What follows belongs to an exercise in optimizing a design on an open flow for small area, a short achievable clock period and few clock cycles; a production flow would make more cautious choices. RTL that was checked went through simulation tests only; none was proved equivalent to the original. Some runs may be left out. An edit can pass the tests and still lose a function that they never use. For runs 5 to 8, only the layout was checked, not whether the RTL still works.

===== design/flow/design.v =====
module MatrixMultUnit(
  input wire reset_n                      ,  
  input wire clk                          ,
  input wire dut_valid                    , 
  output wire dut_ready                   ,
  output wire                           dut__tb__sram_input_write_enable  ,
  output wire [16-1 : 0     ]   dut__tb__sram_input_write_address ,
  output wire [32-1 : 0     ]   dut__tb__sram_input_write_data    ,
  output reg  [16-1 : 0     ]   dut__tb__sram_input_read_address  , 
  input  wire [32-1 : 0     ]   tb__dut__sram_input_read_data     ,     
  output wire                           dut__tb__sram_weight_write_enable  ,
  output wire [16-1 : 0     ]   dut__tb__sram_weight_write_address ,
  output wire [32-1 : 0     ]   dut__tb__sram_weight_write_data    ,
  output reg  [16-1 : 0     ]   dut__tb__sram_weight_read_address  , 
  input  wire [32-1 : 0     ]   tb__dut__sram_weight_read_data     ,     
  output wire                           dut__tb__sram_result_write_enable  ,
  output reg  [16-1 : 0     ]   dut__tb__sram_result_write_address ,
  output wire [32-1 : 0     ]   dut__tb__sram_result_write_data    ,
  output reg  [16-1 : 0     ]   dut__tb__sram_result_read_address  , 
  input  wire [32-1 : 0     ]   tb__dut__sram_result_read_data     ,    
  output wire                           dut__tb__sram_scratchpad_write_enable  ,
  output reg  [16-1 : 0     ]   dut__tb__sram_scratchpad_write_address ,
  output wire [32-1 : 0     ]   dut__tb__sram_scratchpad_write_data    ,
  output reg  [16-1 : 0     ]   dut__tb__sram_scratchpad_read_address  , 
  input  wire [32-1 : 0     ]   tb__dut__sram_scratchpad_read_data  
);
parameter one_address_offset = 12'h1;
parameter idle_state = 4'd0;
parameter get_dimension_state = 4'd1;
parameter accumulating_state = 4'd2;
parameter writing_state = 4'd3;
parameter next_multiplication_setup_state = 4'd4;
parameter setup_multiplication_2_state = 4'd5;
parameter setup_multiplication_3_state = 4'd6;
parameter setup_multiplication_4_state = 4'd7;
parameter setup_multiplication_5_state = 4'd8;
wire my_clock; 
assign my_clock = clk; 
reg [3:0] next_state, current_state;
reg  [32-1 : 0     ]  input_data;
reg  [32-1 : 0     ]  weight_data;
reg  [32-1 : 0     ]  accumulated_result; 
wire [32-1 : 0     ]  mac_result_z;
reg [16-1 : 0     ] input_read_address_next;
reg [16-1 : 0     ] weight_read_address_next;
reg [16-1 : 0     ] result_write_address_next;
reg [16-1 : 0     ] scratchpad_write_address_next;
reg [16-1 : 0     ] next_input_matrix_first_address;
reg [16-1 : 0     ] next_weight_matrix_first_address;
reg [16-1 : 0     ] first_element_of_calculated_input_row_address;
reg [16-1 : 0     ] last_element_of_calculated_input_row_address;
reg [16-1 : 0     ] first_element_of_calculated_weight_matrix_address;
reg [16-1 : 0     ] last_element_of_calculated_weight_matrix_address;
reg [7:0] counter_total_element_in_result_matrix; 
reg [7:0] counter_go_write; 
reg [2:0] counter_next_step;
reg [1:0] counter_3_cycle;
reg [7:0] number_of_input_rows, number_of_input_cols;
reg [7:0] number_of_weight_rows, number_of_weight_cols;
assign dut__tb__sram_input_write_enable = 0;
assign dut__tb__sram_weight_write_enable = 0;
assign dut__tb__sram_input_write_address = 0;
assign dut__tb__sram_input_write_data = 0;
assign dut__tb__sram_weight_write_address = 0;
assign dut__tb__sram_weight_write_data = 0;
always @(posedge clk or negedge reset_n)begin
  if(!reset_n)
    input_read_address_next <= 0;
  else if(current_state == idle_state)
    input_read_address_next <= dut_valid ? one_address_offset : 0;
  else if(dut_valid == 1)
    input_read_address_next <= input_read_address_next + one_address_offset; 
  else if(current_state == idle_state)
    input_read_address_next <= 0;
  else if(current_state == get_dimension_state)
    input_read_address_next <= input_read_address_next + one_address_offset;
  else if((counter_next_step == 6) && (weight_read_address_next == last_element_of_calculated_weight_matrix_address + number_of_weight_cols)) 
    input_read_address_next <= last_element_of_calculated_input_row_address + one_address_offset; 
  else if((counter_next_step == 6) && (weight_read_address_next > last_element_of_calculated_weight_matrix_address))
    input_read_address_next <= first_element_of_calculated_input_row_address; 
  else if((weight_read_address_next == last_element_of_calculated_weight_matrix_address + one_address_offset) && ((current_state == accumulating_state) || (current_state == writing_state) || (current_state == get_dimension_state) || (current_state == setup_multiplication_2_state) || (current_state == setup_multiplication_3_state) || (current_state == setup_multiplication_4_state) || (current_state == setup_multiplication_5_state)))
    input_read_address_next <= last_element_of_calculated_input_row_address + one_address_offset; 
  else if((input_read_address_next == last_element_of_calculated_input_row_address + one_address_offset) && ((current_state == accumulating_state) || (current_state == writing_state) || (current_state == get_dimension_state) || (current_state == setup_multiplication_2_state) || (current_state == setup_multiplication_3_state) || (current_state == setup_multiplication_4_state) || (current_state == setup_multiplication_5_state)))
    input_read_address_next <= first_element_of_calculated_input_row_address; 
  else if((current_state == accumulating_state) || (current_state == writing_state))
    input_read_address_next <= input_read_address_next + one_address_offset;
  else if((current_state == next_multiplication_setup_state) && (counter_next_step == 2))
    input_read_address_next <= next_input_matrix_first_address;
  else if((current_state == next_multiplication_setup_state) && (counter_next_step == 3))
    input_read_address_next <= next_input_matrix_first_address;
  else if((current_state == next_multiplication_setup_state) && (counter_next_step == 4))
    input_read_address_next <= next_input_matrix_first_address;
  else if((current_state == next_multiplication_setup_state) && (counter_next_step == 5))
    input_read_address_next <= next_input_matrix_first_address;
  else 
    input_read_address_next <= input_read_address_next + one_address_offset;
end
always @(posedge clk or negedge reset_n) begin
  if(!reset_n)
    dut__tb__sram_input_read_address <= 0; 
  else if((current_state == idle_state) || (next_state == idle_state))
    dut__tb__sram_input_read_address <= 0; 
  else if(counter_next_step <= 4)
    dut__tb__sram_input_read_address <= input_read_address_next;
end
always @(posedge clk or negedge reset_n) begin
  if(!reset_n)
    dut__tb__sram_result_read_address <= 0;
  else if(current_state == idle_state)
    dut__tb__sram_result_read_address <= 0;
  else if(counter_next_step > 4)
    dut__tb__sram_result_read_address <= input_read_address_next; 
end
always @(posedge clk or negedge reset_n)begin
  if(!reset_n)
    weight_read_address_next <= 0; 
  else if(current_state == idle_state)
    weight_read_address_next <= dut_valid ? one_address_offset : 0;
  else if(dut_valid == 1)
    weight_read_address_next <= weight_read_address_next + one_address_offset;
  else if(current_state == idle_state)
    weight_read_address_next <= 0;
  else if(current_state == get_dimension_state)
    weight_read_address_next <= weight_read_address_next + one_address_offset;
  else if((counter_next_step == 6) && (weight_read_address_next == last_element_of_calculated_weight_matrix_address + number_of_weight_cols) && ((current_state == accumulating_state) || (current_state == writing_state) || (current_state == get_dimension_state) || (current_state == setup_multiplication_2_state) || (current_state == setup_multiplication_3_state) || (current_state == setup_multiplication_4_state) || (current_state == setup_multiplication_5_state)))
    weight_read_address_next <= first_element_of_calculated_weight_matrix_address;
  else if((counter_next_step == 6) && (weight_read_address_next > last_element_of_calculated_weight_matrix_address) && ((current_state == accumulating_state) || (current_state == writing_state) || (current_state == get_dimension_state) || (current_state == setup_multiplication_2_state) || (current_state == setup_multiplication_3_state) || (current_state == setup_multiplication_4_state) || (current_state == setup_multiplication_5_state)))
    weight_read_address_next <= weight_read_address_next - number_of_input_rows*(number_of_weight_cols) + one_address_offset;  
  else if(counter_next_step == 6) 
    weight_read_address_next <= weight_read_address_next + number_of_weight_cols;  
  else if((counter_next_step < 6) && (weight_read_address_next == last_element_of_calculated_weight_matrix_address + one_address_offset) && (input_read_address_next == last_element_of_calculated_input_row_address + one_address_offset)) 
    weight_read_address_next <= first_element_of_calculated_weight_matrix_address; 
  else if(input_read_address_next == last_element_of_calculated_input_row_address + one_address_offset)
    weight_read_address_next <= weight_read_address_next; 
  else if((current_state == next_multiplication_setup_state) && (counter_next_step == 2))
    weight_read_address_next <= next_weight_matrix_first_address;
  else if((current_state == next_multiplication_setup_state) && (counter_next_step == 3))
    weight_read_address_next <= next_weight_matrix_first_address;
  else if((current_state == next_multiplication_setup_state) && (counter_next_step == 4))
    weight_read_address_next <= next_weight_matrix_first_address;
  else if((current_state == next_multiplication_setup_state) && (counter_next_step == 5))
    weight_read_address_next <= next_weight_matrix_first_address;
  else 
    weight_read_address_next <= weight_read_address_next + one_address_offset;
end
always @(posedge clk or negedge reset_n) begin
  if(!reset_n)
    dut__tb__sram_weight_read_address <= 0; 
  else if((current_state == idle_state) || (next_state == idle_state))
    dut__tb__sram_weight_read_address <= 0; 
  else if(counter_next_step <= 4)
    dut__tb__sram_weight_read_address <= weight_read_address_next;
end
always @(posedge clk or negedge reset_n) begin
  if(!reset_n)
    dut__tb__sram_scratchpad_read_address <= 0;
  else if(current_state == idle_state)
    dut__tb__sram_scratchpad_read_address <= 0; 
  else if(counter_next_step > 4)
    dut__tb__sram_scratchpad_read_address <= weight_read_address_next; 
end
always @(posedge clk or negedge reset_n) begin
  if(!reset_n)
    result_write_address_next <= 0;
  else if(current_state == idle_state)
    result_write_address_next <= 0;
  else if(current_state == writing_state)
    result_write_address_next <= result_write_address_next + one_address_offset;
  else 
    result_write_address_next <= result_write_address_next;
end
always @(posedge clk or negedge reset_n) 
begin
    if (!reset_n) 
      dut__tb__sram_result_write_address <= 0;         
    else if(current_state == idle_state)
      dut__tb__sram_result_write_address <= 0; 
    else
      dut__tb__sram_result_write_address <= result_write_address_next;           
end
always @(posedge clk or negedge reset_n)begin
  if(!reset_n)
      scratchpad_write_address_next <= 0;            
  else if(current_state == idle_state)
      scratchpad_write_address_next <= 0;  
  else if(current_state == writing_state)
      scratchpad_write_address_next <= scratchpad_write_address_next + one_address_offset; 
  else 
      scratchpad_write_address_next <= scratchpad_write_address_next; 
end
always @(posedge clk or negedge reset_n)begin
  if (!reset_n) 
    dut__tb__sram_scratchpad_write_address <= 0;         
  else if(current_state == idle_state)
    dut__tb__sram_scratchpad_write_address <= 0;
  else
    dut__tb__sram_scratchpad_write_address <= scratchpad_write_address_next;           
end
always @(posedge clk or negedge reset_n) begin
  if(!reset_n)  
    first_element_of_calculated_input_row_address <= 0;
  else if(current_state == idle_state)
    first_element_of_calculated_input_row_address <= 0;
  else if(current_state == get_dimension_state) 
    first_element_of_calculated_input_row_address <= 1;
  else if((counter_next_step == 6) && (weight_read_address_next == last_element_of_calculated_weight_matrix_address + number_of_weight_cols))  
    first_element_of_calculated_input_row_address <= first_element_of_calculated_input_row_address + number_of_input_rows;
  else if((counter_next_step == 5) && (weight_read_address_next == last_element_of_calculated_weight_matrix_address + one_address_offset))
    first_element_of_calculated_input_row_address <= first_element_of_calculated_input_row_address + number_of_weight_cols;
  else if((counter_next_step < 5) && (weight_read_address_next == last_element_of_calculated_weight_matrix_address + one_address_offset))
    first_element_of_calculated_input_row_address <= first_element_of_calculated_input_row_address + number_of_input_cols;
  else if((current_state == next_multiplication_setup_state) && (counter_next_step == 2))
    first_element_of_calculated_input_row_address <= 1;
  else if((current_state == next_multiplication_setup_state) && (counter_next_step == 3))
    first_element_of_calculated_input_row_address <= 1;
  else if((current_state == next_multiplication_setup_state) && (counter_next_step == 4))
    first_element_of_calculated_input_row_address <= 0;
  else if((current_state == next_multiplication_setup_state) && (counter_next_step == 5))
    first_element_of_calculated_input_row_address <= 3*(number_of_input_rows * number_of_weight_cols);  
  else 
    first_element_of_calculated_input_row_address <= first_element_of_calculated_input_row_address;
end
always @(posedge clk or negedge reset_n) begin
  if(!reset_n)
    last_element_of_calculated_input_row_address <= 0;
  else if(current_state == idle_state)
    last_element_of_calculated_input_row_address <= 0;
  else if(current_state == get_dimension_state)
    last_element_of_calculated_input_row_address <= input_data[15:0];
  else if((counter_next_step == 6) && (weight_read_address_next == last_element_of_calculated_weight_matrix_address + number_of_weight_cols) && (input_read_address_next == last_element_of_calculated_input_row_address + one_address_offset))
    last_element_of_calculated_input_row_address <= last_element_of_calculated_input_row_address + number_of_input_rows; 
  else if((counter_next_step == 5) && (weight_read_address_next == last_element_of_calculated_weight_matrix_address + one_address_offset) && (input_read_address_next == last_element_of_calculated_input_row_address + one_address_offset))
    last_element_of_calculated_input_row_address <= last_element_of_calculated_input_row_address + number_of_weight_cols;
  else if((counter_next_step < 5) && (weight_read_address_next == last_element_of_calculated_weight_matrix_address + one_address_offset) && (input_read_address_next == last_element_of_calculated_input_row_address + one_address_offset))
    last_element_of_calculated_input_row_address <= last_element_of_calculated_input_row_address + number_of_input_cols;
  else if((current_state == next_multiplication_setup_state) && (counter_next_step == 2))
    last_element_of_calculated_input_row_address <= number_of_input_cols;
  else if((current_state == next_multiplication_setup_state) && (counter_next_step == 3))
    last_element_of_calculated_input_row_address <= number_of_input_cols; 
  else if((current_state == next_multiplication_setup_state) && (counter_next_step == 4))
    last_element_of_calculated_input_row_address <= number_of_weight_cols - 1;
  else if((current_state == next_multiplication_setup_state) && (counter_next_step == 5))
    last_element_of_calculated_input_row_address <=  (3*(number_of_input_rows * number_of_weight_cols)) + number_of_input_rows - 1;  
  else 
    last_element_of_calculated_input_row_address <= last_element_of_calculated_input_row_address;
end
always @(posedge clk or negedge reset_n) begin
  if(!reset_n)
    first_element_of_calculated_weight_matrix_address <= 0;
  else if(current_state == idle_state)
    first_element_of_calculated_weight_matrix_address <= 0;
  else if(current_state == get_dimension_state)
    first_element_of_calculated_weight_matrix_address <= 1;  
  else if((current_state == next_multiplication_setup_state) && (counter_next_step == 2))
    first_element_of_calculated_weight_matrix_address <= first_element_of_calculated_weight_matrix_address + number_of_weight_rows * number_of_weight_cols;  
  else if((current_state == next_multiplication_setup_state) && (counter_next_step == 3))
    first_element_of_calculated_weight_matrix_address <= first_element_of_calculated_weight_matrix_address + number_of_weight_rows * number_of_weight_cols;  
  else if((current_state == next_multiplication_setup_state) && (counter_next_step == 4))
    first_element_of_calculated_weight_matrix_address <= number_of_input_rows * number_of_weight_cols;  
  else if((current_state == next_multiplication_setup_state) && (counter_next_step == 5))
    first_element_of_calculated_weight_matrix_address <= first_element_of_calculated_weight_matrix_address + (number_of_input_rows * number_of_weight_cols);  
  else
    first_element_of_calculated_weight_matrix_address <= first_element_of_calculated_weight_matrix_address;
end
always @(posedge clk or negedge reset_n) begin
  if(!reset_n)
    last_element_of_calculated_weight_matrix_address <= 0;
  else if(current_state == idle_state)
    last_element_of_calculated_weight_matrix_address <= 0;
  else if(current_state == get_dimension_state)
    last_element_of_calculated_weight_matrix_address <= number_of_weight_rows * number_of_weight_cols;  
  else if((current_state == next_multiplication_setup_state) && (counter_next_step == 2))
    last_element_of_calculated_weight_matrix_address <= last_element_of_calculated_weight_matrix_address + number_of_weight_rows * number_of_weight_cols;  
  else if((current_state == next_multiplication_setup_state) && (counter_next_step == 3))
    last_element_of_calculated_weight_matrix_address <= last_element_of_calculated_weight_matrix_address + number_of_weight_rows * number_of_weight_cols;  
  else if((current_state == next_multiplication_setup_state) && (counter_next_step == 4))
    last_element_of_calculated_weight_matrix_address <= 2 * number_of_input_rows * number_of_weight_cols - 1;  
  else if((current_state == next_multiplication_setup_state) && (counter_next_step == 5))
    last_element_of_calculated_weight_matrix_address <= last_element_of_calculated_weight_matrix_address + (number_of_input_rows * number_of_weight_cols);  
  else
    last_element_of_calculated_weight_matrix_address <= last_element_of_calculated_weight_matrix_address;
end
always @(posedge clk or negedge reset_n)
begin
  if(!reset_n) 
    next_input_matrix_first_address <= 0;
  else if(current_state == idle_state)
    next_input_matrix_first_address <= 0;
  else if(current_state == get_dimension_state)
    next_input_matrix_first_address <= 1; 
  else if((current_state == next_multiplication_setup_state) && (counter_next_step == 2))
    next_input_matrix_first_address <= 1; 
  else if((current_state == next_multiplication_setup_state) && (counter_next_step == 3))
    next_input_matrix_first_address <= 0; 
  else if((current_state == next_multiplication_setup_state) && (counter_next_step == 4))
    next_input_matrix_first_address <= 3*(number_of_input_rows * number_of_weight_cols);  
  else 
    next_input_matrix_first_address <= next_input_matrix_first_address;
end
always @(posedge clk or negedge reset_n)begin
  if(!reset_n)
    next_weight_matrix_first_address <= 0;
  else if(current_state == idle_state)
    next_weight_matrix_first_address <= 0;
  else if(current_state == get_dimension_state)
    next_weight_matrix_first_address <= number_of_weight_rows * number_of_weight_cols + 1;  
  else if((current_state == next_multiplication_setup_state) && ((counter_next_step == 2)))
    next_weight_matrix_first_address <= next_weight_matrix_first_address + (number_of_weight_rows * number_of_weight_cols);  
  else if((current_state == next_multiplication_setup_state) && (counter_next_step == 3))
    next_weight_matrix_first_address <= number_of_input_rows * number_of_weight_cols;  
  else if((current_state == next_multiplication_setup_state) && (counter_next_step == 4))
    next_weight_matrix_first_address <= 2 * number_of_input_rows * number_of_weight_cols;  
  else 
    next_weight_matrix_first_address <= next_weight_matrix_first_address;
end
always @(posedge clk or negedge reset_n) 
begin
    if(!reset_n)begin
      number_of_input_rows <= 0;
      number_of_input_cols <= 0;
      number_of_weight_rows <= 0;
      number_of_weight_cols <= 0;
    end else if(current_state == idle_state)begin
      number_of_input_rows <= 0;
      number_of_input_cols <= 0;
      number_of_weight_rows <= 0;
      number_of_weight_cols <= 0;
    end else if(current_state == get_dimension_state)   begin
      number_of_input_rows <= input_data[31:16];  
      number_of_input_cols <= input_data[15:0];
      number_of_weight_rows <= weight_data[31:16];
      number_of_weight_cols <= weight_data[15:0];
    end else begin
      number_of_input_rows <= number_of_input_rows;
      number_of_input_cols <= number_of_input_cols;
      number_of_weight_rows <= number_of_weight_rows;
      number_of_weight_cols <= number_of_weight_cols;
    end        
end
always @(posedge clk or negedge reset_n)begin
  if(!reset_n)
    counter_go_write <= 0;
  else if(current_state == idle_state)
    counter_go_write <= 0; 
  else if(current_state == get_dimension_state)
    counter_go_write <= input_data[15:0] - 1;  
  else if(current_state == accumulating_state) 
    counter_go_write <= counter_go_write - 1;
  else if((current_state == writing_state) && (counter_next_step == 6))
    counter_go_write <= number_of_input_rows - 1; 
  else if((current_state == writing_state) && (counter_next_step == 5)) 
    counter_go_write <= number_of_weight_cols - 1;  
  else if((current_state == writing_state) && (counter_next_step < 5))
    counter_go_write <= number_of_input_cols - 1;
  else if(current_state == setup_multiplication_2_state)
    counter_go_write <= number_of_input_cols - 1;
  else if(current_state == setup_multiplication_3_state)
    counter_go_write <= number_of_input_cols - 1;
  else if(current_state == setup_multiplication_4_state)
    counter_go_write <= number_of_weight_cols - 1;  
  else if(current_state == setup_multiplication_5_state)
    counter_go_write <= number_of_input_rows - 1;  
  else 
    counter_go_write <= counter_go_write; 
end
always @(posedge clk or negedge reset_n) 
begin
  if(!reset_n)
    counter_total_element_in_result_matrix <= 0;
  else if (current_state == idle_state)
    counter_total_element_in_result_matrix <= 0;     
  else if (current_state == get_dimension_state)
    counter_total_element_in_result_matrix <= (input_data[31:16] * weight_data[15:0]) - 1; 
  else if (current_state == writing_state) 
    counter_total_element_in_result_matrix <= counter_total_element_in_result_matrix - 1;
  else if (current_state == setup_multiplication_2_state) 
    counter_total_element_in_result_matrix <= (number_of_input_rows * number_of_weight_cols) - 1;
  else if (current_state == setup_multiplication_3_state) 
    counter_total_element_in_result_matrix <= (number_of_input_rows * number_of_weight_cols) - 1;
  else if (current_state == setup_multiplication_4_state) 
    counter_total_element_in_result_matrix <= (number_of_input_rows * number_of_input_rows) - 1;   
  else if (current_state == setup_multiplication_5_state) 
    counter_total_element_in_result_matrix <= (number_of_input_rows * number_of_weight_cols) - 1; 
  else 
    counter_total_element_in_result_matrix <= counter_total_element_in_result_matrix;  
end
always @(posedge clk or negedge reset_n) begin
  if(!reset_n)begin
    counter_next_step <= 0;
  end else if(current_state == idle_state) begin
    counter_next_step <= 2;
  end else if(current_state == next_multiplication_setup_state)begin
    counter_next_step <= counter_next_step + 1;
  end else
    counter_next_step <= counter_next_step;
end
always @(posedge clk or negedge reset_n)begin
  if(!reset_n)
    counter_3_cycle <= 0;
  else if(current_state == idle_state) 
    counter_3_cycle <= 2;
  else if (current_state == get_dimension_state)
    counter_3_cycle <= counter_3_cycle - 1;
  else if(current_state == setup_multiplication_2_state) 
    counter_3_cycle <= counter_3_cycle - 1;
  else if(current_state == setup_multiplication_3_state) 
    counter_3_cycle <= counter_3_cycle - 1;
  else if(current_state == setup_multiplication_4_state) 
    counter_3_cycle <= counter_3_cycle - 1;
  else if(current_state == setup_multiplication_5_state) 
    counter_3_cycle <= counter_3_cycle - 1;
  else 
    counter_3_cycle <= 2;
end
always @(posedge clk or negedge reset_n) 
begin
    if(!reset_n)begin
      input_data <= 0;      
      weight_data <= 0;        
    end else if(current_state == idle_state)begin
      input_data <= 0;      
      weight_data <= 0;  
    end else if(counter_next_step <= 4)begin 
      input_data <= tb__dut__sram_input_read_data;      
      weight_data <= tb__dut__sram_weight_read_data;
    end else begin 
      input_data <= tb__dut__sram_result_read_data;      
      weight_data <= tb__dut__sram_scratchpad_read_data;
    end 
end
interger_accumulated_matrix_multiplication u1( 
  .input_data(input_data),   
  .weight_data(weight_data),  
  .accumulated_result_data(accumulated_result),
  .result_data(mac_result_z)
);
always @(posedge clk or negedge reset_n)begin
  if(!reset_n)
    accumulated_result <= 0;
  else if (current_state == idle_state)
    accumulated_result <= 0;
  else if((current_state == accumulating_state))
    accumulated_result <= mac_result_z;
  else if(current_state == writing_state)
    accumulated_result <= 0;
  else if(current_state == next_multiplication_setup_state)
    accumulated_result <= 0;
  else if(current_state == setup_multiplication_2_state)
    accumulated_result <= 0;
  else if(current_state == setup_multiplication_3_state)
    accumulated_result <= 0;
  else if(current_state == setup_multiplication_4_state)
    accumulated_result <= 0;
  else if(current_state == setup_multiplication_5_state)
    accumulated_result <= 0;
  else 
    accumulated_result <= accumulated_result;
end
assign dut__tb__sram_result_write_data = accumulated_result;
assign dut__tb__sram_result_write_enable = (current_state == writing_state) ? 1 : 0;
assign dut__tb__sram_scratchpad_write_data = accumulated_result;
assign dut__tb__sram_scratchpad_write_enable = (current_state == writing_state) ? 1 : 0;
always @(posedge clk or negedge reset_n) begin
  if(!reset_n)
    current_state <= 0;
  else 
    current_state <= next_state;
end
always @(*) begin
  case (current_state)
    idle_state:begin
      if (dut_valid == 1)  
        next_state = get_dimension_state;
      else  
        next_state = idle_state;
    end
    get_dimension_state:begin
      if(counter_3_cycle != 0)
        next_state = get_dimension_state;
      else 
        next_state = accumulating_state;
    end
    accumulating_state: begin 
      if(counter_go_write == 0)
        next_state = writing_state;
      else 
        next_state = accumulating_state;
    end
    writing_state:begin
      if(counter_total_element_in_result_matrix != 0) 
        next_state = accumulating_state;
      else 
        next_state = next_multiplication_setup_state;
    end
    next_multiplication_setup_state:begin
      if(counter_next_step == 2)
        next_state = setup_multiplication_2_state;
      else if(counter_next_step == 3)
        next_state = setup_multiplication_3_state;
      else if(counter_next_step == 4)
        next_state = setup_multiplication_4_state;
      else if(counter_next_step == 5)
        next_state = setup_multiplication_5_state;
      else if(counter_next_step == 6)
        next_state = idle_state; 
      else 
        next_state = next_multiplication_setup_state;
    end
    setup_multiplication_2_state:begin
      if(counter_3_cycle == 0) 
        next_state = accumulating_state;
      else  
        next_state = setup_multiplication_2_state;
    end
    setup_multiplication_3_state:begin
      if(counter_3_cycle == 0) 
        next_state = accumulating_state;
      else  
        next_state = setup_multiplication_3_state;
    end
    setup_multiplication_4_state:begin
      if(counter_3_cycle == 0) 
        next_state = accumulating_state;
      else  
        next_state = setup_multiplication_4_state;
    end
    setup_multiplication_5_state:begin
      if(counter_3_cycle == 0) 
        next_state = accumulating_state;
      else  
        next_state = setup_multiplication_5_state;
    end
    default: next_state = idle_state;
  endcase
end
assign dut_ready = (current_state == idle_state) ? 1:0;
endmodule
module interger_accumulated_matrix_multiplication ( 
  input wire [32-1  : 0] input_data,
  input wire [32-1  : 0] weight_data,
  input wire [32-1 : 0] accumulated_result_data,
  output wire [32-1 : 0] result_data
);
  assign result_data = (input_data * weight_data) + accumulated_result_data;
endmodule

===== design/flow/run.sh =====
#!/bin/bash
# synth_recipe.tcl (not shown) runs the flow's synth.tcl, then flattens the netlist and writes it again
# the make line also repeats each setting of config.mk as NAME=value (left out here)
make -C /OpenROAD-flow-scripts/flow DESIGN_CONFIG=/design/flow/config.mk WORK_HOME=/design/flow/orfs CLKGATE_MAP_FILE= SYNTH_SCRIPT=/design/flow/synth_recipe.tcl finish

===== design/flow/constraint.sdc =====
create_clock -name core_clock -period 10.0 [get_ports {clk}]
set_input_delay 2.0000 -clock core_clock [delete_from_list [all_inputs] [get_ports {clk}]]
set_output_delay 2.0000 -clock core_clock [all_outputs]
set_load 0.01 [all_outputs]

===== design/flow/config.mk =====
export PLATFORM = sky130hd
export DESIGN_NAME = MatrixMultUnit
export DESIGN_NICKNAME = MatrixMultUnit
export VERILOG_FILES = /design/flow/design.v
export SDC_FILE = /design/flow/constraint.sdc
export NUM_CORES = 4
export LEC_CHECK = 0
export CAP_MARGIN = 20
export CORE_MARGIN = 2
export CORE_UTILIZATION = 40
export SLEW_MARGIN = 20

Fig. 1: run 1, metal 2
Drawn at 1 px/um.
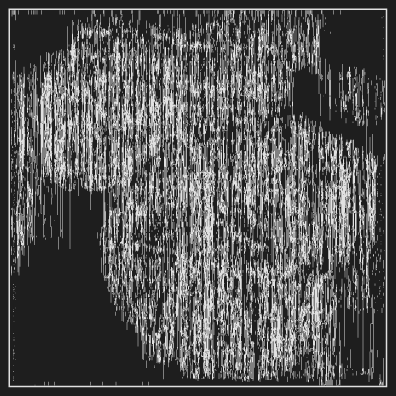
The layer holds 45% of the routed length. The layer carries 85.8 mm of wire. The wires run mostly vertical. 6470 nets have wire on it. The longest straight run is 139 um.
WL final: 189000 um
met2 usage: 0.425

Fig. 2: run 1, gate families picked out
Drawn at 2 px/um.
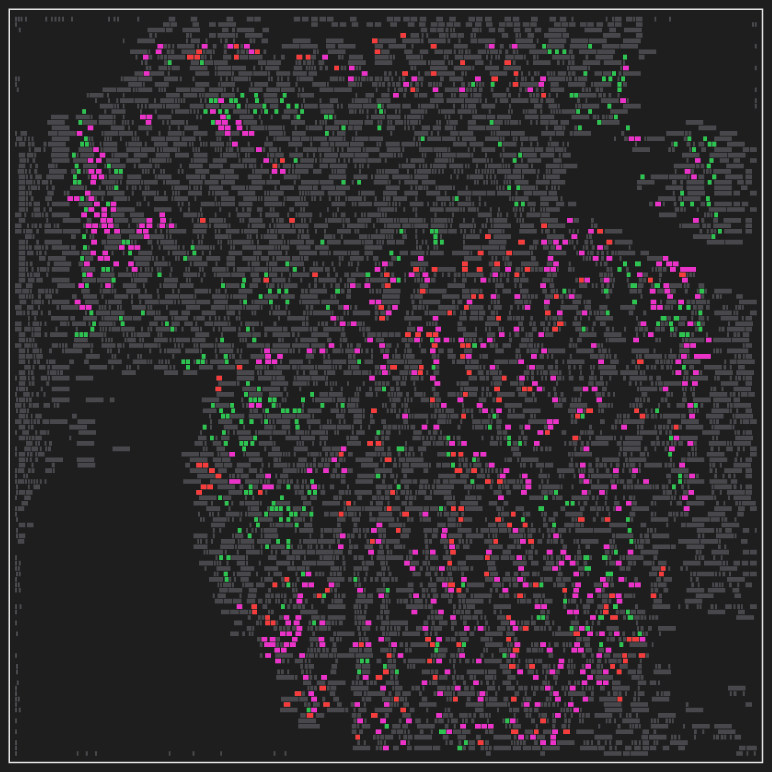
XOR/XNOR gates: drawn in magenta, cells 479, where spread over the die. AND and OR gates: drawn in green, cells 346, where spread over the die. AND-OR and OR-AND gates: drawn in red, cells 194.
Final Non-Filler Cells: 8593
multi-input combinational area share: 0.653

Fig. 3: run 1, pin map
Drawn at 1 px/um. Pins as bars across the die edge, other pins in gray.
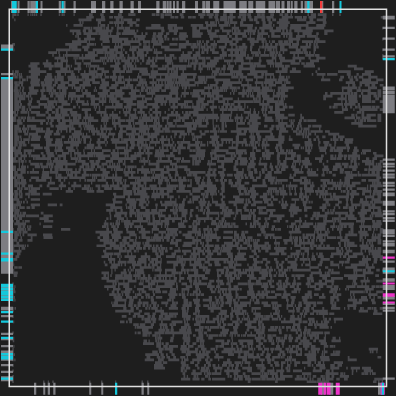
dut__tb__sram_weight_read_address: drawn in magenta, pins 16, direction output, edge 11 bottom, 5 right. dut_ready: drawn in red, pins 1, direction output, edge top. dut__tb__sram_input_write_data: drawn in cyan, pins 32, direction output, edge 21 left, 7 top, 2 right, 2 bottom.
All pins by edge: 182 left, 108 top, 72 right, 30 bottom.
IO buf count: 293
Chip Width: 376 um
DIE HEIGHT: 376 um

==> results.py, run 1 <==
metrics = {
    "finish": {
        "finalNetCount": 7912,
        "final_util": 0.446,
        "bufAreaShareNonClock": 0.0610,
        "mostFrequentLayoutCell": "nand2_1",
        "final_cell_mix": "nand2_1, inv_1, fa_1",
        "signal_buffers": 398,
        "clkbuf_count": 69,
        "clk_share": 0.0314,
        "n_antenna_cell": 3,
        "multiInputGateArea_sq_um": 40000,
        "area_growth_pct": 10.9,
    },
    "logic_synthesis": {
        "synthArstFlopShare": 1.00,
        "synth_top_area_frac": 0.201,
        "netlist_area_sq_um": 55300,
        "synth.distinct_cells": 89,
        "synthFlopType": "dfrtp_1",
        "synth_area_leaders": "fa_1, dfrtp_1, ha_1",
        "ys_warn_count": 1,
        "syn_inst": 6696,
        "synth_top_family_by_area": "adder cells",
        "synth_compound_area_frac": 0.152,
        "synth.most_common_cell": "nand2_1",
    },
    "grt": {
        "grtUsageTotal": 0.266,
    },
    "clock_tree": {
        "cts_tree": "yes",
        "root_buffer": "clkbuf_16",
        "post-cts-setup-buffers": 0,
        "cts_repair_resize_count": 0,
        "htree_levels": 2,
        "hold_buffers": 0,
        "worstSkewPairLatency_ns": 0.68,
    },
    "sta": {
        "fin_crit_ns": 8.17,
        "fmax_ghz": 0.122,
        "setup_slack_ns": 1.83,
        "finClkSkew_ns": 0.0290,
        "finalHoldViolCount": 0,
        "worst_slew_pin_slew_ns": 1.03,
    },
    "route": {
        "top_layer_used": "met4",
        "drt_iter0_drc": 4332,
        "met3_length_um": 15900,
        "route.met2.wl_um": 85800,
    },
    "worst_setup_path": {
        "cp_common_cell": "fa_1",
        "reg2reg_to": "accumulated_result[31]$_DFFE_PN0P_",
        "path_class": "reg2reg",
        "slowest_delay_ns": 0.90,
        "crit_fanout": 20,
        "critical_path.top_delay_family": "adder cells",
        "path_buf_inv": 4,
    },
    "outcome": {
        "status": "timing/DRC/antenna clean",
    },
    "placement": {
        "place_inst": 8489,
    },
    "die": {
        "start_util": 0.403,
        "fp.dieArea_sq_um": 141000,
        "nWellTaps": 1794,
    },
    "min_path": {
        "min_to": "counter_3_cycle[0]$_DFF_PN0_",
    },
}
Testbench counts for the RTL of run 1, summed over its fixed seeds: cycles 595,934.
## Run 2: large edit since run 1, in outline
design/flow/design.v: 545 -> 2930 lines; modules unchanged: 0
  MatrixMultUnit: edited, 537 -> 222 lines
  mmu_mac: new, 2708 lines
  removed: interger_accumulated_matrix_multiplication
==> module MatrixMultUnit as of run 2 <==
module MatrixMultUnit(
  input  wire reset_n,
  input  wire clk,
  input  wire dut_valid,
  output wire dut_ready,
  output wire        dut__tb__sram_input_write_enable,
  output wire [15:0] dut__tb__sram_input_write_address,
  output wire [31:0] dut__tb__sram_input_write_data,
  output wire [15:0] dut__tb__sram_input_read_address,
  input  wire [31:0] tb__dut__sram_input_read_data,
  output wire        dut__tb__sram_weight_write_enable,
  output wire [15:0] dut__tb__sram_weight_write_address,
  output wire [31:0] dut__tb__sram_weight_write_data,
  output wire [15:0] dut__tb__sram_weight_read_address,
  input  wire [31:0] tb__dut__sram_weight_read_data,
  output wire        dut__tb__sram_result_write_enable,
  output wire [15:0] dut__tb__sram_result_write_address,
  output wire [31:0] dut__tb__sram_result_write_data,
  output wire [15:0] dut__tb__sram_result_read_address,
  input  wire [31:0] tb__dut__sram_result_read_data,
  output wire        dut__tb__sram_scratchpad_write_enable,
  output wire [15:0] dut__tb__sram_scratchpad_write_address,
  output wire [31:0] dut__tb__sram_scratchpad_write_data,
  output wire [15:0] dut__tb__sram_scratchpad_read_address,
  input  wire [31:0] tb__dut__sram_scratchpad_read_data
);
localparam S_IDLE  = 3'd0;
localparam S_LOAD0 = 3'd1;    
localparam S_LOAD1 = 3'd2;    
localparam S_LOAD2 = 3'd3;    
localparam S_RUN   = 3'd4;    
localparam S_DRAIN = 3'd5;    
localparam P_QKV = 2'd0;
localparam P_S   = 2'd1;
localparam P_Z   = 2'd2;
localparam P_END = 2'd3;
reg  [2:0]  state;
reg         ready;
reg  [1:0]  phase;
reg  [1:0]  m;           
reg  [6:0]  t;           
reg  [4:0]  j;           
reg  [4:0]  i;           
reg  [4:0]  n_r, d_r;
reg  [6:0]  k_r;
reg  [6:0]  tl;
reg  [4:0]  jl;
reg  [8:0]  nd;
reg  [10:0] a_addr, a_base;
reg  [11:0] b_addr, b_base;
reg  [10:0] waddr;
reg  [1:0]  dcnt;
wire lt = (t == tl);
wire lj = (j == jl);
wire li = (i == n_r);
wire is_z = (phase == P_Z);
wire [10:0] a_inc = a_addr + 11'd1;
wire [11:0] b_inc = b_addr + (is_z ? {7'd0, d_r} : 12'd1);
wire [11:0] b_col = b_base + 12'd1;
wire [11:0] nd2 = {2'b00, nd, 1'b0};
wire [10:0] nd3 = {2'b00, nd} + {1'b0, nd, 1'b0};
always @(posedge clk or negedge reset_n) begin
  if (!reset_n) begin
    state <= S_IDLE;
    ready <= 1'b1;
  end else begin
    case (state)
      S_IDLE:  if (dut_valid) begin state <= S_LOAD0; ready <= 1'b0; end
      S_LOAD0: state <= S_LOAD1;
      S_LOAD1: state <= S_LOAD2;
      S_LOAD2: state <= S_RUN;
      S_RUN:   if (lt & lj & li & (phase != P_QKV)) state <= S_DRAIN;
      S_DRAIN: if (dcnt == 2'd0) begin
                 if (phase == P_END) begin state <= S_IDLE; ready <= 1'b1; end
                 else state <= S_RUN;
               end
      default: begin state <= S_IDLE; ready <= 1'b1; end
    endcase
  end
end
always @(posedge clk) begin
  case (state)
    S_IDLE: begin
      a_addr <= 11'd0;
      b_addr <= 12'd0;
    end
    S_LOAD1: begin
      n_r <= tb__dut__sram_input_read_data[20:16];
      k_r <= tb__dut__sram_input_read_data[6:0];
      d_r <= tb__dut__sram_weight_read_data[4:0];
    end
    S_LOAD2: begin
      phase  <= P_QKV;
      m      <= 2'd0;
      t      <= 7'd1;
      j      <= 5'd1;
      i      <= 5'd1;
      tl     <= k_r;
      jl     <= d_r;
      a_addr <= 11'd1;
      a_base <= 11'd1;
      b_addr <= 12'd1;
      b_base <= 12'd1;
    end
    S_RUN: begin
      if (!lt) begin
        t      <= t + 7'd1;
        a_addr <= a_inc;
        b_addr <= b_inc;
      end else begin
        t <= 7'd1;
        if (!lj) begin
          j      <= j + 5'd1;
          a_addr <= a_base;
          if (is_z) begin
            b_addr <= b_col;
            b_base <= b_col;
          end else
            b_addr <= b_inc;
        end else if (!li) begin
          j      <= 5'd1;
          i      <= i + 5'd1;
          a_addr <= a_inc;
          a_base <= a_inc;
          if (is_z) begin
            b_addr <= nd2;
            b_base <= nd2;
          end else
            b_addr <= b_base;
        end else begin
          j <= 5'd1;
          i <= 5'd1;
          if (phase == P_QKV && m != 2'd2) begin
            m      <= m + 2'd1;
            a_addr <= 11'd1;
            a_base <= 11'd1;
            b_addr <= b_inc;
            b_base <= b_inc;
          end else if (phase == P_QKV) begin
            phase  <= P_S;
            tl     <= {2'b00, d_r};
            jl     <= n_r;
            a_addr <= 11'd0;
            a_base <= 11'd0;
            b_addr <= {3'b000, nd};
            b_base <= {3'b000, nd};
          end else if (phase == P_S) begin
            phase  <= P_Z;
            tl     <= {2'b00, n_r};
            jl     <= d_r;
            a_addr <= nd3;
            a_base <= nd3;
            b_addr <= nd2;
            b_base <= nd2;
          end else
            phase <= P_END;
        end
      end
    end
    default: ;
  endcase
end
always @(posedge clk) begin
  nd <= n_r * d_r;
  if (state == S_RUN) dcnt <= 2'd3;
  else dcnt <= dcnt - 2'd1;
end
reg        src1;
reg        first1, first2, first3;
reg        last1, last2, last3, we;
reg [31:0] op_a, op_b;
wire [31:0] acc;
always @(posedge clk) begin
  src1   <= (phase != P_QKV);
  first1 <= (t == 7'd1);
  first2 <= first1;
  first3 <= first2;
  op_a   <= src1 ? tb__dut__sram_result_read_data : tb__dut__sram_input_read_data;
  op_b   <= src1 ? tb__dut__sram_scratchpad_read_data : tb__dut__sram_weight_read_data;
end
always @(posedge clk or negedge reset_n) begin
  if (!reset_n) begin
    last1 <= 1'b0;
    last2 <= 1'b0;
    last3 <= 1'b0;
    we    <= 1'b0;
  end else begin
    last1 <= (state == S_RUN) & lt;
    last2 <= last1;
    last3 <= last2;
    we    <= last3;
  end
end
always @(posedge clk) begin
  if (state == S_LOAD2) waddr <= 11'd0;
  else if (we) waddr <= waddr + 11'd1;
end
mmu_mac u_mac (
  .clk(clk),
  .a(op_a),
  .b(op_b),
  .zero_acc(first3),
  .acc(acc)
);
assign dut_ready = ready;
assign dut__tb__sram_input_write_enable   = 1'b0;
assign dut__tb__sram_input_write_address  = 16'd0;
assign dut__tb__sram_input_write_data     = 32'd0;
assign dut__tb__sram_weight_write_enable  = 1'b0;
assign dut__tb__sram_weight_write_address = 16'd0;
assign dut__tb__sram_weight_write_data    = 32'd0;
assign dut__tb__sram_input_read_address      = {5'd0, a_addr};
assign dut__tb__sram_result_read_address     = {5'd0, a_addr};
assign dut__tb__sram_weight_read_address     = {4'd0, b_addr};
assign dut__tb__sram_scratchpad_read_address = {4'd0, b_addr};
assign dut__tb__sram_result_write_enable      = we;
assign dut__tb__sram_result_write_address     = {5'd0, waddr};
assign dut__tb__sram_result_write_data        = acc;
assign dut__tb__sram_scratchpad_write_enable  = we;
assign dut__tb__sram_scratchpad_write_address = {5'd0, waddr};
assign dut__tb__sram_scratchpad_write_data    = acc;
endmodule
==> design/flow/flow/run.sh (new file) <==
#!/bin/bash
# Standard layout, with timing repair aiming at 6 ns of setup slack.
set -euo pipefail
bash standard.sh SETUP_SLACK_MARGIN=6 finish > standard_flow.log 2>&1
==> design/flow/standard.sh (new file) <==
#!/bin/bash
# synth_recipe.tcl (not shown) runs the flow's synth.tcl, then flattens the netlist and writes it again
# the make line also repeats each setting of config.mk as NAME=value (left out here)
make -C /OpenROAD-flow-scripts/flow DESIGN_CONFIG=/design/flow/config.mk WORK_HOME=/design/flow/orfs CLKGATE_MAP_FILE= SYNTH_SCRIPT=/design/flow/synth_recipe.tcl "${@:-finish}"
--- a/design/flow/config.mk
+++ b/design/flow/config.mk
@@ -6,4 +6,5 @@
 export NUM_CORES = 4
 export LEC_CHECK = 0
+export ABC_CLOCK_PERIOD_IN_PS = 3000
 export CAP_MARGIN = 20
 export CORE_MARGIN = 2
removed: design/flow/run.sh
Fig. 4: run 2, wires at chosen ports, followed through buffers
Drawn at 1.5 px/um.
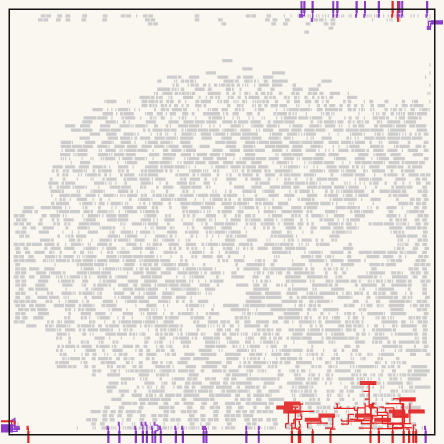
dut__tb__sram_weight_read_address: drawn in red, direction output, edge 13 bottom, 2 top, 1 left, end cells 16, buffers 12, wire 633 um. dut__tb__sram_input_write_data: drawn in purple, direction output, edge 15 bottom, 11 top, 4 left, 2 right, end cells 32, buffers 0, wire 147 um.
IO buf count: 265
IO Pins: 392

Fig. 5: run 2, full-chip view from the flow's report step
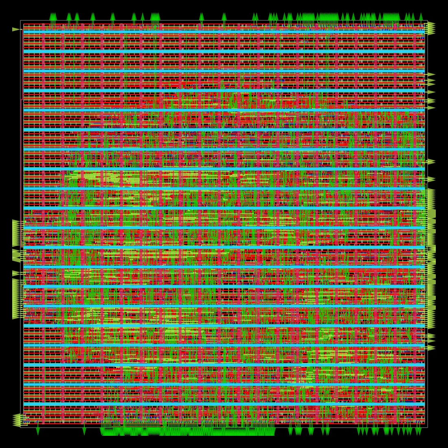
Layout Cell Area excl Fill: 35600 sq um
WL final: 85600 um
DIE HEIGHT: 283 um

Fig. 6: run 2, metal 2
Drawn at 1.5 px/um.
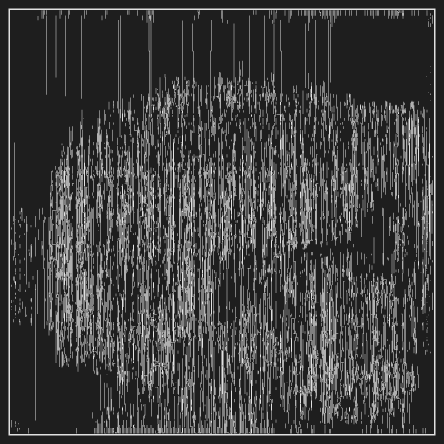
The layer holds 48% of the routed length. The longest straight run is 90.8 um. The layer carries 41.1 mm of wire.
Via Count: 21600
met2 usage: 0.369

==> results.py, run 2 <==
metrics = {
    "outcome": {
        "status": "timing/DRC/antenna clean",
    },
    "die": {
        "die_x_um": 283,
        "start_util": 0.402,
        "nWellTaps": 1040,
        "fp.dieArea_sq_um": 79900,
    },
    "sta": {
        "finClkSkew_ns": 0.0220,
        "fin_crit_ns": 3.91,
        "fmax_ghz": 0.256,
        "worst_slew_pin_slew_ns": 0.990,
    },
    "clock_tree": {
        "htree_levels": 2,
        "hold_buffers": 0,
        "cts_repair_resize_count": 16,
        "root_buffer": "clkbuf_16",
        "cts_tree": "yes",
    },
    "finish": {
        "final_cell_mix": "inv_1, fa_1, and2_1",
        "bufAreaShareNonClock": 0.0854,
        "fin_cells": 4422,
        "mostFrequentLayoutCell": "inv_1",
        "clkbuf_count": 47,
        "finalNetCount": 4026,
        "n_antenna_cell": 1,
        "area_growth_pct": 14.5,
        "final_util": 0.461,
    },
    "route": {
        "drt_iter0_drc": 1564,
        "top_layer_used": "met4",
        "route.met2.wl_um": 41100,
        "met3_length_um": 6650,
    },
    "logic_synthesis": {
        "synthFlopType": "dfxtp_1",
        "synth.distinct_cells": 75,
        "synth_top_family_by_area": "adder cells",
        "netlist_area_sq_um": 31100,
        "synth_compound_area_frac": 0.0605,
        "syn_inst": 3200,
        "synthArstFlopShare": 0.0230,
        "synth.most_common_cell": "inv_1",
    },
    "placement": {
        "place_inst": 4336,
    },
    "grt": {
        "grtUsageTotal": 0.221,
    },
    "worst_setup_path": {
        "crit_fanout": 4,
        "slowest_delay_ns": 0.53,
        "critical_path.top_delay_family": "adder cells",
        "reg2reg_to": "u_mac.acc[20]$_DFF_P_",
    },
    "min_path": {
        "min_to": "first2$_DFF_P_",
    },
}
Testbench counts for the RTL of run 2, summed over its fixed seeds: cycles 565,045.
--- run 3 (diff from run 2) ---
==> design/flow/run.sh (new file) <==
#!/bin/bash
# synth_recipe.tcl (not shown) runs the flow's synth.tcl, then flattens the netlist and writes it again
# the make line also repeats each setting of config.mk as NAME=value (left out here)
make -C /OpenROAD-flow-scripts/flow DESIGN_CONFIG=/design/flow/config.mk WORK_HOME=/design/flow/orfs CLKGATE_MAP_FILE= SYNTH_SCRIPT=/design/flow/synth_recipe.tcl finish
--- a/design/flow/config.mk
+++ b/design/flow/config.mk
@@ -6,5 +6,4 @@
 export NUM_CORES = 4
 export LEC_CHECK = 0
-export ABC_CLOCK_PERIOD_IN_PS = 3000
 export CAP_MARGIN = 20
 export CORE_MARGIN = 2
removed: design/flow/flow/run.sh
removed: design/flow/standard.sh
Fig. 7: run 3, wires at chosen ports, followed through buffers
Drawn at 1.5 px/um.
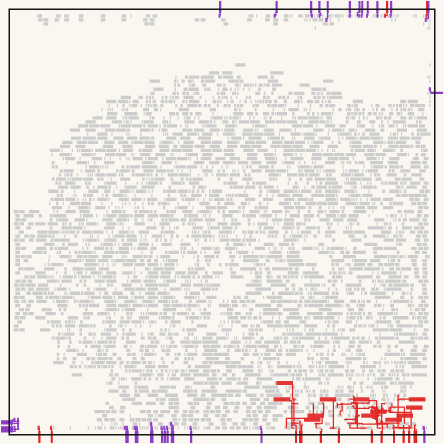
dut__tb__sram_weight_read_address: drawn in red, direction output, edge 14 bottom, 2 top, end cells 16, buffers 12, wire 654 um. dut__tb__sram_input_write_data: drawn in purple, direction output, edge 14 bottom, 12 top, 5 left, 1 right, end cells 32, buffers 0, wire 146 um.

Fig. 8: run 3, pin map
Drawn at 1.5 px/um. Pins as bars across the die edge, other pins in gray.
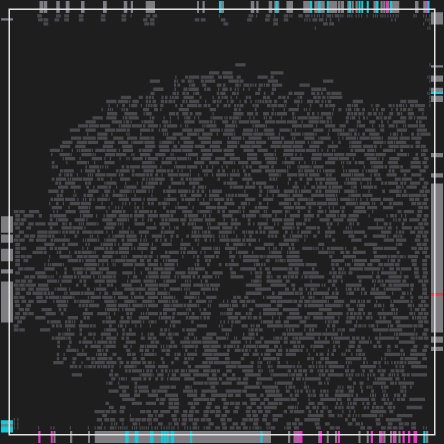
dut__tb__sram_input_write_data: drawn in cyan, pins 32, direction output, edge 14 bottom, 12 top, 5 left, 1 right. dut_ready: drawn in red, pins 1, direction output, edge right. dut__tb__sram_weight_read_address: drawn in magenta, pins 16, direction output, edge 14 bottom, 2 top.
All pins by edge: 160 bottom, 98 right, 87 top, 47 left.
Chip Width: 283 um

Fig. 9: run 3, metal 2
Drawn at 1.5 px/um.
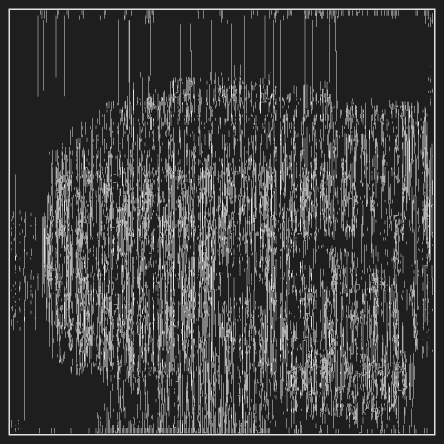
The longest straight run is 90.4 um. The wires run mostly vertical. 3413 nets have wire on it. The layer carries 41.6 mm of wire.
met2 usage: 0.374
WL final: 85300 um
Via Count: 21500

==> results.py, run 3 <==
metrics = {
    "finish": {
        "final_cell_mix": "inv_1, fa_1, and2_1",
        "multiInputGateArea_sq_um": 19600,
        "n_antenna_cell": 0,
        "mostFrequentLayoutCell": "inv_1",
        "multi_input_area_share": 0.556,
        "bufAreaShareNonClock": 0.0835,
        "clkbuf_count": 52,
        "area_growth_pct": 13.5,
        "final_util": 0.457,
        "clk_share": 0.0403,
        "finalNetCount": 4018,
        "signal_buffers": 304,
    },
    "logic_synthesis": {
        "synth.most_common_cell": "inv_1",
        "syn_inst": 3200,
        "synth.distinct_cells": 75,
        "synthFlopType": "dfxtp_1",
        "netlist_area_sq_um": 31100,
        "synth_top_area_frac": 0.287,
        "synth_top_family_by_area": "adder cells",
    },
    "route": {
        "drt_iter0_drc": 1270,
        "route.met2.wl_um": 41600,
    },
    "worst_setup_path": {
        "path_class": "reg2reg",
        "crit_fanout": 32,
        "critical_path.top_delay_family": "compound AO/OA/AOI/OAI gates",
        "slowest_delay_ns": 0.55,
        "reg2reg_to": "u_mac.acc[28]$_DFF_P_",
        "path_buf_inv": 3,
    },
    "clock_tree": {
        "cts_tree": "yes",
        "root_buffer": "clkbuf_16",
        "post-cts-setup-buffers": 0,
        "worstSkewPairLatency_ns": 0.58,
    },
    "sta": {
        "setup_slack_ns": 5.45,
        "finClkSkew_ns": 0.0229,
        "fin_crit_ns": 4.55,
        "fmax_ghz": 0.220,
        "worst_slew_pin_slew_ns": 1.13,
        "finalHoldViolCount": 0,
    },
    "die": {
        "io_pins": 392,
        "fp.dieArea_sq_um": 79900,
    },
    "min_path": {
        "min_to": "first2$_DFF_P_",
    },
    "placement": {
        "place_inst": 4337,
    },
    "grt": {
        "grtUsageTotal": 0.220,
    },
    "outcome": {
        "status": "timing/DRC/antenna clean",
    },
}
--- run 4 (diff from run 3) ---
==> design/flow/flow/run.sh (new file) <==
#!/bin/bash
# Standard layout, with timing repair aiming at 7 ns of setup slack.
set -euo pipefail
bash standard.sh SETUP_SLACK_MARGIN=7 finish > standard_flow.log 2>&1
==> design/flow/standard.sh (new file) <==
#!/bin/bash
# synth_recipe.tcl (not shown) runs the flow's synth.tcl, then flattens the netlist and writes it again
# the make line also repeats each setting of config.mk as NAME=value (left out here)
make -C /OpenROAD-flow-scripts/flow DESIGN_CONFIG=/design/flow/config.mk WORK_HOME=/design/flow/orfs CLKGATE_MAP_FILE= SYNTH_SCRIPT=/design/flow/synth_recipe.tcl "${@:-finish}"
--- a/design/flow/config.mk
+++ b/design/flow/config.mk
@@ -6,4 +6,5 @@
 export NUM_CORES = 4
 export LEC_CHECK = 0
+export ABC_CLOCK_PERIOD_IN_PS = 3000
 export CAP_MARGIN = 20
 export CORE_MARGIN = 2
removed: design/flow/run.sh
Fig. 10: run 4, wires at chosen ports, followed through buffers
Drawn at 1.5 px/um.
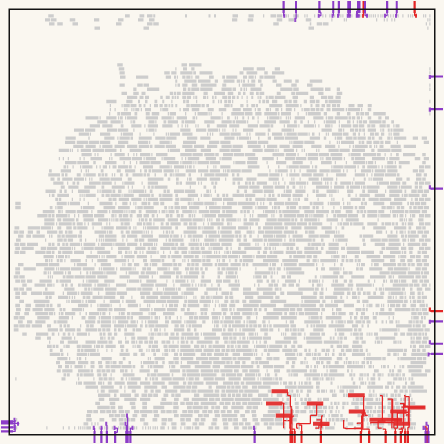
dut__tb__sram_weight_read_address: drawn in red, direction output, edge 13 bottom, 2 top, 1 right, end cells 16, buffers 16, wire 481 um. dut__tb__sram_input_write_data: drawn in purple, direction output, edge 12 top, 10 bottom, 6 right, 4 left, end cells 32, buffers 0, wire 142 um.

Fig. 11: run 4, pin map
Drawn at 1.5 px/um. Pins as bars across the die edge, other pins in gray.
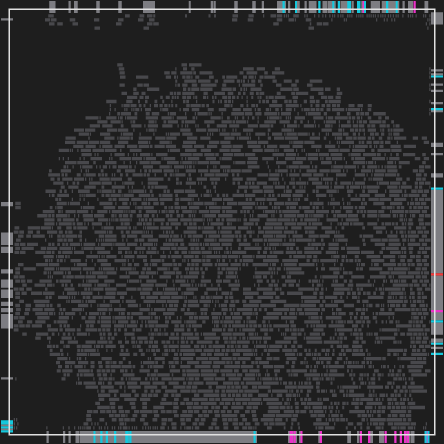
dut__tb__sram_input_write_data: drawn in cyan, pins 32, direction output, edge 12 top, 10 bottom, 6 right, 4 left. dut__tb__sram_weight_read_address: drawn in magenta, pins 16, direction output, edge 13 bottom, 2 top, 1 right. dut_ready: drawn in red, pins 1, direction output, edge right.
All pins by edge: 165 bottom, 96 right, 91 top, 40 left.

Fig. 12: run 4, gate families picked out
Drawn at 3 px/um.
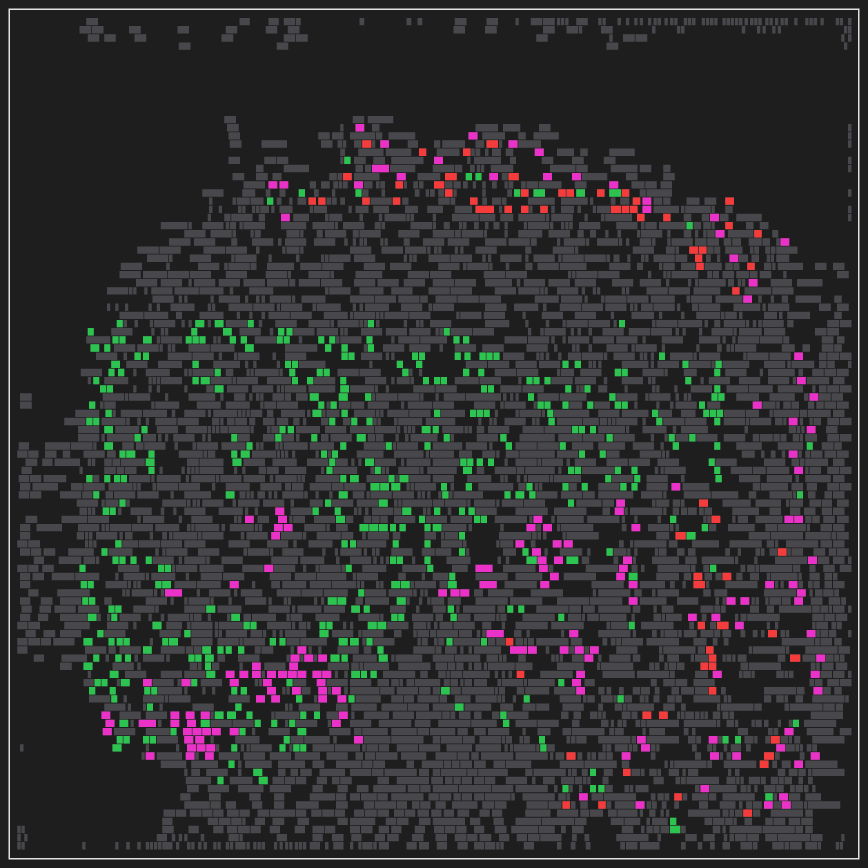
AND-OR and OR-AND gates: drawn in red, cells 68. AND and OR gates: drawn in green, cells 411. XOR/XNOR gates: drawn in magenta, cells 164, where spread over the die.
Final Non-Filler Cells: 4742
most common cell after layout, fill and taps aside: inv_1
multi-input combinational area share: 0.513

==> results.py, run 4 <==
metrics = {
    "worst_setup_path": {
        "crit_fanout": 4,
        "path_buf_inv": 2,
        "slowest_delay_ns": 0.53,
    },
    "clock_tree": {
        "hold_buffers": 0,
        "worstSkewPairLatency_ns": 0.61,
        "post-cts-setup-buffers": 231,
        "htree_levels": 2,
    },
    "grt": {
        "grtUsageMet2": 0.421,
        "grtUsageTotal": 0.250,
    },
    "logic_synthesis": {
        "synthArstFlopShare": 0.0230,
        "synth.most_common_cell": "inv_1",
        "netlist_area_sq_um": 31100,
        "synth_top_family_by_area": "adder cells",
        "syn_inst": 3200,
        "ys_warn_count": 2,
    },
    "finish": {
        "clk_share": 0.0337,
        "bufAreaShareNonClock": 0.169,
    },
    "route": {
        "top_layer_used": "met5",
        "met3_length_um": 7690,
        "vias": 23700,
        "drt-total-wl_um": 100000,
    },
    "sta": {
        "finalHoldViolCount": 0,
        "finClkSkew_ns": 0.0394,
    },
    "die": {
        "start_util": 0.402,
        "nWellTaps": 1040,
    },
    "placement": {
        "portBuffers": 265,
    },
    "outcome": {
        "status": "timing/DRC/antenna clean",
    },
}
## Run 5: large edit since run 4, in outline
design/flow/design.v: 2930 -> 2924 lines; modules unchanged: 0
  MatrixMultUnit: edited, 222 -> 225 lines
  mmu_mac: edited, 2708 -> 2699 lines
==> module MatrixMultUnit as of run 5 <==
module MatrixMultUnit(
  input  wire reset_n,
  input  wire clk,
  input  wire dut_valid,
  output wire dut_ready,
  output wire        dut__tb__sram_input_write_enable,
  output wire [15:0] dut__tb__sram_input_write_address,
  output wire [31:0] dut__tb__sram_input_write_data,
  output wire [15:0] dut__tb__sram_input_read_address,
  input  wire [31:0] tb__dut__sram_input_read_data,
  output wire        dut__tb__sram_weight_write_enable,
  output wire [15:0] dut__tb__sram_weight_write_address,
  output wire [31:0] dut__tb__sram_weight_write_data,
  output wire [15:0] dut__tb__sram_weight_read_address,
  input  wire [31:0] tb__dut__sram_weight_read_data,
  output wire        dut__tb__sram_result_write_enable,
  output wire [15:0] dut__tb__sram_result_write_address,
  output wire [31:0] dut__tb__sram_result_write_data,
  output wire [15:0] dut__tb__sram_result_read_address,
  input  wire [31:0] tb__dut__sram_result_read_data,
  output wire        dut__tb__sram_scratchpad_write_enable,
  output wire [15:0] dut__tb__sram_scratchpad_write_address,
  output wire [31:0] dut__tb__sram_scratchpad_write_data,
  output wire [15:0] dut__tb__sram_scratchpad_read_address,
  input  wire [31:0] tb__dut__sram_scratchpad_read_data
);
localparam S_IDLE  = 3'd0;
localparam S_LOAD0 = 3'd1;    
localparam S_LOAD1 = 3'd2;    
localparam S_LOAD2 = 3'd3;    
localparam S_RUN   = 3'd4;    
localparam S_DRAIN = 3'd5;    
localparam P_QKV = 2'd0;
localparam P_S   = 2'd1;
localparam P_Z   = 2'd2;
localparam P_END = 2'd3;
reg  [2:0]  state;
reg         ready;
reg  [1:0]  phase;
reg  [1:0]  m;           
reg  [6:0]  t;           
reg  [4:0]  j;           
reg  [4:0]  i;           
reg  [4:0]  n_r, d_r;
reg  [6:0]  k_r;
reg  [6:0]  tl;
reg  [4:0]  jl;
reg  [8:0]  nd;
reg  [10:0] a_addr, a_base;
reg  [11:0] b_addr, b_base;
reg  [10:0] waddr;
reg  [2:0]  dcnt;
wire lt = (t == tl);
wire lj = (j == jl);
wire li = (i == n_r);
wire is_z = (phase == P_Z);
wire [10:0] a_inc = a_addr + 11'd1;
wire [11:0] b_inc = b_addr + (is_z ? {7'd0, d_r} : 12'd1);
wire [11:0] b_col = b_base + 12'd1;
wire [11:0] nd2 = {2'b00, nd, 1'b0};
wire [10:0] nd3 = {2'b00, nd} + {1'b0, nd, 1'b0};
always @(posedge clk or negedge reset_n) begin
  if (!reset_n) begin
    state <= S_IDLE;
    ready <= 1'b1;
  end else begin
    case (state)
      S_IDLE:  if (dut_valid) begin state <= S_LOAD0; ready <= 1'b0; end
      S_LOAD0: state <= S_LOAD1;
      S_LOAD1: state <= S_LOAD2;
      S_LOAD2: state <= S_RUN;
      S_RUN:   if (lt & lj & li & (phase != P_QKV)) state <= S_DRAIN;
      S_DRAIN: if (dcnt == 3'd0) begin
                 if (phase == P_END) begin state <= S_IDLE; ready <= 1'b1; end
                 else state <= S_RUN;
               end
      default: begin state <= S_IDLE; ready <= 1'b1; end
    endcase
  end
end
always @(posedge clk) begin
  case (state)
    S_IDLE: begin
      a_addr <= 11'd0;
      b_addr <= 12'd0;
    end
    S_LOAD1: begin
      n_r <= tb__dut__sram_input_read_data[20:16];
      k_r <= tb__dut__sram_input_read_data[6:0];
      d_r <= tb__dut__sram_weight_read_data[4:0];
    end
    S_LOAD2: begin
      phase  <= P_QKV;
      m      <= 2'd0;
      t      <= 7'd1;
      j      <= 5'd1;
      i      <= 5'd1;
      tl     <= k_r;
      jl     <= d_r;
      a_addr <= 11'd1;
      a_base <= 11'd1;
      b_addr <= 12'd1;
      b_base <= 12'd1;
    end
    S_RUN: begin
      if (!lt) begin
        t      <= t + 7'd1;
        a_addr <= a_inc;
        b_addr <= b_inc;
      end else begin
        t <= 7'd1;
        if (!lj) begin
          j      <= j + 5'd1;
          a_addr <= a_base;
          if (is_z) begin
            b_addr <= b_col;
            b_base <= b_col;
          end else
            b_addr <= b_inc;
        end else if (!li) begin
          j      <= 5'd1;
          i      <= i + 5'd1;
          a_addr <= a_inc;
          a_base <= a_inc;
          if (is_z) begin
            b_addr <= nd2;
            b_base <= nd2;
          end else
            b_addr <= b_base;
        end else begin
          j <= 5'd1;
          i <= 5'd1;
          if (phase == P_QKV && m != 2'd2) begin
            m      <= m + 2'd1;
            a_addr <= 11'd1;
            a_base <= 11'd1;
            b_addr <= b_inc;
            b_base <= b_inc;
          end else if (phase == P_QKV) begin
            phase  <= P_S;
            tl     <= {2'b00, d_r};
            jl     <= n_r;
            a_addr <= 11'd0;
            a_base <= 11'd0;
            b_addr <= {3'b000, nd};
            b_base <= {3'b000, nd};
          end else if (phase == P_S) begin
            phase  <= P_Z;
            tl     <= {2'b00, n_r};
            jl     <= d_r;
            a_addr <= nd3;
            a_base <= nd3;
            b_addr <= nd2;
            b_base <= nd2;
          end else
            phase <= P_END;
        end
      end
    end
    default: ;
  endcase
end
always @(posedge clk) begin
  nd <= n_r * d_r;
  if (state == S_RUN) dcnt <= 3'd4;
  else dcnt <= dcnt - 3'd1;
end
reg        src1;
reg        first1, first2, first3, first4;
reg        last1, last2, last3, last4, we;
reg [31:0] op_a, op_b;
wire [31:0] acc;
always @(posedge clk) begin
  src1   <= (phase != P_QKV);
  first1 <= (t == 7'd1);
  first2 <= first1;
  first3 <= first2;
  first4 <= first3;
  op_a   <= src1 ? tb__dut__sram_result_read_data : tb__dut__sram_input_read_data;
  op_b   <= src1 ? tb__dut__sram_scratchpad_read_data : tb__dut__sram_weight_read_data;
end
always @(posedge clk or negedge reset_n) begin
  if (!reset_n) begin
    last1 <= 1'b0;
    last2 <= 1'b0;
    last3 <= 1'b0;
    last4 <= 1'b0;
    we    <= 1'b0;
  end else begin
    last1 <= (state == S_RUN) & lt;
    last2 <= last1;
    last3 <= last2;
    last4 <= last3;
    we    <= last4;
  end
end
always @(posedge clk) begin
  if (state == S_LOAD2) waddr <= 11'd0;
  else if (we) waddr <= waddr + 11'd1;
end
mmu_mac u_mac (
  .clk(clk),
  .a(op_a),
  .b(op_b),
  .zero_acc(first4),
  .acc(acc)
);
assign dut_ready = ready;
assign dut__tb__sram_input_write_enable   = 1'b0;
assign dut__tb__sram_input_write_address  = 16'd0;
assign dut__tb__sram_input_write_data     = 32'd0;
assign dut__tb__sram_weight_write_enable  = 1'b0;
assign dut__tb__sram_weight_write_address = 16'd0;
assign dut__tb__sram_weight_write_data    = 32'd0;
assign dut__tb__sram_input_read_address      = {5'd0, a_addr};
assign dut__tb__sram_result_read_address     = {5'd0, a_addr};
assign dut__tb__sram_weight_read_address     = {4'd0, b_addr};
assign dut__tb__sram_scratchpad_read_address = {4'd0, b_addr};
assign dut__tb__sram_result_write_enable      = we;
assign dut__tb__sram_result_write_address     = {5'd0, waddr};
assign dut__tb__sram_result_write_data        = acc;
assign dut__tb__sram_scratchpad_write_enable  = we;
assign dut__tb__sram_scratchpad_write_address = {5'd0, waddr};
assign dut__tb__sram_scratchpad_write_data    = acc;
endmodule
==> design/flow/flow/run.sh (replaced) <==
#!/bin/bash
# The standard layout, with timing repair aiming at 6.5 ns of setup slack.
set -euo pipefail
bash standard.sh SETUP_SLACK_MARGIN=6.5 finish > standard_flow.log 2>&1
Fig. 13: run 5, gate families picked out
Drawn at 3 px/um.
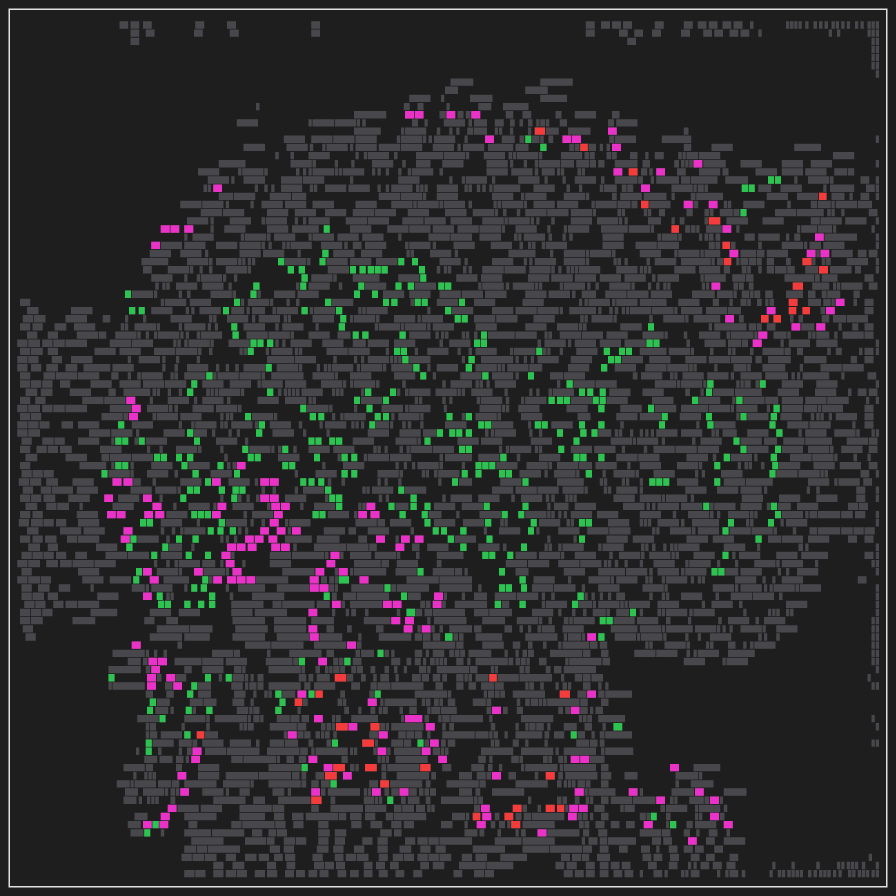
XOR/XNOR gates: drawn in magenta, cells 169, where spread over the die. AND and OR gates: drawn in green, cells 340. AND-OR and OR-AND gates: drawn in red, cells 39.
Final Non-Filler Cells: 4655
multi-input combinational area share: 0.498

Fig. 14: run 5, pin map
Drawn at 1.5 px/um. Pins as bars across the die edge, other pins in gray.
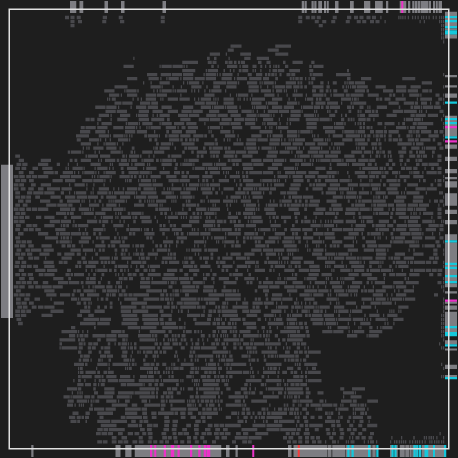
dut__tb__sram_input_write_data: drawn in cyan, pins 32, direction output, edge 19 right, 13 bottom. dut__tb__sram_weight_read_address: drawn in magenta, pins 16, direction output, edge 12 bottom, 3 right, 1 top. dut_ready: drawn in red, pins 1, direction output, edge bottom.
DIE HEIGHT: 292 um
Chip Width: 292 um

Fig. 15: run 5, metal 2
Drawn at 1.5 px/um.
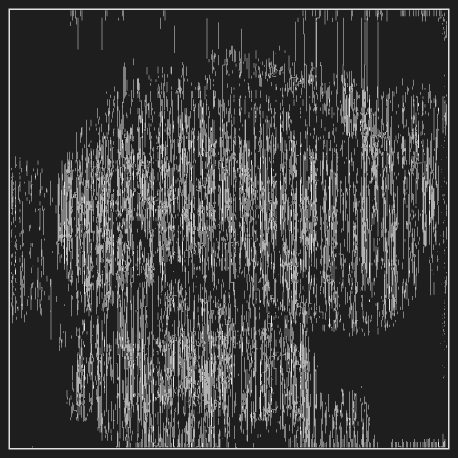
The wires run mostly vertical. 3527 nets have wire on it.
met2 usage: 0.365
WL final: 88800 um
Via Count: 22300

==> results.py, run 5 <==
metrics = {
    "finish": {
        "mostFrequentLayoutCell": "inv_1",
        "clkbuf_count": 72,
        "finalNetCount": 4216,
        "fin_area_sq_um": 38400,
        "bufAreaShareNonClock": 0.0840,
    },
    "route": {
        "met3_length_um": 5860,
    },
    "clock_tree": {
        "htree_levels": 2,
        "post-cts-setup-buffers": 31,
        "cts_repair_resize_count": 172,
        "hold_buffers": 0,
        "cts_tree": "yes",
    },
    "sta": {
        "setup_slack_ns": 6.48,
        "finClkSkew_ns": 0.0397,
    },
    "worst_setup_path": {
        "slowest_delay_ns": 0.45,
        "crit_fanout": 3,
        "critical_path.top_delay_family": "flip-flops",
    },
    "logic_synthesis": {
        "synth.distinct_cells": 71,
        "ys_warn_count": 2,
        "synth_top_family_by_area": "adder cells",
        "synthFlopType": "dfxtp_1",
        "synthArstFlopShare": 0.0192,
        "synth_compound_area_frac": 0.0480,
        "netlist_area_sq_um": 33200,
    },
    "die": {
        "nWellTaps": 1070,
        "start_util": 0.404,
        "fp.dieArea_sq_um": 85200,
    },
    "outcome": {
        "status": "timing/DRC/antenna clean",
    },
    "placement": {
        "portBuffers": 265,
    },
}
--- run 6 (diff from run 5) ---
==> design/flow/flow/run.sh (replaced) <==
#!/bin/bash
# The standard layout, with timing repair aiming at 6.8 ns of setup slack.
set -euo pipefail
bash standard.sh SETUP_SLACK_MARGIN=6.8 finish > standard_flow.log 2>&1
Fig. 16: run 6, wires at chosen ports, followed through buffers
Drawn at 1 px/um.
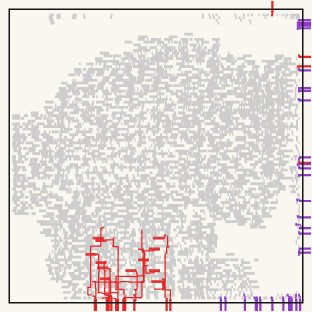
dut__tb__sram_weight_read_address: drawn in red, direction output, edge 12 bottom, 3 right, 1 top, end cells 16, buffers 18, wire 903 um. dut__tb__sram_input_write_data: drawn in purple, direction output, edge 19 right, 13 bottom, end cells 32, buffers 0, wire 118 um.

Fig. 17: run 6, gate families picked out
Drawn at 3 px/um.
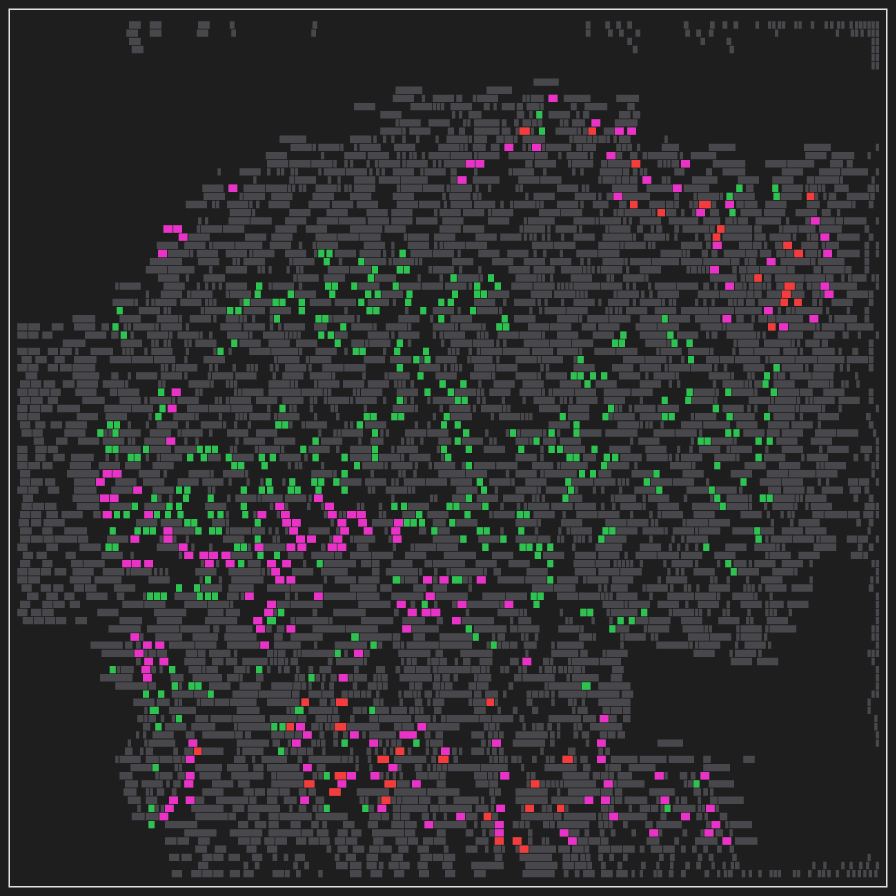
AND-OR and OR-AND gates: drawn in red, cells 39. XOR/XNOR gates: drawn in magenta, cells 169, where spread over the die. AND and OR gates: drawn in green, cells 340.
multi-input combinational area share: 0.496
Final Non-Filler Cells: 4723

Fig. 18: run 6, metal 2
Drawn at 1.5 px/um.
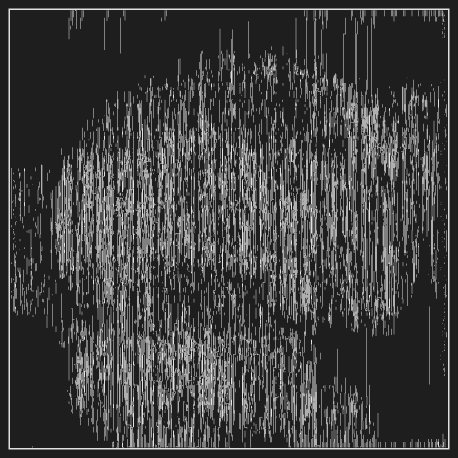
3626 nets have wire on it. The wires run mostly vertical. The longest straight run is 89.1 um. The layer holds 48% of the routed length.
WL final: 91600 um
met2 usage: 0.369
Via Count: 22600

==> results.py, run 6 <==
metrics = {
    "outcome": {
        "status": "timing/DRC/antenna clean",
    },
    "min_path": {
        "min_to": "first3$_DFF_P_",
    },
    "logic_synthesis": {
        "synth_top_family_by_area": "adder cells",
        "synth.distinct_cells": 71,
        "netlist_area_sq_um": 33200,
        "syn_inst": 3325,
    },
    "worst_setup_path": {
        "slowest_delay_ns": 0.43,
        "path_class": "reg2out",
        "reg2reg_to": "u_mac.acc[31]$_DFF_P_",
        "crit_fanout": 2,
    },
    "clock_tree": {
        "cts_repair_resize_count": 739,
        "cts_tree": "yes",
        "worstSkewPairLatency_ns": 0.63,
        "root_buffer": "clkbuf_16",
    },
    "grt": {
        "grtUsageTotal": 0.217,
    },
    "die": {
        "die_x_um": 292,
        "fp.dieArea_sq_um": 85200,
        "io_pins": 392,
        "start_util": 0.404,
    },
    "finish": {
        "fin_area_sq_um": 39400,
        "finalNetCount": 4285,
        "clkbuf_count": 75,
        "mostFrequentLayoutCell": "inv_1",
        "multiInputGateArea_sq_um": 19600,
        "area_growth_pct": 18.9,
        "final_cell_mix": "inv_1, fa_1, and2_1",
        "n_antenna_cell": 2,
        "bufAreaShareNonClock": 0.0935,
    },
    "sta": {
        "finalHoldViolCount": 0,
        "fmax_ghz": 0.292,
        "finClkSkew_ns": 0.0450,
        "worst_slew_pin_slew_ns": 0.867,
        "setup_slack_ns": 6.58,
    },
    "route": {
        "drt_iter0_drc": 1420,
        "top_layer_used": "met4",
        "route.met2.wl_um": 44300,
        "met3_length_um": 5860,
    },
}
==> run 7: too many edits to list; what changed since run 6 <==
design/flow/design.v: 2924 -> 2504 lines; modules unchanged: 0
  MatrixMultUnit: edited, 225 -> 230 lines
  mmu_mac: edited, 2699 -> 2266 lines
  mmu_fa: new, 4 lines
  mmu_han: new, 4 lines
==> module mmu_fa as of run 7 <==
module mmu_fa(input wire a, input wire b, input wire c, output wire s, output wire co);
assign s  = a ^ b ^ c;
assign co = (a & b) | (a & c) | (b & c);
endmodule
==> module MatrixMultUnit as of run 7 <==
module MatrixMultUnit(
  input  wire reset_n,
  input  wire clk,
  input  wire dut_valid,
  output wire dut_ready,
  output wire        dut__tb__sram_input_write_enable,
  output wire [15:0] dut__tb__sram_input_write_address,
  output wire [31:0] dut__tb__sram_input_write_data,
  output wire [15:0] dut__tb__sram_input_read_address,
  input  wire [31:0] tb__dut__sram_input_read_data,
  output wire        dut__tb__sram_weight_write_enable,
  output wire [15:0] dut__tb__sram_weight_write_address,
  output wire [31:0] dut__tb__sram_weight_write_data,
  output wire [15:0] dut__tb__sram_weight_read_address,
  input  wire [31:0] tb__dut__sram_weight_read_data,
  output wire        dut__tb__sram_result_write_enable,
  output wire [15:0] dut__tb__sram_result_write_address,
  output wire [31:0] dut__tb__sram_result_write_data,
  output wire [15:0] dut__tb__sram_result_read_address,
  input  wire [31:0] tb__dut__sram_result_read_data,
  output wire        dut__tb__sram_scratchpad_write_enable,
  output wire [15:0] dut__tb__sram_scratchpad_write_address,
  output wire [31:0] dut__tb__sram_scratchpad_write_data,
  output wire [15:0] dut__tb__sram_scratchpad_read_address,
  input  wire [31:0] tb__dut__sram_scratchpad_read_data
);
localparam S_IDLE  = 3'd0;
localparam S_LOAD0 = 3'd1;    
localparam S_LOAD1 = 3'd2;    
localparam S_LOAD2 = 3'd3;    
localparam S_RUN   = 3'd4;    
localparam S_DRAIN = 3'd5;    
localparam P_QKV = 2'd0;
localparam P_S   = 2'd1;
localparam P_Z   = 2'd2;
localparam P_END = 2'd3;
reg  [2:0]  state;
reg         ready;
reg  [1:0]  phase;
reg  [1:0]  m;           
reg  [6:0]  t;           
reg  [4:0]  j;           
reg  [4:0]  i;           
reg  [4:0]  n_r, d_r;
reg  [6:0]  k_r;
reg  [6:0]  tl;
reg  [4:0]  jl;
reg  [8:0]  nd;
reg  [10:0] a_addr, a_base;
reg  [11:0] b_addr, b_base;
reg  [10:0] waddr;
reg  [2:0]  dcnt;
wire lt = (t == tl);
wire lj = (j == jl);
wire li = (i == n_r);
wire is_z = (phase == P_Z);
wire [10:0] a_inc = a_addr + 11'd1;
wire [11:0] b_inc = b_addr + (is_z ? {7'd0, d_r} : 12'd1);
wire [11:0] b_col = b_base + 12'd1;
wire [11:0] nd2 = {2'b00, nd, 1'b0};
wire [10:0] nd3 = {2'b00, nd} + {1'b0, nd, 1'b0};
always @(posedge clk or negedge reset_n) begin
  if (!reset_n) begin
    state <= S_IDLE;
    ready <= 1'b1;
  end else begin
    case (state)
      S_IDLE:  if (dut_valid) begin state <= S_LOAD0; ready <= 1'b0; end
      S_LOAD0: state <= S_LOAD1;
      S_LOAD1: state <= S_LOAD2;
      S_LOAD2: state <= S_RUN;
      S_RUN:   if (lt & lj & li & (phase != P_QKV)) state <= S_DRAIN;
      S_DRAIN: if (dcnt == 3'd0) begin
                 if (phase == P_END) begin state <= S_IDLE; ready <= 1'b1; end
                 else state <= S_RUN;
               end
      default: begin state <= S_IDLE; ready <= 1'b1; end
    endcase
  end
end
always @(posedge clk) begin
  case (state)
    S_IDLE, S_LOAD0: begin
      a_addr <= 11'd0;
      b_addr <= 12'd0;
    end
    S_LOAD1: begin
      a_addr <= 11'd0;
      b_addr <= 12'd0;
      n_r <= tb__dut__sram_input_read_data[20:16];
      k_r <= tb__dut__sram_input_read_data[6:0];
      d_r <= tb__dut__sram_weight_read_data[4:0];
    end
    S_LOAD2: begin
      phase  <= P_QKV;
      m      <= 2'd0;
      t      <= 7'd1;
      j      <= 5'd1;
      i      <= 5'd1;
      tl     <= k_r;
      jl     <= d_r;
      a_addr <= 11'd1;
      a_base <= 11'd1;
      b_addr <= 12'd1;
      b_base <= 12'd1;
    end
    S_RUN: begin
      if (!lt) begin
        t      <= t + 7'd1;
        a_addr <= a_inc;
        b_addr <= b_inc;
      end else begin
        t <= 7'd1;
        if (!lj) begin
          j      <= j + 5'd1;
          a_addr <= a_base;
          if (is_z) begin
            b_addr <= b_col;
            b_base <= b_col;
          end else
            b_addr <= b_inc;
        end else if (!li) begin
          j      <= 5'd1;
          i      <= i + 5'd1;
          a_addr <= a_inc;
          a_base <= a_inc;
          if (is_z) begin
            b_addr <= nd2;
            b_base <= nd2;
          end else
            b_addr <= b_base;
        end else begin
          j <= 5'd1;
          i <= 5'd1;
          if (phase == P_QKV && m != 2'd2) begin
            m      <= m + 2'd1;
            a_addr <= 11'd1;
            a_base <= 11'd1;
            b_addr <= b_inc;
            b_base <= b_inc;
          end else if (phase == P_QKV) begin
            phase  <= P_S;
            tl     <= {2'b00, d_r};
            jl     <= n_r;
            a_addr <= 11'd0;
            a_base <= 11'd0;
            b_addr <= {3'b000, nd};
            b_base <= {3'b000, nd};
          end else if (phase == P_S) begin
            phase  <= P_Z;
            tl     <= {2'b00, n_r};
            jl     <= d_r;
            a_addr <= nd3;
            a_base <= nd3;
            b_addr <= nd2;
            b_base <= nd2;
          end else
            phase <= P_END;
        end
      end
    end
    default: begin
      a_addr <= a_base;
      b_addr <= b_base;
    end
  endcase
end
always @(posedge clk) begin
  nd <= n_r * d_r;
  if (state == S_RUN) dcnt <= 3'd4;
  else dcnt <= dcnt - 3'd1;
end
reg        src1;
reg        first1, first2, first3, first4;
reg        last1, last2, last3, last4, we;
reg [31:0] op_a, op_b;
wire [31:0] acc;
always @(posedge clk) begin
  src1   <= (phase != P_QKV);
  first1 <= (t == 7'd1);
  first2 <= first1;
  first3 <= first2;
  first4 <= first3;
  op_a   <= src1 ? tb__dut__sram_result_read_data : tb__dut__sram_input_read_data;
  op_b   <= src1 ? tb__dut__sram_scratchpad_read_data : tb__dut__sram_weight_read_data;
end
always @(posedge clk or negedge reset_n) begin
  if (!reset_n) begin
    last1 <= 1'b0;
    last2 <= 1'b0;
    last3 <= 1'b0;
    last4 <= 1'b0;
    we    <= 1'b0;
  end else begin
    last1 <= (state == S_RUN) & lt;
    last2 <= last1;
    last3 <= last2;
    last4 <= last3;
    we    <= last4;
  end
end
always @(posedge clk) begin
  if (state == S_LOAD2) waddr <= 11'd0;
  else waddr <= waddr + {10'd0, we};
end
mmu_mac u_mac (
  .clk(clk),
  .a(op_a),
  .b(op_b),
  .zero_acc(first4),
  .acc(acc)
);
assign dut_ready = ready;
assign dut__tb__sram_input_write_enable   = 1'b0;
assign dut__tb__sram_input_write_address  = 16'd0;
assign dut__tb__sram_input_write_data     = 32'd0;
assign dut__tb__sram_weight_write_enable  = 1'b0;
assign dut__tb__sram_weight_write_address = 16'd0;
assign dut__tb__sram_weight_write_data    = 32'd0;
assign dut__tb__sram_input_read_address      = {5'd0, a_addr};
assign dut__tb__sram_result_read_address     = {5'd0, a_addr};
assign dut__tb__sram_weight_read_address     = {4'd0, b_addr};
assign dut__tb__sram_scratchpad_read_address = {4'd0, b_addr};
assign dut__tb__sram_result_write_enable      = we;
assign dut__tb__sram_result_write_address     = {5'd0, waddr};
assign dut__tb__sram_result_write_data        = acc;
assign dut__tb__sram_scratchpad_write_enable  = we;
assign dut__tb__sram_scratchpad_write_address = {5'd0, waddr};
assign dut__tb__sram_scratchpad_write_data    = acc;
endmodule
==> module mmu_han as of run 7 <==
module mmu_han(input wire a, input wire b, output wire s, output wire co);
assign s  = ~(a ^ b);
assign co = a | b;
endmodule
==> design/flow/flow/run.sh (replaced) <==
#!/bin/bash
# The standard layout, with timing repair aiming at 7.0 ns of setup slack.
set -euo pipefail
bash standard.sh SETUP_SLACK_MARGIN=7.0 finish > standard_flow.log 2>&1
--- a/design/flow/config.mk
+++ b/design/flow/config.mk
@@ -11,2 +11,3 @@
 export CORE_UTILIZATION = 40
 export SLEW_MARGIN = 20
+export SYNTH_HIERARCHICAL = 1
Fig. 19: run 7, gate families picked out
Drawn at 3 px/um.
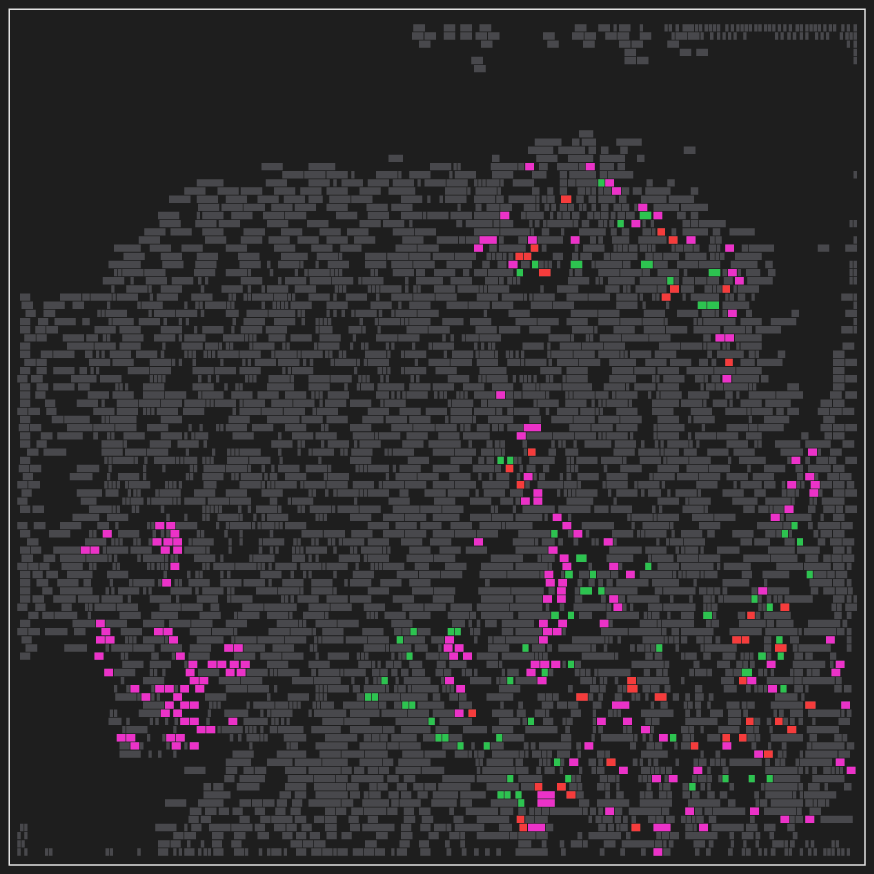
AND and OR gates: drawn in green, cells 68. XOR/XNOR gates: drawn in magenta, cells 166. AND-OR and OR-AND gates: drawn in red, cells 40.
Final Non-Filler Cells: 4388
multi-input combinational area share: 0.505
most common cell after layout, fill and taps aside: nand2_1

Fig. 20: run 7, pin map
Drawn at 1.5 px/um. Pins as bars across the die edge, other pins in gray.
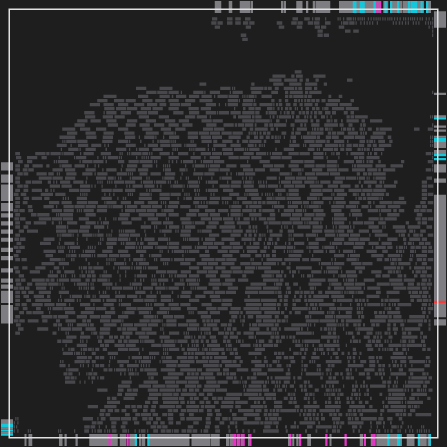
dut_ready: drawn in red, pins 1, direction output, edge right. dut__tb__sram_input_write_data: drawn in cyan, pins 32, direction output, edge 16 top, 7 bottom, 5 right, 4 left. dut__tb__sram_weight_read_address: drawn in magenta, pins 16, direction output, edge 14 bottom, 2 top.
All pins by edge: 148 bottom, 92 right, 91 top, 61 left.
DIE HEIGHT: 285 um
Chip Width: 285 um

Fig. 21: run 7, metal 2
Drawn at 1.5 px/um.
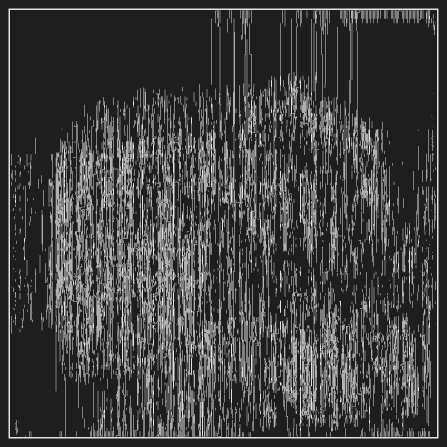
3412 nets have wire on it. The wires run mostly vertical. The longest straight run is 134 um. The layer carries 43.6 mm of wire.
Via Count: 22200
met2 usage: 0.360
WL final: 91400 um

==> results.py, run 7 <==
metrics = {
    "die": {
        "nWellTaps": 1040,
        "start_util": 0.406,
        "fp.dieArea_sq_um": 81100,
    },
    "logic_synthesis": {
        "synth_top_family_by_area": "adder cells",
        "synthFlopType": "dfxtp_1",
        "synth_area_leaders": "fa_1, dfxtp_1, edfxtp_1",
        "synth_top_area_frac": 0.284,
        "ys_warn_count": 8,
        "synth.most_common_cell": "nand2_1",
        "synth.distinct_cells": 84,
    },
    "clock_tree": {
        "htree_levels": 2,
        "worstSkewPairLatency_ns": 0.62,
        "hold_buffers": 0,
        "cts_tree": "yes",
        "cts_repair_resize_count": 827,
        "post-cts-setup-buffers": 111,
    },
    "sta": {
        "fmax_ghz": 0.300,
        "fin_crit_ns": 3.34,
        "worst_slew_pin_slew_ns": 1.05,
        "finalHoldViolCount": 0,
    },
    "finish": {
        "bufAreaShareNonClock": 0.113,
        "multiInputGateArea_sq_um": 19400,
        "signal_buffers": 449,
        "clk_share": 0.0505,
        "n_antenna_cell": 0,
        "clkbuf_count": 71,
        "final_cell_mix": "nand2_1, fa_1, dfxtp_1",
        "area_growth_pct": 22.2,
        "fin_area_sq_um": 38500,
    },
    "worst_setup_path": {
        "reg2reg_to": "u_mac.acc[31]$_DFF_P_",
        "crit_fanout": 3,
        "slowest_delay_ns": 0.44,
        "path_class": "reg2out",
        "path_buf_inv": 2,
    },
    "placement": {
        "place_inst": 4135,
    },
    "outcome": {
        "status": "timing/DRC/antenna clean",
    },
    "route": {
        "route.met2.wl_um": 43600,
    },
    "min_path": {
        "min_to": "first3$_DFF_P_",
    },
}
--- run 8 (diff from run 7) ---
==> design/flow/flow/run.sh (replaced) <==
#!/bin/bash
# The standard layout, with timing repair aiming at 6.8 ns of setup slack.
set -euo pipefail
bash standard.sh SETUP_SLACK_MARGIN=6.8 finish > standard_flow.log 2>&1
Fig. 22: run 8, wires at chosen ports, followed through buffers
Drawn at 1.5 px/um.
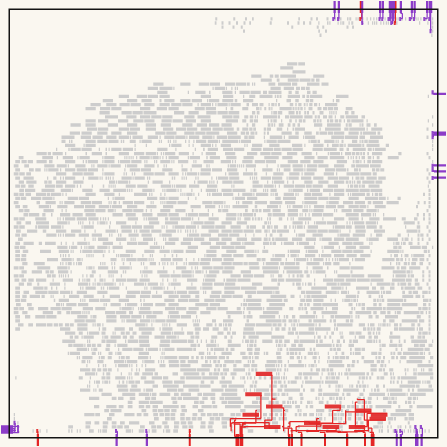
dut__tb__sram_weight_read_address: drawn in red, direction output, edge 14 bottom, 2 top, end cells 16, buffers 13, wire 603 um. dut__tb__sram_input_write_data: drawn in purple, direction output, edge 15 top, 7 bottom, 6 right, 4 left, end cells 32, buffers 0, wire 175 um.

Fig. 23: run 8, gate families picked out
Drawn at 3 px/um.
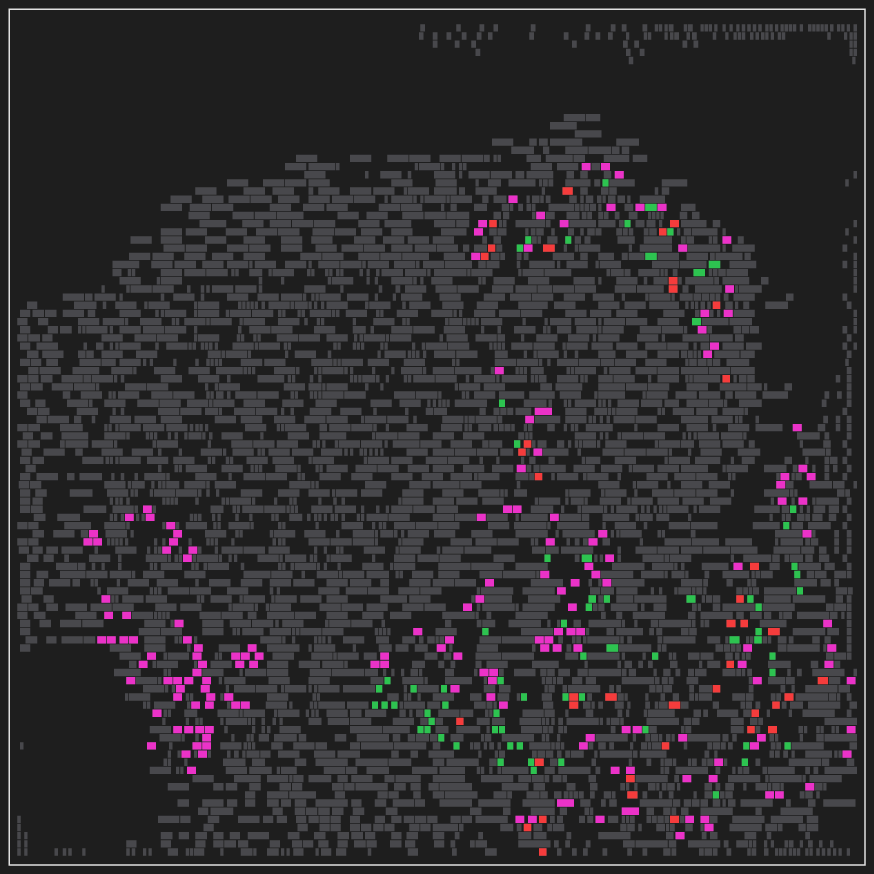
AND-OR and OR-AND gates: drawn in red, cells 40. XOR/XNOR gates: drawn in magenta, cells 166. AND and OR gates: drawn in green, cells 68.
multi-input combinational area share: 0.521
Final Non-Filler Cells: 4343

Fig. 24: run 8, full-chip view from the flow's report step
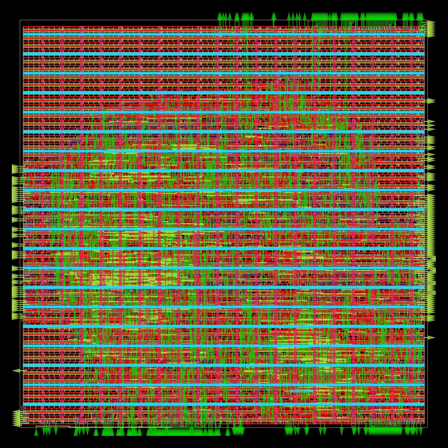
num rows: 102
Layout Cell Area excl Fill: 37000 sq um
WL final: 88500 um
Util after Layout: 0.476
die area: 81100 sq um

==> results.py, run 8 <==
metrics = {
    "placement": {
        "portBuffers": 265,
        "place_inst": 4142,
    },
    "die": {
        "io_pins": 392,
        "die_height_um": 285,
        "nWellTaps": 1040,
        "die_x_um": 285,
        "start_util": 0.406,
    },
    "finish": {
        "final_cell_mix": "nand2_1, fa_1, dfxtp_1",
        "signal_buffers": 406,
        "bufAreaShareNonClock": 0.0884,
        "mostFrequentLayoutCell": "nand2_1",
        "n_antenna_cell": 1,
        "clk_share": 0.0481,
        "clkbuf_count": 66,
        "finalNetCount": 3940,
    },
    "sta": {
        "fmax_ghz": 0.299,
        "fin_crit_ns": 3.35,
        "worst_slew_pin_slew_ns": 1.17,
        "finClkSkew_ns": 0.0392,
    },
    "logic_synthesis": {
        "syn_inst": 3020,
        "synthFlopType": "dfxtp_1",
        "synth.distinct_cells": 84,
        "synthArstFlopShare": 0.0192,
    },
    "route": {
        "vias": 21900,
        "drt_iter0_drc": 1677,
    },
    "clock_tree": {
        "htree_levels": 2,
        "worstSkewPairLatency_ns": 0.62,
        "post-cts-setup-buffers": 83,
    },
    "worst_setup_path": {
        "critical_path.top_delay_family": "compound AO/OA/AOI/OAI gates",
        "path_buf_inv": 4,
    },
    "outcome": {
        "status": "timing/DRC/antenna clean",
    },
    "grt": {
        "grtUsageTotal": 0.219,
    },
}

==> gallery <==
Pin map.
Drawn at 1.5 px/um. Pins as bars across the die edge, other pins in gray.
panel A
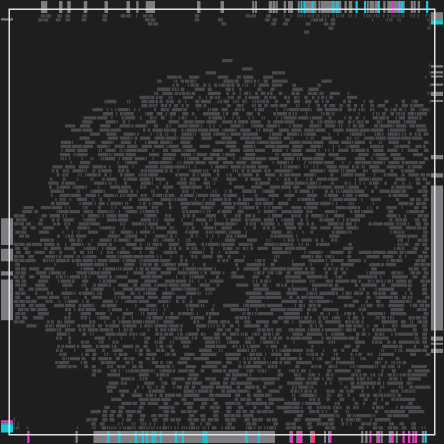
panel B
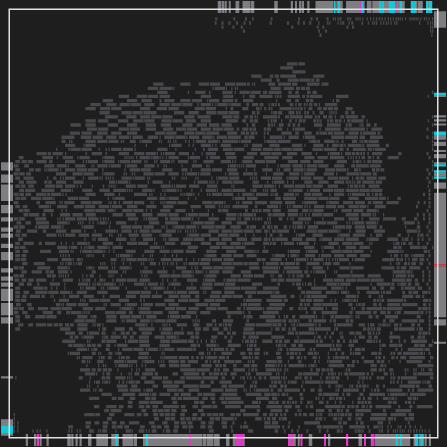
panel C
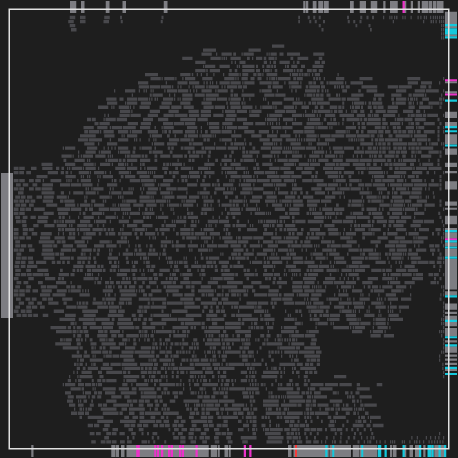
| from | picture |
|---|---|
| run 6 | panel C |
| run 8 | panel B |
| run 2 | panel A |

Key to panel C:
dut__tb__sram_input_write_data: drawn in cyan, pins 32, direction output, edge 19 right, 13 bottom. dut__tb__sram_weight_read_address: drawn in magenta, pins 16, direction output, edge 12 bottom, 3 right, 1 top. dut_ready: drawn in red, pins 1, direction output, edge bottom.
All pins by edge: 161 bottom, 106 right, 71 left, 54 top.


==> layout pictures side by side <==
Wires at chosen ports, followed through buffers.
image #1
Drawn at 1 px/um.
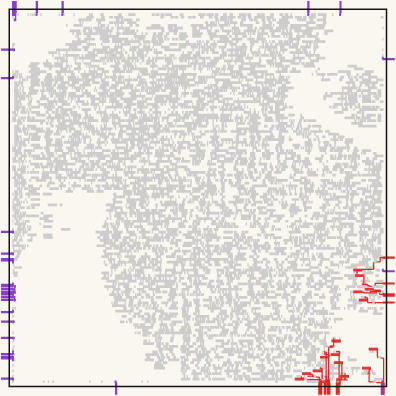
image #2
Drawn at 1.5 px/um.
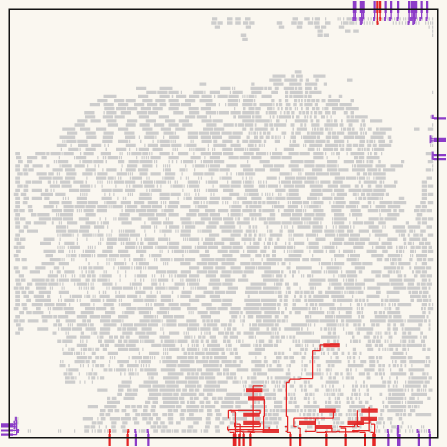
image #3
Drawn at 1 px/um.
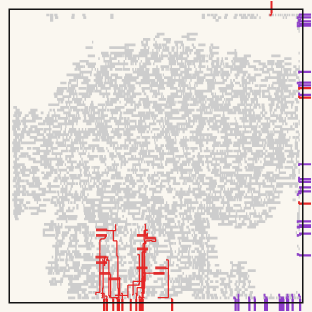
image #2 -> run 7
image #3 -> run 5
image #1 -> run 1
- largest die: image #1
- most cells: image #1

## re-timing with driven ports
In the flow no input, the clock included, has a driving cell. The finished layouts below were timed again as built, in two steps.
Step 1 assumes that a clkbuf_16 drives the clock port and a buf_2 every other input.
Step 2 times the ports against the registers' clock, not the clock port: input delays grow and output delays shrink by t, the midpoint of the rising clock arrivals with the driver on.
Three values: ideal, step 1, step 2; two values: the first two.
run	t (ns)	slack for setup (ns)	slew at the worst register clock pin (ns)	worst data-port slew with drivers (ns)	pins driven straight from the clock port
run 1	0.737	1.830 / 1.830 / 1.830	0.07 / 0.07	0.07	1
run 2	0.647	6.088 / 6.088 / 6.088	0.07 / 0.07	0.06	1
run 3	0.635	5.454 / 5.454 / 5.454	0.06 / 0.06	0.08	1
run 4	0.651	6.085 / 6.085 / 6.085	0.07 / 0.07	0.07	1
run 5	0.674	6.477 / 6.415 / 6.511	0.07 / 0.07	0.06	1
run 6	0.671	6.579 / 6.515 / 6.638	0.07 / 0.07	0.11	1
run 7	0.667	6.662 / 6.605 / 6.770	0.07 / 0.07	0.06	1
run 8	0.665	6.654 / 6.611 / 6.654	0.07 / 0.07	0.06	1
After both steps setup and hold are still met in every run listed.
